Background: an optimization exercise with open tools, aiming at small area. Do not read the settings as production practice. Where RTL was checked, it was by simulation tests only, not by an equivalence proof against the original. The series may have gaps, and a smaller design here may also do less where the tests do not look. No functional check of the RTL was part of run 4.

Run 1, nets reached from selected ports:
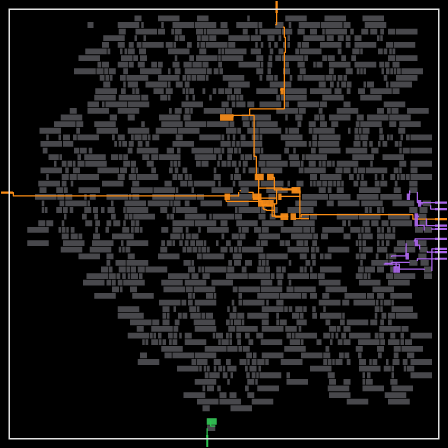
Run 1, signal wires by layer:
Only two layers are drawn.
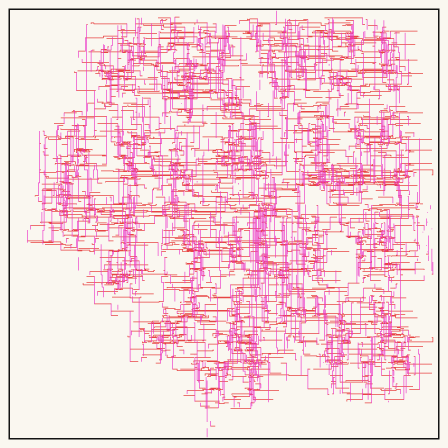
Run 1, clock routing:
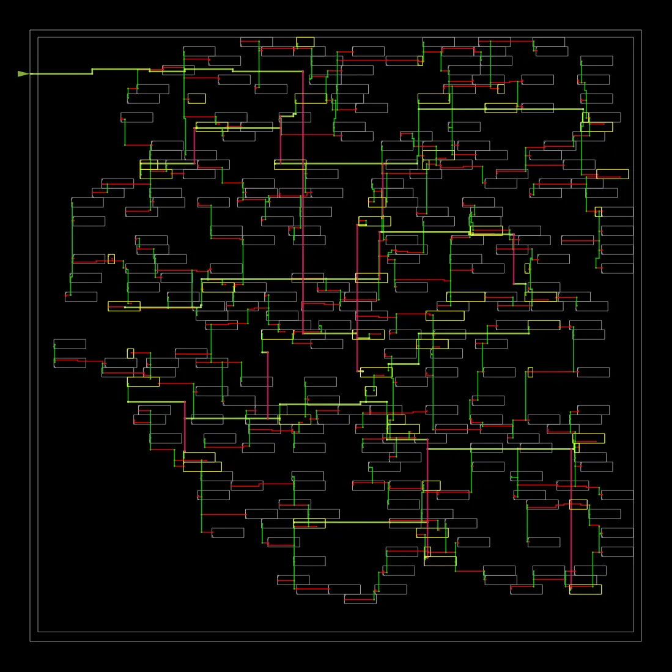
### flow/config.mk
export PLATFORM = sky130hd
export DESIGN_NAME = CounterUD
export DESIGN_NICKNAME = CounterUD
export VERILOG_FILES = /design/flow/design.v
export SDC_FILE = /design/flow/constraint.sdc
export NUM_CORES = 4
export LEC_CHECK = 0
export CAP_MARGIN = 20
export CORE_MARGIN = 2
export CORE_UTILIZATION = 40
export SLEW_MARGIN = 20
### flow/design.v
`timescale 1ns / 1ps
module chia8xung
#(parameter N= 30, M = 20000000) 
( input wire clk,reset,
 output wire [7:0]q );
reg [N-1:0] r_reg01H,r_reg1H,r_reg10H,r_reg100H,r_reg1000H,r_reg10000H,r_reg100000H,r_reg1000000H;
wire [N-1:0] 
r_next01H,r_next1H,r_next10H,r_next100H,r_next1000H,r_next10000H,r_next100000H,r_next1000000H;
always @(posedge clk,posedge reset)
if (reset)
begin
r_reg01H<=0;
r_reg1H<=0;
r_reg10H<=0;
r_reg100H<=0;
r_reg1000H<=0;
r_reg10000H<=0;
r_reg100000H<=0;
r_reg1000000H<=0;
end
else begin
r_reg01H<=r_next01H;
r_reg1H<=r_next1H;
r_reg10H<=r_next10H;
r_reg100H<=r_next100H;
r_reg1000H<=r_next1000H;
r_reg10000H<=r_next10000H;
r_reg100000H<=r_next100000H;
r_reg1000000H<=r_next1000000H; end
assign r_next01H = (r_reg01H==M)?0:r_reg01H + 1;
assign r_next1H = (r_reg1H==M/10)?0:r_reg1H + 1;
assign r_next10H = (r_reg10H==M/100)?0:r_reg10H + 1;
assign r_next100H = (r_reg100H==M/1000)?0:r_reg100H + 1;
assign r_next1000H = (r_reg1000H==M/10000)?0:r_reg1000H + 1;
assign r_next10000H = (r_reg10000H==M/100000)?0:r_reg10000H + 1;
assign r_next100000H = (r_reg100000H==M/1000000)?0:r_reg100000H + 1;
assign r_next1000000H = (r_reg1000000H==M/10000000)?0:r_reg1000000H + 1;
assign q[7]=(r_reg01H<M/2)?0:1;
assign q[6]=(r_reg1H<M/20)?0:1;
assign q[5]=(r_reg10H<M/200)?0:1;
assign q[4]=(r_reg100H<M/2000)?0:1;
assign q[3]=(r_reg1000H<M/20000)?0:1;
assign q[2]=(r_reg10000H<M/200000)?0:1;
assign q[1]=(r_reg100000H<M/2000000)?0:1;
assign q[0]=(r_reg1000000H<M/20000000)?0:1;
endmodule
`timescale 1ns / 1ps
module mux8to1(
input [7:0] d,
input [2:0] s,
input wire En,
output reg y);
always @(d, s, En)
if (En == 1)
case (s)
3'b000: y = d[0];
3'b001: y = d[1];
3'b010: y = d[2];
3'b011: y = d[3];
3'b100: y = d[4];
3'b101: y = d[5];
3'b110: y = d[6];
3'b111: y = d[7];
endcase
else y = 0;
endmodule
`timescale 1ns / 1ps
module dem8bit
#(parameter N= 8)
(input wire clk,reset,tick,ud,
output wire [7:0]q );
reg [N-1:0] r_reg;
reg t_prev;
wire [N-1:0] r_next;
always @(posedge clk, posedge reset) 
if (reset)
begin
r_reg<=0;
t_prev<=0;
end
else 
begin
t_prev<=tick;
if (tick & ~t_prev)
r_reg<=r_next;
end
assign r_next = (ud==0)?r_reg + 1:r_reg - 1;
assign q=r_reg;
endmodule
`timescale 1ns / 1ps
module CounterUD(
input wire clk, reset, En,
input wire [2:0] SW,
input wire UD,
output wire [7:0]LED,
output wire [7:0]Dao );
wire [7:0]f;
wire clk_o;
chia8xung a1 (clk, reset, f) ;
mux8to1 a2(f,SW,En,clk_o);
dem8bit a3 (clk,reset,clk_o,UD,LED);
assign Dao = ~LED;
endmodule
### flow/run.sh
#!/bin/bash
# synth_recipe.tcl (not shown) runs the flow's synth.tcl, then flattens the netlist and writes it again
# the make line also repeats each setting of config.mk as NAME=value (left out here)
make -C /OpenROAD-flow-scripts/flow DESIGN_CONFIG=/design/flow/config.mk WORK_HOME=/design/flow/orfs CLKGATE_MAP_FILE= SYNTH_SCRIPT=/design/flow/synth_recipe.tcl finish
### flow/constraint.sdc
create_clock -name core_clock -period 10.0 [get_ports {clk}]
set_input_delay 2.0000 -clock core_clock [delete_from_list [all_inputs] [get_ports {clk}]]
set_output_delay 2.0000 -clock core_clock [all_outputs]
set_load 0.01 [all_outputs]
==> results.py, run 1 <==
metrics = {
    "cells_and_area": {
        "fin_area_um2": 13500,
        "final_cell_mix": "249 x dfrtp_1, 157 x xnor2_1, 121 x nor2_1",
        "multi_input_area_share_pct": 40.0,
        "nets": 1217,
        "final_common_cell": "dfrtp_1",
        "fillers": 2751,
        "fin_util_pct": 46.1,
        "clock_area_share_pct": 7.17,
        "non_clock_buffer_count": 28,
        "synthToLayoutAreaGrowth_pct": 14.2,
        "seq-cell-share_pct": 46.0,
        "num_antenna_cells": 1,
    },
    "detailed_routing": {
        "wl_met2_mm": 9.74,
        "antenna_left": 0,
        "drtIter0Drc": 445,
        "viasPerCell": 5.10,
        "wl_met3_um": 853,
        "vias": 8147,
        "highest_layer": "met4",
        "drc_errors": 0,
    },
    "critical_path": {
        "reg2reg_slack_ns": 7.43,
        "worstSetupPathDepth": 7,
        "endpoint": "a3.r_reg[7]",
        "worst_setup_path_start_kind": "input pin",
        "critPathLaunch": "SW[0]",
        "cp_max_fo": 14,
    },
    "flow_run": {
        "maxCapViolCount": 0,
    },
    "floorplan": {
        "chipWidth_um": 176,
        "dieArea_um2": 31000,
        "initial_utilization_pct": 40.3,
        "rows": 63,
        "io_pins": 23,
    },
    "synth": {
        "yosysTopAreaCell": "dfrtp_1",
        "yosysMostFrequentCell": "dfrtp_1",
        "synth_edf_count": 0,
        "async_flop_share_pct": 100,
        "syn_area_um2": 11900,
        "ys_types": 54,
        "yosys.area_share.simple_pct": 23.6,
        "synth_fa_ha_area_share_pct": 2.60,
        "syn-num-nets": 1170,
        "ys_top_cells_by_count": "249 x dfrtp_1, 157 x xnor2_1, 121 x nor2_1",
        "ys.flop_type": "dfrtp_1",
        "synth_xor_area_share_pct": 16.9,
        "synth_compound_area_share_pct": 2.47,
    },
    "hold_path": {
        "min_path_type": "flop to flop",
        "hold_depth": 1,
        "min_to": "a1.r_reg10H[29]",
    },
    "timing": {
        "hold_viol_final": 0,
        "timing.fmax_ghz": 0.259,
        "rsz0062_at_grt": "false",
        "fin_tns_setup_ns": 0,
        "finalSetupViolations": 0,
        "timing.slew.headroom_pct": 34.7,
        "maxSlewViolCount": 0,
    },
    "clock_tree": {
        "clock-root-buffer": "clkbuf_16",
        "clock_path_buffers": 3,
        "cts_sinks": 249,
    },
    "placed_design": {
        "port_buffers": 22,
        "placed_cells": 1545,
    },
    "global_route": {
        "grt_pass1_wl_mm": 38.0,
        "grt_max_degree": 141,
        "met3_usage_pct": 2.67,
        "gr-usage-met2_pct": 23.7,
        "antenna_found_initial": 1,
    },
    "outcome": {
        "status": "finished clean",
    },
}
## Picture notes: 'nets reached from selected ports'
- Dao: purple (bits 8; direction output; edge right; end cells 8; wire 117 um)
- reset: green (bits 1; direction input; edge bottom; end cells 1; wire 7.40 um)

## Picture notes: 'signal wires by layer'
- metal 1: red (wire length 10800 um)
- metal 2: magenta (wire length 9740 um)

## Picture notes: 'clock routing'
clock buffers: 40
num sequential: 249
CTS Buf Count: 29

Run 1, cell classes on the final placement:
Scale bar: 50 um.
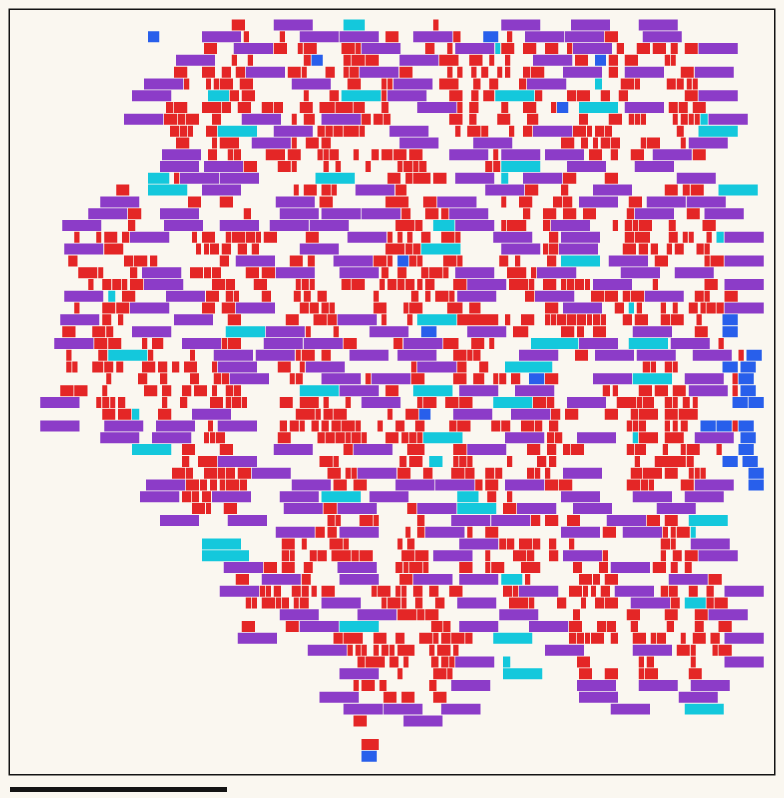

==> run 1 -> run 2 <==
==> flow/design.v (replaced) <==
module CounterUD(
input wire clk, reset, En,
input wire [2:0] SW,
input wire UD,
output wire [7:0] LED,
output wire [7:0] Dao );
reg ca, cb;  
reg [2:0] r7;
reg [6:0] r67;
reg [9:0] r667;
reg [12:0] r6667;
reg [16:0] r66667;
reg [19:0] r666667;
reg [19:0] r952381;
reg [7:1] fr;
reg p;
reg [7:0] cnt;
wire fb7 = ~(r7[2] ^ r7[1]);
wire e67 = (r67 == 7'd55);
wire fb67 = ~(r67[6] ^ r67[0]) ^ e67;
wire e667 = (r667 == 10'd587);
wire fb667 = ~(r667[9] ^ r667[6]) ^ e667;
wire e6667 = (r6667 == 13'd4920);
wire fb6667 = ~(r6667[12] ^ r6667[0] ^ r6667[1] ^ r6667[4]) ^ e6667;
wire e66667 = (r66667 == 17'd56286);
wire fb66667 = ~(r66667[16] ^ r66667[2]) ^ e66667;
wire e666667 = (r666667 == 20'd344611);
wire fb666667 = ~(r666667[19] ^ r666667[16]) ^ e666667;
wire e952381 = (r952381 == 20'd126811);
wire fb952381 = ~(r952381[19] ^ r952381[2]) ^ e952381;
wire set1 = ~ca & (r7 == 3'd3);
wire clr1 = cb & (r7 == 3'd4);
wire set2 = ~ca & (r67 == 7'd11);
wire clr2 = cb & e67;
wire set3 = ~ca & (r667 == 10'd594);
wire clr3 = cb & e667;
wire set4 = ~ca & (r6667 == 13'd8101);
wire clr4 = cb & e6667;
wire set5 = ~ca & (r66667 == 17'd40949);
wire clr5 = cb & e66667;
wire set6 = ~ca & (r666667 == 20'd485048);
wire clr6 = cb & e666667;
wire set7 = ~ca & (r7 == 3'd3) & (r952381 == 20'd704423);
wire clr7 = cb & (r7 == 3'd4) & e952381;
wire [7:0] f = {fr, ca};
wire s = En & f[SW];
always @(posedge clk, posedge reset)
if (reset) begin
  ca <= 1'b0; cb <= 1'b0;
  r7 <= 3'd0;
  r67 <= 7'd111;
  r667 <= 10'd150;
  r6667 <= 13'd1648;
  r66667 <= 17'd112573;
  r666667 <= 20'd689223;
  r952381 <= 20'd253622;
  fr <= 7'd0; p <= 1'b0; cnt <= 8'd0;
end else begin
  ca <= ~cb; cb <= ca & ~cb;
  r7 <= {r7[1:0], fb7};
  r67 <= {r67[5:0], fb67};
  r667 <= {r667[8:0], fb667};
  r6667 <= {r6667[11:0], fb6667};
  r66667 <= {r66667[15:0], fb66667};
  r666667 <= {r666667[18:0], fb666667};
  r952381 <= {r952381[18:0], fb952381};
  fr[1] <= set1 | (fr[1] & ~clr1);
  fr[2] <= set2 | (fr[2] & ~clr2);
  fr[3] <= set3 | (fr[3] & ~clr3);
  fr[4] <= set4 | (fr[4] & ~clr4);
  fr[5] <= set5 | (fr[5] & ~clr5);
  fr[6] <= set6 | (fr[6] & ~clr6);
  fr[7] <= set7 | (fr[7] & ~clr7);
  p <= s;
  if (s & ~p) cnt <= UD ? cnt - 8'd1 : cnt + 8'd1;
end
assign LED = cnt;
assign Dao = ~cnt;
endmodule
Run 2, cell classes on the final placement:
Scale bar: 20 um.
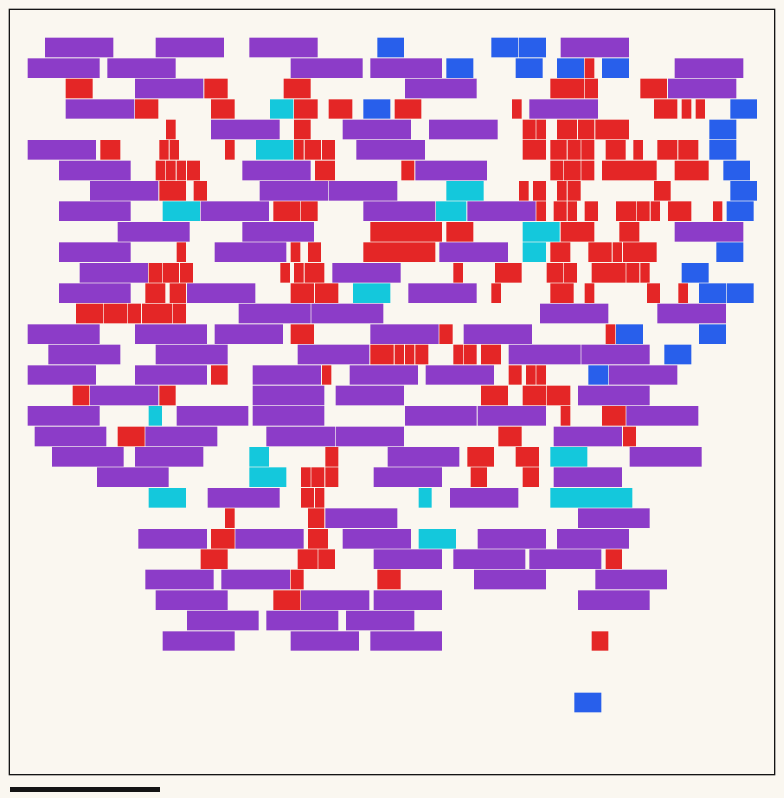
- clock drivers and dummy loads: cyan (cells 16; share of their area 4.7%)
- combinational and other logic: red (cells 153; share of their area 24%)
- sequential cells: purple (cells 108; share of their area 65%)
- remaining buffers and delay cells: blue (cells 23; share of their area 5.4%)

Run 2, signal wires by layer:
Only two layers are drawn.
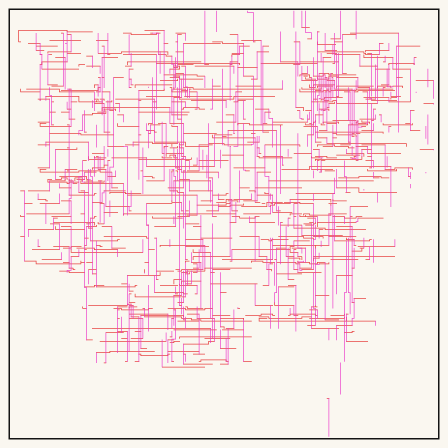
- metal 1: red (wire length 2890 um)
- metal 2: magenta (wire length 2720 um)

==> results.py, run 2 <==
metrics = {
    "floorplan": {
        "dieArea_um2": 10300,
        "chipWidth_um": 102,
        "initial_utilization_pct": 41.2,
        "rows": 35,
        "io_pins": 23,
    },
    "synth": {
        "syn_area_um2": 3810,
        "yosysTopAreaCell": "dfrtp_1",
        "synth_xor_area_share_pct": 2.53,
        "ys_top_cells_by_count": "59 x dfrtp_1, 49 x dfstp_2, 15 x nand2_1",
        "yosys.area_share.simple_pct": 13.2,
        "yosysMostFrequentCell": "dfrtp_1",
        "synth_compound_area_share_pct": 5.39,
        "syn-num-nets": 276,
        "ys.flop_type": "dfrtp_1",
        "ys_types": 44,
    },
    "cells_and_area": {
        "nClkBuffers": 9,
        "final_common_cell": "dfrtp_1",
        "nets": 309,
        "non_clock_buffer_count": 23,
        "seq_cell_count": 108,
        "fin_util_pct": 47.5,
        "num_antenna_cells": 0,
        "fillers": 814,
        "synthToLayoutAreaGrowth_pct": 15.2,
        "seq-cell-share_pct": 63.0,
        "final_cell_mix": "59 x dfrtp_1, 49 x dfstp_2, 22 x clkdlybuf4s50_1",
        "clock_area_share_pct": 4.56,
        "multi_input_area_share_pct": 22.4,
        "fin_area_um2": 4390,
    },
    "timing": {
        "hold_viol_final": 0,
        "fin_tns_setup_ns": 0,
        "maxSlewViolCount": 0,
        "timing.slew.headroom_pct": 47.9,
        "rsz0062_at_grt": "false",
        "finalSetupViolations": 0,
        "timing.fmax_ghz": 0.264,
    },
    "critical_path": {
        "endpoint": "cnt[6]",
        "cp_max_fo": 7,
        "critPathLaunch": "UD",
        "worst_setup_path_start_kind": "input pin",
        "worstSetupPathDepth": 8,
    },
    "detailed_routing": {
        "wl_met3_um": 224,
        "highest_layer": "met4",
        "antenna_left": 0,
        "wl_met2_mm": 2.72,
        "viasPerCell": 4.87,
        "drc_errors": 0,
        "vias": 2089,
        "drtIter0Drc": 90,
    },
    "global_route": {
        "gr-usage-met2_pct": 19.0,
        "antenna_found_initial": 0,
        "grt_pass1_wl_mm": 10.3,
        "met3_usage_pct": 4.83,
    },
    "clock_tree": {
        "clock_path_buffers": 2,
        "numCtsBuffers": 9,
        "cts_sinks": 108,
    },
    "hold_path": {
        "min_to": "r66667[16]",
        "min_path_type": "flop to flop",
    },
    "flow_run": {
        "maxCapViolCount": 0,
    },
    "placed_design": {
        "placed_cells": 413,
        "port_buffers": 22,
    },
    "outcome": {
        "status": "finished clean",
    },
}
Run 2, sequential cells colored by netlist name:
Scale bar: 20 um. Other sequential cells in the stronger gray, the rest of the logic in the fainter gray.
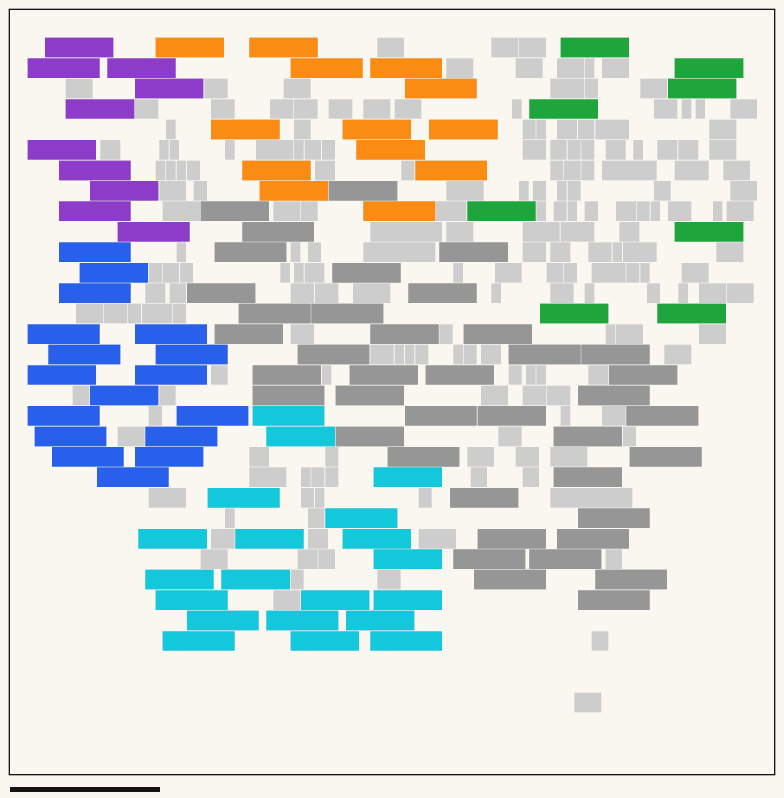
- r667: purple (placed flops 10; where upper left)
- r6667: orange (placed flops 13; where top center)
- r666667: cyan (placed flops 20)
- cnt: green (placed flops 8; where upper right)
- r66667: blue (placed flops 17; where middle left)
- not colored: 40

Run 2, clock routing:
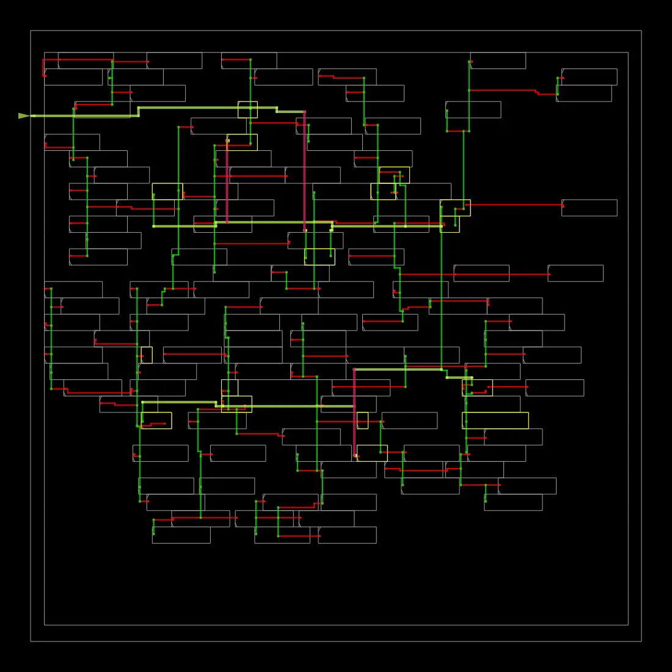

==> run 2 -> run 3 <==
==> flow/design.v (replaced) <==
module CounterUD(
input wire clk, reset, En,
input wire [2:0] SW,
input wire UD,
output wire [7:0] LED,
output wire [7:0] Dao );
reg ca, cb;  
reg [2:0] r1;  
reg [6:0] r2;  
reg [9:0] r3;  
reg [12:0] r4;  
reg [16:0] r5;  
reg [19:0] r6;  
reg [19:0] r7;  
reg [7:1] fr;
reg p;
reg [7:0] cnt;
wire fb1 = ~(r1[2] ^ r1[1]);
wire e2 = ((r2 & 7'd101) == 7'd4);
wire e3 = ((r3 & 10'd863) == 10'd73);
wire e4 = ((r4 & 13'd8179) == 13'd7218);
wire e5 = ((r5 & 17'd98259) == 17'd18688);
wire e6 = ((r6 & 20'd491503) == 20'd279595);
wire e7 = ((r7 & 20'd1048559) == 20'd57610);
wire set1 = ~ca & ((r1 & 3'd1) == 3'd1);
wire clr1 = cb & ((r1 & 3'd7) == 3'd4);
wire set2 = ~ca & ((r2 & 7'd25) == 7'd1);
wire clr2 = cb & e2;
wire set3 = ~ca & ((r3 & 10'd821) == 10'd0);
wire clr3 = cb & e3;
wire set4 = ~ca & ((r4 & 13'd7918) == 13'd4236);
wire clr4 = cb & e4;
wire set5 = ~ca & ((r5 & 17'd40446) == 17'd38914);
wire clr5 = cb & e5;
wire set6 = ~ca & ((r6 & 20'd786382) == 20'd60166);
wire clr6 = cb & e6;
wire set7 = ~ca & ((r1 & 3'd3) == 3'd3) & ((r7 & 20'd753591) == 20'd218117);
wire clr7 = cb & e7 & ((r1 & 3'd5) == 3'd4);
wire [7:0] f = {fr, ca};
wire s = En & f[SW];
always @(posedge clk, posedge reset)
if (reset) begin
  ca <= 1'b0; cb <= 1'b0;
  r1 <= 3'd0;
  r2 <= 7'd9;
  r3 <= 10'd18;
  r4 <= 13'd4196;
  r5 <= 17'd70160;
  r6 <= 20'd559188;
  r7 <= 20'd49684;
  fr <= 7'd0; p <= 1'b0; cnt <= 8'd0;
end else begin
  ca <= ~cb; cb <= ca & ~cb;
  r1 <= {r1[1:0], fb1};
  r2 <= {r2[5], r2[4], r2[3], r2[2], r2[1], r2[0], (r2[6] ^ r2[5]) ^ e2};
  r3 <= {r3[8], r3[7], r3[6] ^ e3, r3[5], r3[4], r3[3], r3[2], r3[1], r3[0], ~(r3[9] ^ r3[6])};
  r4 <= {r4[11], r4[10] ^ e4, r4[9], r4[8], r4[7], r4[6], r4[5], r4[4], r4[3], r4[2], r4[1], r4[0], ~(r4[12] ^ r4[2])};
  r5 <= {r5[15], r5[14] ^ e5, r5[13], r5[12], r5[11], r5[10], r5[9], r5[8], r5[7], r5[6], r5[5], r5[4], r5[3], r5[2], r5[1], r5[0], (r5[16] ^ r5[2])};
  r6 <= {r6[18], r6[17], r6[16], r6[15], r6[14], r6[13], r6[12], r6[11], r6[10], r6[9], r6[8], r6[7], r6[6], r6[5], r6[4], r6[3], r6[2], r6[1], r6[0] ^ e6, ~(r6[19] ^ r6[2])};
  r7 <= {r7[18], r7[17], r7[16], r7[15] ^ e7, r7[14], r7[13], r7[12], r7[11], r7[10], r7[9], r7[8], r7[7], r7[6], r7[5], r7[4], r7[3], r7[2], r7[1], r7[0], (r7[19] ^ r7[2])};
  fr[1] <= set1 | (fr[1] & ~clr1);
  fr[2] <= set2 | (fr[2] & ~clr2);
  fr[3] <= set3 | (fr[3] & ~clr3);
  fr[4] <= set4 | (fr[4] & ~clr4);
  fr[5] <= set5 | (fr[5] & ~clr5);
  fr[6] <= set6 | (fr[6] & ~clr6);
  fr[7] <= set7 | (fr[7] & ~clr7);
  p <= s;
  if (s & ~p) cnt <= UD ? cnt - 8'd1 : cnt + 8'd1;
end
assign LED = cnt;
assign Dao = ~cnt;
endmodule
Run 3, clock routing:
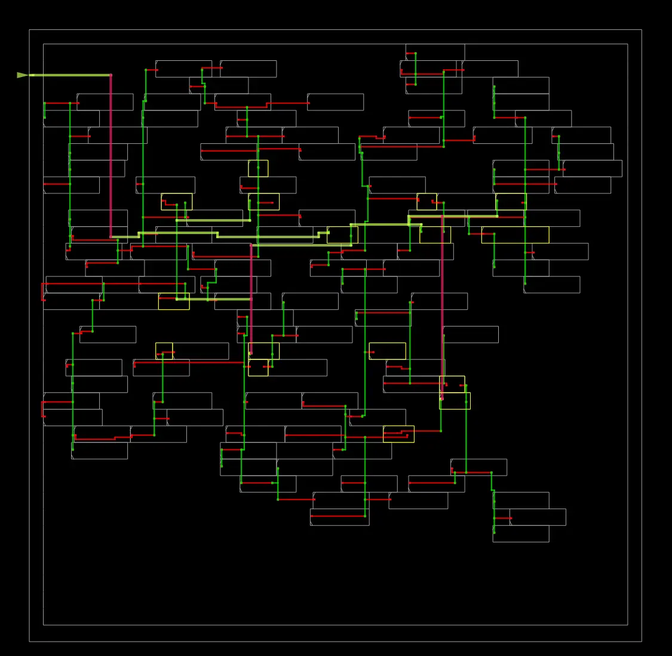
clock buffers: 9
CTS Buf Count: 9
worst-skew pair later-pin latency: 0.36 ns

Run 3, nets reached from selected ports:
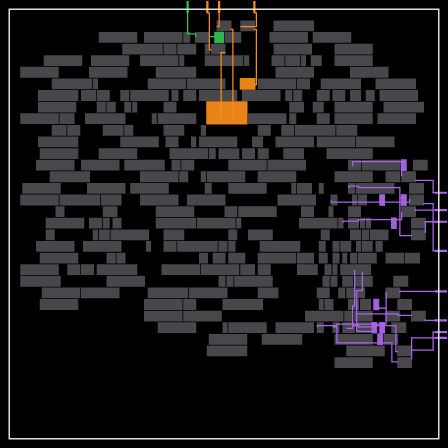
- Dao: purple (bits 8; direction output; edge right; end cells 8; wire 259 um)
- reset: green (bits 1; direction input; edge top; end cells 1; wire 9.20 um)

==> results.py, run 3 <==
metrics = {
    "outcome": {
        "status": "finished clean",
    },
    "cells_and_area": {
        "seq-cell-share_pct": 63.8,
        "synthToLayoutAreaGrowth_pct": 15.6,
        "non_clock_buffer_count": 23,
        "fillers": 786,
        "seq_cell_count": 108,
        "nets": 295,
        "final_cell_mix": "85 x dfrtp_1, 23 x dfstp_2, 22 x clkdlybuf4s50_1",
        "final_cell_count_no_fill": 396,
        "fin_area_um2": 4280,
        "multi_input_area_share_pct": 21.1,
        "clock_area_share_pct": 5.02,
        "final_common_cell": "dfrtp_1",
        "num_antenna_cells": 0,
        "fin_util_pct": 47.0,
    },
    "detailed_routing": {
        "drtIter0Drc": 55,
        "drc_errors": 0,
        "viasPerCell": 5.03,
        "wl_met2_mm": 2.67,
        "firstDrtPassIters": 4,
        "wl_met3_um": 201,
        "highest_layer": "met4",
        "antenna_left": 0,
        "vias": 1990,
        "routed_wl_mm": 5.81,
    },
    "synth": {
        "yosysMostFrequentCell": "dfrtp_1",
        "avgSynthCellArea_um2": 15.0,
        "syn-num-nets": 262,
        "yosys.area_share.simple_pct": 11.4,
        "ys_top_cells_by_count": "85 x dfrtp_1, 23 x dfstp_2, 16 x inv_1",
        "syn_area_um2": 3710,
        "synth_xor_area_share_pct": 2.60,
        "muxShareOfSynthArea_pct": 1.96,
        "ys_types": 44,
        "ys.flop_type": "dfrtp_1",
        "synth-seq-area-share_pct": 73.7,
        "synth_compound_area_share_pct": 5.57,
        "yosysTopAreaCell": "dfrtp_1",
    },
    "timing": {
        "timing.slew.headroom_pct": 51.3,
        "rsz0062_at_grt": "false",
        "hold_viol_final": 0,
        "timing.fmax_ghz": 0.261,
        "hold_ws_ns": 0.360,
        "maxSlewViolCount": 0,
        "finalSetupViolations": 0,
        "fin_skew_ns": 0.00581,
        "fin_tns_setup_ns": 0,
    },
    "floorplan": {
        "io_pins": 23,
        "die_h_um": 100,
        "dieArea_um2": 10100,
        "chipWidth_um": 100,
        "initial_utilization_pct": 40.7,
        "rows": 35,
    },
    "global_route": {
        "antenna_found_initial": 0,
        "grt_pass1_vias": 2056,
        "met3_usage_pct": 3.83,
        "grt_pass1_wl_mm": 10.4,
        "gr-usage-met2_pct": 19.5,
    },
    "critical_path": {
        "worst-setup-path-type": "input pin to flop",
        "worst_setup_path_start_kind": "input pin",
        "reg2reg_slack_ns": 8.02,
        "crit_path_end_kind": "flop",
        "rr_worst_depth": 5,
        "cp_max_fo": 7,
        "worstSetupPathDepth": 8,
        "crit_family": "buffers and inverters",
        "critPathLaunch": "UD",
        "reg2reg_from": "ca",
        "endpoint": "cnt[6]",
    },
    "placed_design": {
        "port_buffers": 22,
        "hpwl_mm": 3.97,
        "placed_cells": 380,
        "placed_area_um2": 4070,
    },
    "hold_path": {
        "hold_depth": 0,
        "min_to": "r2[2]",
        "min_path_type": "flop to flop",
    },
    "flow_run": {
        "maxCapViolCount": 0,
    },
    "clock_tree": {
        "clock_path_buffers": 2,
        "cts_tree": "done",
        "cts_sinks": 108,
    },
}
Run 3, signal wires by layer:
Only two layers are drawn.
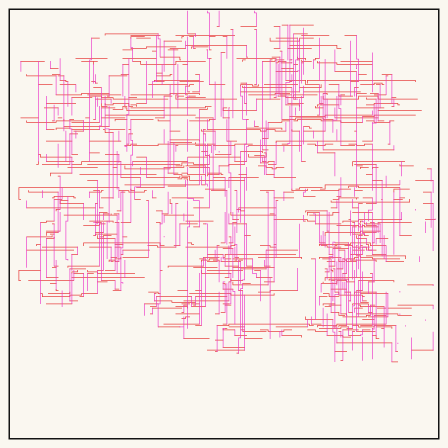
- metal 1: red (wire length 2870 um)
- metal 2: magenta (wire length 2670 um)

Run 3, sequential cells colored by netlist name:
Scale bar: 20 um. Other sequential cells in the stronger gray, the rest of the logic in the fainter gray.
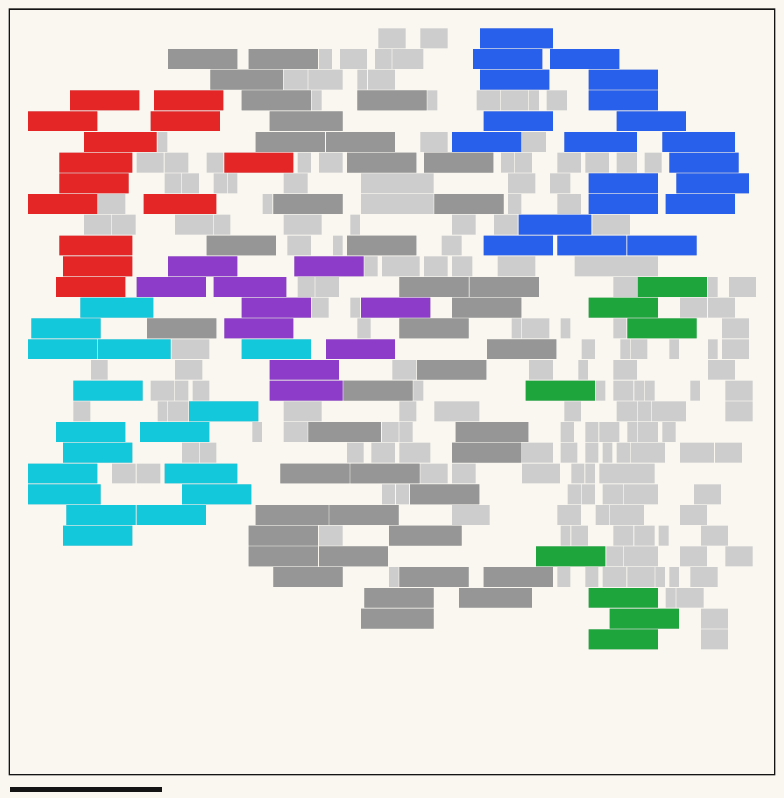

==> run 3 -> run 4 <==
--- a/flow/design.v
+++ b/flow/design.v
@@ -40,2 +40,9 @@
 wire s = En & f[SW];
+wire [7:0] x = cnt ^ {8{UD}};
+wire [7:0] tg;
+assign tg[0] = s & ~p;
+genvar i;
+generate for (i = 1; i < 8; i = i + 1) begin : g_tg
+  assign tg[i] = tg[i-1] & x[i-1];
+end endgenerate
 always @(posedge clk, posedge reset)
@@ -68,3 +75,3 @@
   p <= s;
-  if (s & ~p) cnt <= UD ? cnt - 8'd1 : cnt + 8'd1;
+  cnt <= cnt ^ tg;
 end
==> flow/flow/run.sh (new file) <==
#!/bin/bash
# Standard ORFS layout (standard.sh), with two changes that only affect buffer choice:
# port buffers use buf_1 and CTS uses clkbuf_8 without dummy loads.
set -euo pipefail
export BUFFER_PORTS_ARGS="-buffer_cell sky130_fd_sc_hd__buf_1"
export CTS_ARGS="-sink_clustering_enable -repair_clock_nets -dont_use_dummy_load -buf_list sky130_fd_sc_hd__clkbuf_8"
bash standard.sh finish > run_standard.log 2>&1
==> flow/standard.sh (new file) <==
#!/bin/bash
# synth_recipe.tcl (not shown) runs the flow's synth.tcl, then flattens the netlist and writes it again
# the make line also repeats each setting of config.mk as NAME=value (left out here)
make -C /OpenROAD-flow-scripts/flow DESIGN_CONFIG=/design/flow/config.mk WORK_HOME=/design/flow/orfs CLKGATE_MAP_FILE= SYNTH_SCRIPT=/design/flow/synth_recipe.tcl "${@:-finish}"
removed: flow/run.sh
Run 4, sequential cells colored by netlist name:
Scale bar: 20 um. Other sequential cells in the stronger gray, the rest of the logic in the fainter gray.
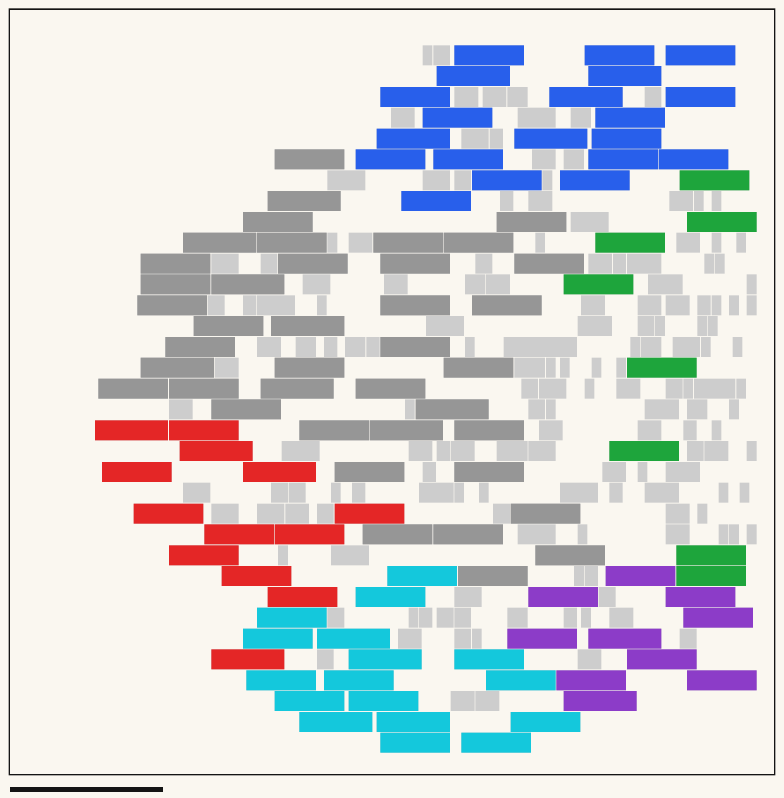
- r5: cyan (placed flops 17; where bottom center)
- r7: blue (placed flops 20)
- r3: purple (placed flops 10; where lower right)
- r4: red (placed flops 13)
- cnt: green (placed flops 8)

Run 4, signal wires by layer:
Only two layers are drawn.
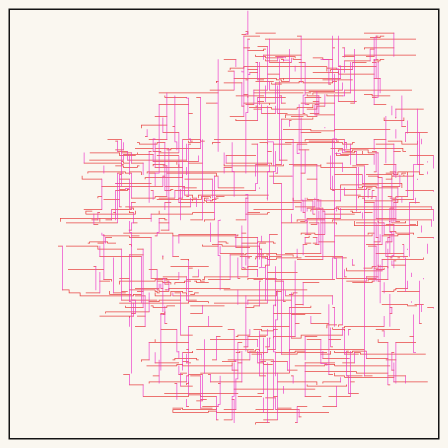
- metal 2: magenta (wire length 2280 um)
- metal 1: red (wire length 3020 um)

==> results.py, run 4 <==
metrics = {
    "timing": {
        "timing.fmax_ghz": 0.323,
        "timing.slew.headroom_pct": 47.1,
        "hold_ws_ns": 0.337,
        "finalSetupViolations": 0,
        "hold_viol_final": 0,
    },
    "synth": {
        "muxShareOfSynthArea_pct": 1.16,
        "synth-seq-area-share_pct": 74.5,
        "syn_area_um2": 3670,
        "avgSynthCellArea_um2": 15.5,
        "synth_compound_area_share_pct": 4.09,
        "synth_xor_area_share_pct": 4.06,
        "ys_top_cells_by_count": "85 x dfrtp_1, 23 x dfstp_2, 15 x xnor2_1",
    },
    "global_route": {
        "grt_pass1_wl_mm": 9.74,
        "gr-usage-met2_pct": 16.1,
    },
    "cells_and_area": {
        "clock_area_share_pct": 3.10,
        "multi_input_area_share_pct": 21.6,
        "num_antenna_cells": 0,
        "synthToLayoutAreaGrowth_pct": 9.08,
        "final_common_cell": "dfrtp_1",
        "non_clock_buffer_count": 23,
        "nets": 277,
        "final_cell_mix": "85 x dfrtp_1, 23 x dfstp_2, 22 x buf_1",
    },
    "hold_path": {
        "min_to": "r3[8]",
        "min_path_type": "flop to flop",
        "hold_depth": 0,
    },
    "critical_path": {
        "endpoint": "Dao[0]",
        "crit_path_end_kind": "output pin",
        "cp_max_fo": 7,
        "worst_setup_path_start_kind": "flop",
        "critPathLaunch": "cnt[0]",
        "reg2reg_from": "ca",
        "reg2reg_slack_ns": 8.35,
    },
    "placed_design": {
        "port_buffers": 22,
        "placed_cells": 366,
    },
    "outcome": {
        "status": "finished clean",
    },
    "detailed_routing": {
        "wl_met2_mm": 2.28,
        "highest_layer": "met4",
        "viasPerCell": 5.00,
        "drtIter0Drc": 63,
        "routed_wl_mm": 5.63,
        "wl_met3_um": 231,
        "firstDrtPassIters": 5,
        "drc_errors": 0,
    },
    "clock_tree": {
        "clock_path_buffers": 2,
        "cts_tree": "done",
        "cts_sinks": 108,
        "insertion_delay_ns": 0.36,
    },
    "floorplan": {
        "rows": 34,
    },
}
Run 4, cell classes on the final placement:
Scale bar: 20 um.
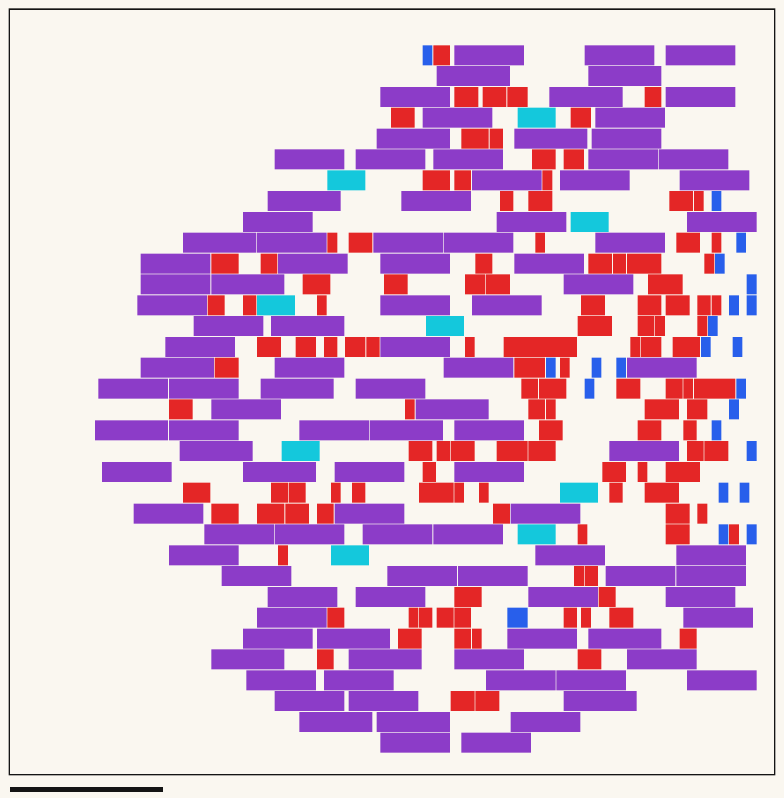
- remaining buffers and delay cells: blue (cells 23; share of their area 2.3%)
- sequential cells: purple (cells 108; share of their area 71%)
- clock drivers: cyan (cells 9; share of their area 3.2%)
- combinational and other logic: red (cells 127; share of their area 24%)

Run 4, clock routing:
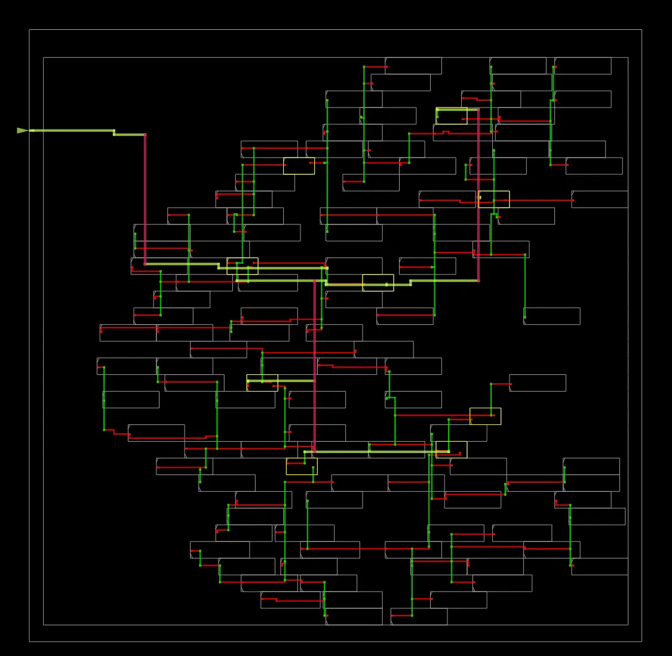

==> run 4 -> run 5 <==
--- a/flow/design.v
+++ b/flow/design.v
@@ -61,8 +61,8 @@
   r1 <= {r1[1:0], fb1};
-  r2 <= {r2[5], r2[4], r2[3], r2[2], r2[1], r2[0], (r2[6] ^ r2[5]) ^ e2};
-  r3 <= {r3[8], r3[7], r3[6] ^ e3, r3[5], r3[4], r3[3], r3[2], r3[1], r3[0], ~(r3[9] ^ r3[6])};
-  r4 <= {r4[11], r4[10] ^ e4, r4[9], r4[8], r4[7], r4[6], r4[5], r4[4], r4[3], r4[2], r4[1], r4[0], ~(r4[12] ^ r4[2])};
-  r5 <= {r5[15], r5[14] ^ e5, r5[13], r5[12], r5[11], r5[10], r5[9], r5[8], r5[7], r5[6], r5[5], r5[4], r5[3], r5[2], r5[1], r5[0], (r5[16] ^ r5[2])};
-  r6 <= {r6[18], r6[17], r6[16], r6[15], r6[14], r6[13], r6[12], r6[11], r6[10], r6[9], r6[8], r6[7], r6[6], r6[5], r6[4], r6[3], r6[2], r6[1], r6[0] ^ e6, ~(r6[19] ^ r6[2])};
-  r7 <= {r7[18], r7[17], r7[16], r7[15] ^ e7, r7[14], r7[13], r7[12], r7[11], r7[10], r7[9], r7[8], r7[7], r7[6], r7[5], r7[4], r7[3], r7[2], r7[1], r7[0], (r7[19] ^ r7[2])};
+  r2 <= {r2[5], r2[4], r2[3], r2[2], r2[1], r2[0], ((r2[6] ^ r2[5]) | e2)};
+  r3 <= {r3[8], r3[7], (r3[6] & ~e3), r3[5], r3[4], r3[3], r3[2], r3[1], r3[0], ~(r3[9] ^ r3[6])};
+  r4 <= {r4[11], (r4[10] & ~e4), r4[9], r4[8], r4[7], r4[6], r4[5], r4[4], r4[3], r4[2], r4[1], r4[0], ~(r4[12] ^ r4[2])};
+  r5 <= {r5[15], (r5[14] & ~e5), r5[13], r5[12], r5[11], r5[10], r5[9], r5[8], r5[7], r5[6], r5[5], r5[4], r5[3], r5[2], r5[1], r5[0], (r5[16] ^ r5[2])};
+  r6 <= {r6[18], r6[17], r6[16], r6[15], r6[14], r6[13], r6[12], r6[11], r6[10], r6[9], r6[8], r6[7], r6[6], r6[5], r6[4], r6[3], r6[2], r6[1], (r6[0] & ~e6), ~(r6[19] ^ r6[2])};
+  r7 <= {r7[18], r7[17], r7[16], (r7[15] & ~e7), r7[14], r7[13], r7[12], r7[11], r7[10], r7[9], r7[8], r7[7], r7[6], r7[5], r7[4], r7[3], r7[2], r7[1], r7[0], (r7[19] ^ r7[2])};
   fr[1] <= set1 | (fr[1] & ~clr1);
--- a/flow/flow/run.sh
+++ b/flow/flow/run.sh
@@ -5,3 +5,3 @@
 export BUFFER_PORTS_ARGS="-buffer_cell sky130_fd_sc_hd__buf_1"
-export CTS_ARGS="-sink_clustering_enable -repair_clock_nets -dont_use_dummy_load -buf_list sky130_fd_sc_hd__clkbuf_8"
+export CTS_ARGS="-sink_clustering_enable -repair_clock_nets -dont_use_dummy_load -buf_list sky130_fd_sc_hd__clkbuf_16 -sink_clustering_size 100 -sink_clustering_max_diameter 500"
 bash standard.sh finish > run_standard.log 2>&1
Run 5, clock routing:
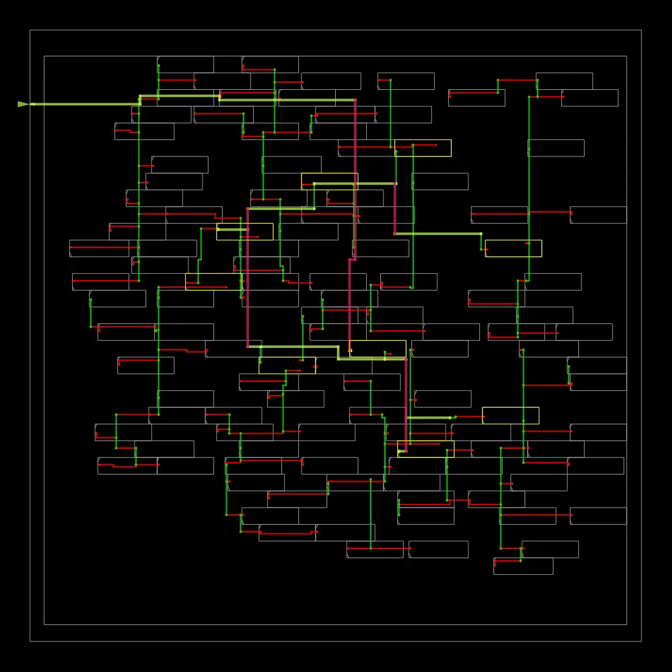
final clock skew: 0.0198 ns

Run 5, sequential cells colored by netlist name:
Scale bar: 20 um. Other sequential cells in the stronger gray, the rest of the logic in the fainter gray.
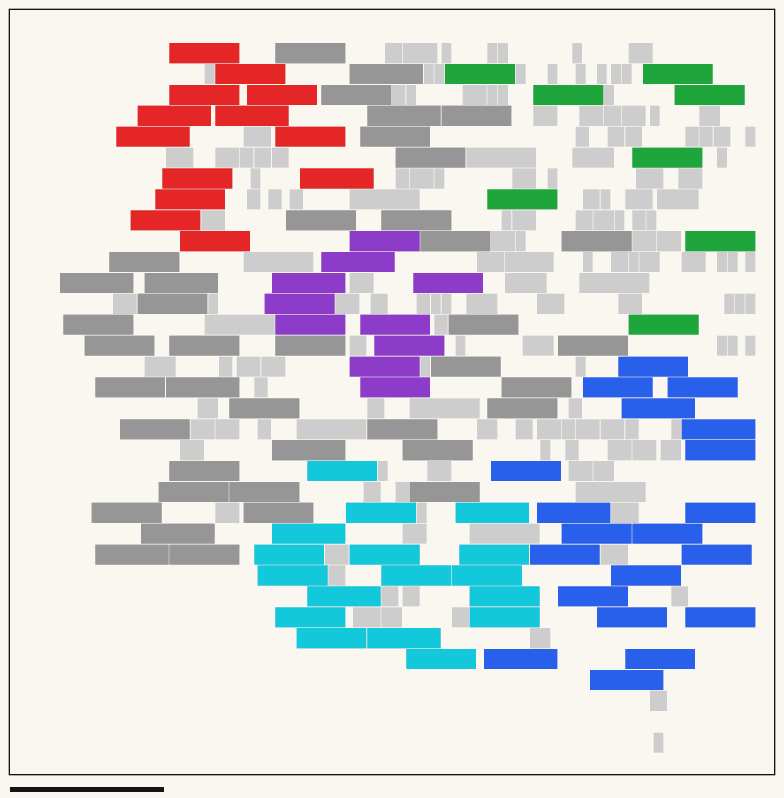
- r4: red (placed flops 13; where upper left)
- r3: purple (placed flops 10; where center)
- r5: cyan (placed flops 17; where bottom center)
- r7: blue (placed flops 20)
- cnt: green (placed flops 8; where upper right)
- not colored: 40

Run 5, nets reached from selected ports:
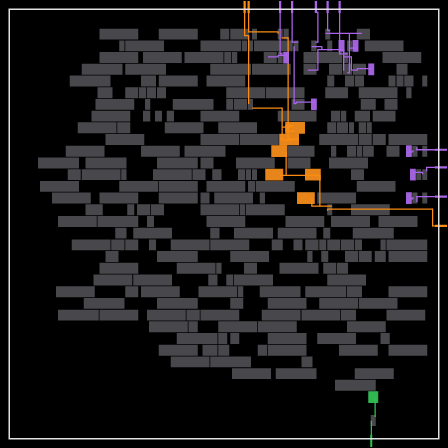
- Dao: purple (bits 8; direction output; edge 5 top, 3 right; end cells 8; wire 135 um)
- reset: green (bits 1; direction input; edge bottom; end cells 1; wire 8.00 um)

==> results.py, run 5 <==
metrics = {
    "clock_tree": {
        "clock_path_buffers": 2,
        "cts_sinks": 108,
        "insertion_delay_ns": 0.34,
    },
    "placed_design": {
        "port_buffers": 22,
        "placed_cells": 367,
    },
    "synth": {
        "syn_area_um2": 3640,
        "ys_top_cells_by_count": "85 x dfrtp_1, 23 x dfstp_2, 14 x xnor2_1",
        "synth-seq-area-share_pct": 74.9,
        "avgSynthCellArea_um2": 15.3,
        "synth_xor_area_share_pct": 3.84,
        "muxShareOfSynthArea_pct": 1.17,
        "ys_types": 41,
        "synth_compound_area_share_pct": 4.19,
        "yosysMostFrequentCell": "dfrtp_1",
    },
    "timing": {
        "hold_viol_final": 0,
        "finalSetupViolations": 0,
        "hold_ws_ns": 0.358,
        "timing.slew.headroom_pct": 34.8,
    },
    "detailed_routing": {
        "wl_met2_mm": 2.47,
        "routed_wl_mm": 5.73,
        "wl_met3_um": 168,
        "drc_errors": 0,
        "drtIter0Drc": 62,
        "highest_layer": "met4",
        "viasPerCell": 4.91,
    },
    "critical_path": {
        "crit_path_end_kind": "flop",
        "cp_max_fo": 9,
        "reg2reg_slack_ns": 8.19,
        "endpoint": "cnt[2]",
        "critPathLaunch": "UD",
        "reg2reg_from": "ca",
        "worst_setup_path_start_kind": "input pin",
        "slowest_delay_ns": 0.48,
    },
    "cells_and_area": {
        "final_common_cell": "dfrtp_1",
        "clock_area_share_pct": 5.53,
        "synthToLayoutAreaGrowth_pct": 11.8,
        "num_antenna_cells": 0,
        "multi_input_area_share_pct": 20.7,
        "final_cell_mix": "85 x dfrtp_1, 23 x dfstp_2, 22 x buf_1",
        "nets": 278,
        "non_clock_buffer_count": 23,
    },
    "hold_path": {
        "min_to": "r2[2]",
        "min_path_type": "flop to flop",
        "hold_depth": 0,
    },
    "outcome": {
        "status": "finished clean",
    },
    "global_route": {
        "grt_pass1_wl_mm": 9.56,
        "gr-usage-met2_pct": 17.7,
    },
    "floorplan": {
        "initial_utilization_pct": 41.6,
        "rows": 34,
    },
}
Run 5, signal wires by layer:
Only two layers are drawn.
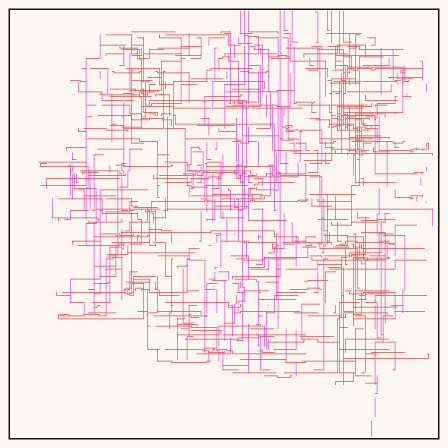

==> run 5 -> run 6 <==
==> flow/flow/run.sh (replaced) <==
#!/bin/bash
# Standard ORFS layout (standard.sh), with two changes that only affect buffer choice:
# port buffers use buf_1 and CTS uses clkbuf_8 without dummy loads.
set -euo pipefail
export BUFFER_PORTS_ARGS="-buffer_cell sky130_fd_sc_hd__buf_1"
export CTS_ARGS="-sink_clustering_enable -repair_clock_nets -dont_use_dummy_load -buf_list sky130_fd_sc_hd__clkbuf_8 -sink_clustering_size 30 -sink_clustering_max_diameter 300"
bash standard.sh finish > run_standard.log 2>&1
Run 6, signal wires by layer:
Only two layers are drawn.
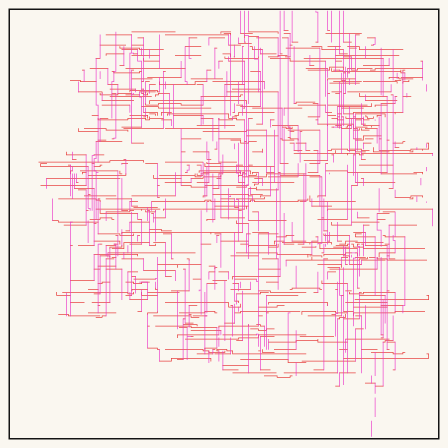
- metal 1: red (wire length 2890 um)
- metal 2: magenta (wire length 2470 um)

Run 6, cell classes on the final placement:
Scale bar: 20 um.
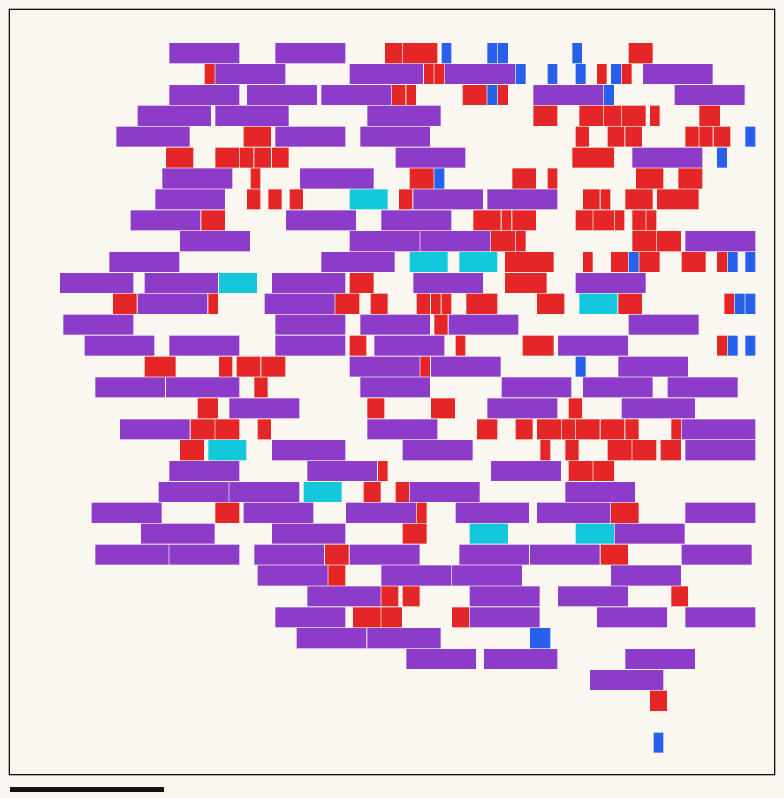
- combinational and other logic: red (cells 128; share of their area 23%)
- remaining buffers and delay cells: blue (cells 23; share of their area 2.3%)
- sequential cells: purple (cells 108; share of their area 71%)
- clock drivers: cyan (cells 9; share of their area 3.2%)

Run 6, sequential cells colored by netlist name:
Scale bar: 20 um. Other sequential cells in the stronger gray, the rest of the logic in the fainter gray.
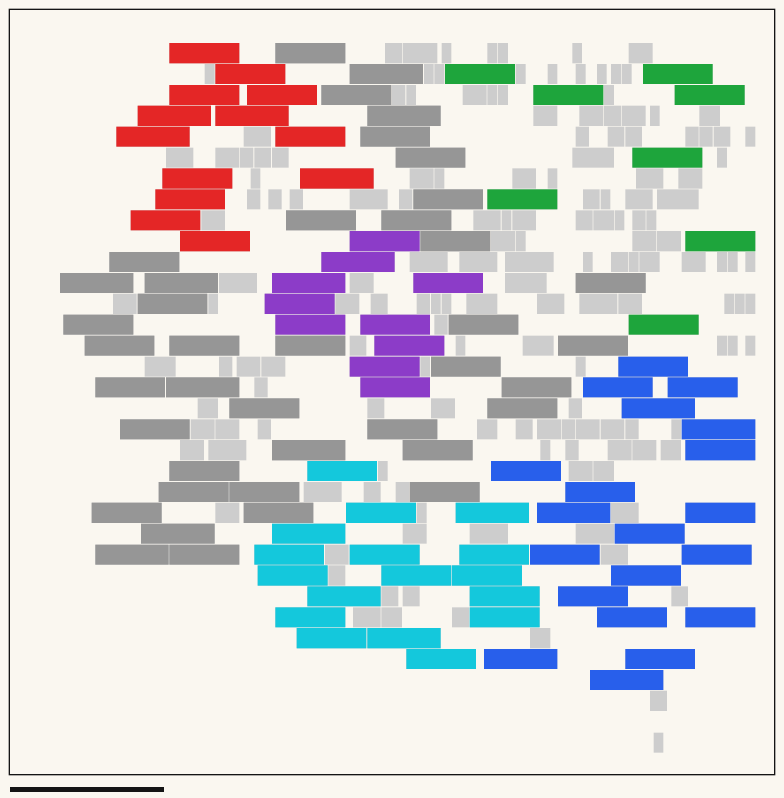
- r3: purple (placed flops 10; where center)
- r4: red (placed flops 13; where upper left)
- cnt: green (placed flops 8; where upper right)
- r5: cyan (placed flops 17; where bottom center)
- r7: blue (placed flops 20)

==> results.py, run 6 <==
metrics = {
    "synth": {
        "synth.area.top_cells": "dfrtp_1 58%, dfstp_2 17%, xnor2_1 3.4%",
        "synth_compound_area_share_pct": 4.19,
        "avgSynthCellArea_um2": 15.3,
        "ys_top_cells_by_count": "85 x dfrtp_1, 23 x dfstp_2, 14 x xnor2_1",
        "yosysMostFrequentCell": "dfrtp_1",
        "muxShareOfSynthArea_pct": 1.17,
        "syn-num-nets": 246,
        "synth_fa_ha_area_share_pct": 0.343,
        "async_flop_share_pct": 100,
        "synth_cells": 238,
        "synth_xor_area_share_pct": 3.84,
        "yosys.area_share.simple_pct": 13.6,
        "synth.top_cell.area_share_pct": 58.4,
        "ys.warnings.count": 1,
        "synth_top_family_by_area": "simple AND/OR/NAND/NOR gates",
        "synth-seq-area-share_pct": 74.9,
        "ys_types": 41,
        "syn_area_um2": 3640,
    },
    "timing": {
        "fin_tns_setup_ns": 0,
        "hold_viol_final": 0,
        "finalSetupViolations": 0,
        "hold_ws_ns": 0.353,
        "timing.slew.headroom_pct": 35.2,
        "fin_skew_ns": 0.0309,
        "timing.fmax_ghz": 0.310,
    },
    "placed_design": {
        "port_buffers": 22,
        "post-place-ws_ns": 6.43,
        "placed_cells": 367,
    },
    "hold_path": {
        "min_to": "r2[5]",
        "hold_depth": 0,
        "min_path_type": "flop to flop",
    },
    "cells_and_area": {
        "fillers": 771,
        "multi_input_area_share_pct": 21.2,
        "synthToLayoutAreaGrowth_pct": 9.03,
        "final_common_cell": "dfrtp_1",
        "reg.largest.list": "r6 x20, r7 x20, r5 x17",
        "drive_above_1_share_pct": 16.0,
        "non_clock_buffer_count": 23,
        "final_cell_mix": "85 x dfrtp_1, 23 x dfstp_2, 22 x buf_1",
        "num_antenna_cells": 0,
        "clock_area_share_pct": 3.12,
        "nets": 278,
    },
    "detailed_routing": {
        "routed_wl_mm": 5.61,
        "wl_met3_um": 174,
        "viasPerCell": 4.91,
        "wl_met2_mm": 2.47,
        "drtIter0Drc": 75,
        "firstDrtPassIters": 4,
        "drc_errors": 0,
        "highest_layer": "met4",
    },
    "critical_path": {
        "reg2reg_from": "ca",
        "crit_required_ns": 10.22,
        "slowest_delay_ns": 0.47,
        "crit_path_end_kind": "flop",
        "crit_path_top_delay_cell": "or3b_2",
        "cp.arrival_ns": 3.45,
        "cp_max_fo": 9,
        "endpoint": "cnt[2]",
        "critPathLaunch": "UD",
        "reg2reg_slack_ns": 8.17,
        "worst_setup_path_start_kind": "input pin",
    },
    "clock_tree": {
        "insertion_delay_ns": 0.35,
        "h-tree-depth": 3,
        "postCtsSetupRepairBufs": 0,
        "cts_sinks": 108,
        "clock_path_buffers": 2,
    },
    "floorplan": {
        "chipWidth_um": 99.5,
        "initial_utilization_pct": 41.6,
        "core_um2": 8760,
        "rows": 34,
    },
    "global_route": {
        "grt-ovfl-total": 0,
        "grt_pass1_vias": 1894,
        "grt_use_total_pct": 12.3,
        "grt_pass1_wl_mm": 9.39,
        "met1_usage_pct": 18.0,
        "gr-usage-met2_pct": 17.5,
    },
    "outcome": {
        "status": "finished clean",
    },
}
==> run 6 -> run 7 <==
==> flow/flow/run.sh (replaced) <==
#!/bin/bash
# Standard ORFS layout (standard.sh), with two changes that only affect buffer choice:
# port buffers use buf_1 and CTS uses clkbuf_8 without dummy loads.
set -euo pipefail
export BUFFER_PORTS_ARGS="-buffer_cell sky130_fd_sc_hd__buf_1"
export CTS_ARGS="-sink_clustering_enable -repair_clock_nets -dont_use_dummy_load -buf_list sky130_fd_sc_hd__clkbuf_8"
bash standard.sh finish > run_standard.log 2>&1
Run 7, clock routing:
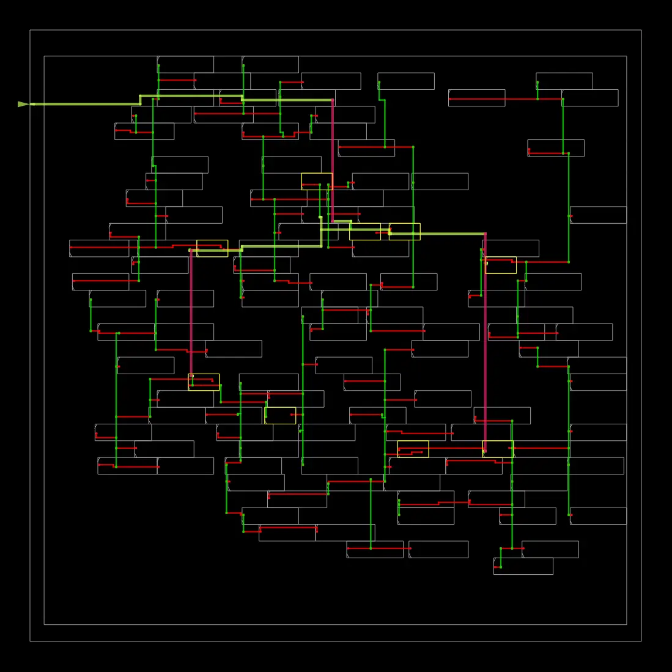
final clock skew: 0.0309 ns
worst-skew pair later-pin latency: 0.35 ns
CTS sink count: 108
num sequential: 108

Run 7, nets reached from selected ports:
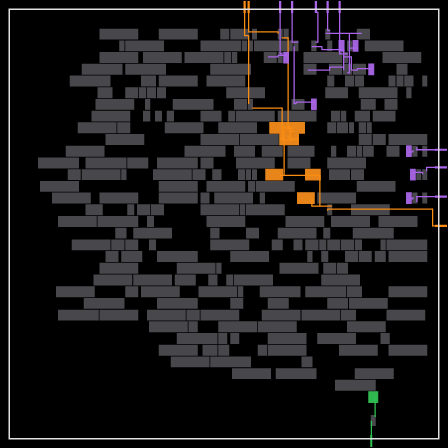
- Dao: purple (bits 8; direction output; edge 5 top, 3 right; end cells 8; wire 136 um)
- reset: green (bits 1; direction input; edge bottom; end cells 1; wire 8.00 um)

==> results.py, run 7 <==
metrics = {
    "critical_path": {
        "reg2reg_slack_ns": 8.17,
        "endpoint": "cnt[2]",
        "slowest_delay_ns": 0.47,
        "reg2reg_from": "ca",
        "crit_required_ns": 10.22,
        "worst_setup_path_start_kind": "input pin",
        "crit_path_end_kind": "flop",
    },
    "synth": {
        "ys_types": 41,
        "synth_xor_area_share_pct": 3.84,
        "synth-seq-area-share_pct": 74.9,
        "ys_top_cells_by_count": "85 x dfrtp_1, 23 x dfstp_2, 14 x xnor2_1",
        "synth_fa_ha_area_share_pct": 0.343,
        "synth.top_cell.area_share_pct": 58.4,
        "ys.warnings.count": 1,
        "synth_top_family_by_area": "simple AND/OR/NAND/NOR gates",
        "async_flop_share_pct": 100,
        "yosys.area_share.simple_pct": 13.6,
        "synth_compound_area_share_pct": 4.19,
    },
    "cells_and_area": {
        "drive_above_1_share_pct": 16.0,
        "fillers": 771,
        "clock_area_share_pct": 3.12,
        "non_clock_buffer_count": 23,
        "final_cell_mix": "85 x dfrtp_1, 23 x dfstp_2, 22 x buf_1",
        "reg.largest.list": "r6 x20, r7 x20, r5 x17",
        "multi_input_area_share_pct": 21.2,
        "nets": 278,
        "final_common_cell": "dfrtp_1",
    },
    "clock_tree": {
        "clock_path_buffers": 2,
    },
    "placed_design": {
        "post-place-ws_ns": 6.43,
        "placed_cells": 367,
    },
    "global_route": {
        "grt_pass1_wl_mm": 9.39,
        "gr-usage-met2_pct": 17.5,
        "grt_pass1_vias": 1894,
        "grt_use_total_pct": 12.3,
    },
    "hold_path": {
        "min_path_type": "flop to flop",
        "hold_depth": 0,
    },
    "floorplan": {
        "chipWidth_um": 99.5,
        "core_um2": 8760,
    },
    "timing": {
        "fin_tns_setup_ns": 0,
        "timing.fmax_ghz": 0.310,
        "timing.slew.headroom_pct": 35.2,
        "finalSetupViolations": 0,
        "hold_ws_ns": 0.353,
        "hold_viol_final": 0,
    },
    "detailed_routing": {
        "firstDrtPassIters": 4,
        "viasPerCell": 4.91,
        "wl_met3_um": 174,
        "wl_met2_mm": 2.47,
        "drtIter0Drc": 75,
    },
    "outcome": {
        "status": "finished clean",
    },
}

[afterwards: timing with drivers on the ports]
The results above use ideal ports. As a check the final layouts listed here were re-extracted and re-timed, cells and wires unchanged.
Step 1 sets driving cells, clkbuf_16 on the clock port and buf_2 on the other inputs (assumed; they add their load-dependent delay and slew).
Step 2 times the ports against the registers' clock, not the clock port: input delays grow and output delays shrink by t, the midpoint of the rising clock arrivals with the driver on.
Three values: ideal ports, drivers, drivers and shift; two values: the first two.
| run | t, ns | setup slack, ns | slew at the worst register clock pin (ns) | worst slew at a driven data input, ns |
|---|---|---|---|---|
| run 1 | 0.584 | 6.137 / 6.165 / 5.581 | 0.06 / 0.06 | 0.09 |
| run 2 | 0.391 | 6.207 / 6.205 / 5.814 | 0.11 / 0.11 | 0.04 |
| run 3 | 0.386 | 6.174 / 6.177 / 5.791 | 0.10 / 0.10 | 0.03 |
| run 4 | 0.376 | 6.900 / 6.871 / 6.565 | 0.10 / 0.10 | 0.04 |
| run 5 | 0.365 | 6.747 / 6.760 / 6.395 | 0.07 / 0.07 | 0.04 |
| run 6 | 0.367 | 6.770 / 6.774 / 6.407 | 0.10 / 0.10 | 0.04 |
| run 7 | 0.367 | 6.770 / 6.774 / 6.407 | 0.10 / 0.10 | 0.04 |
After both steps every run listed still meets setup and hold. The setup slack of run 1, which loses most, moves by +0.028 ns with the drivers and by -0.556 ns with both steps.
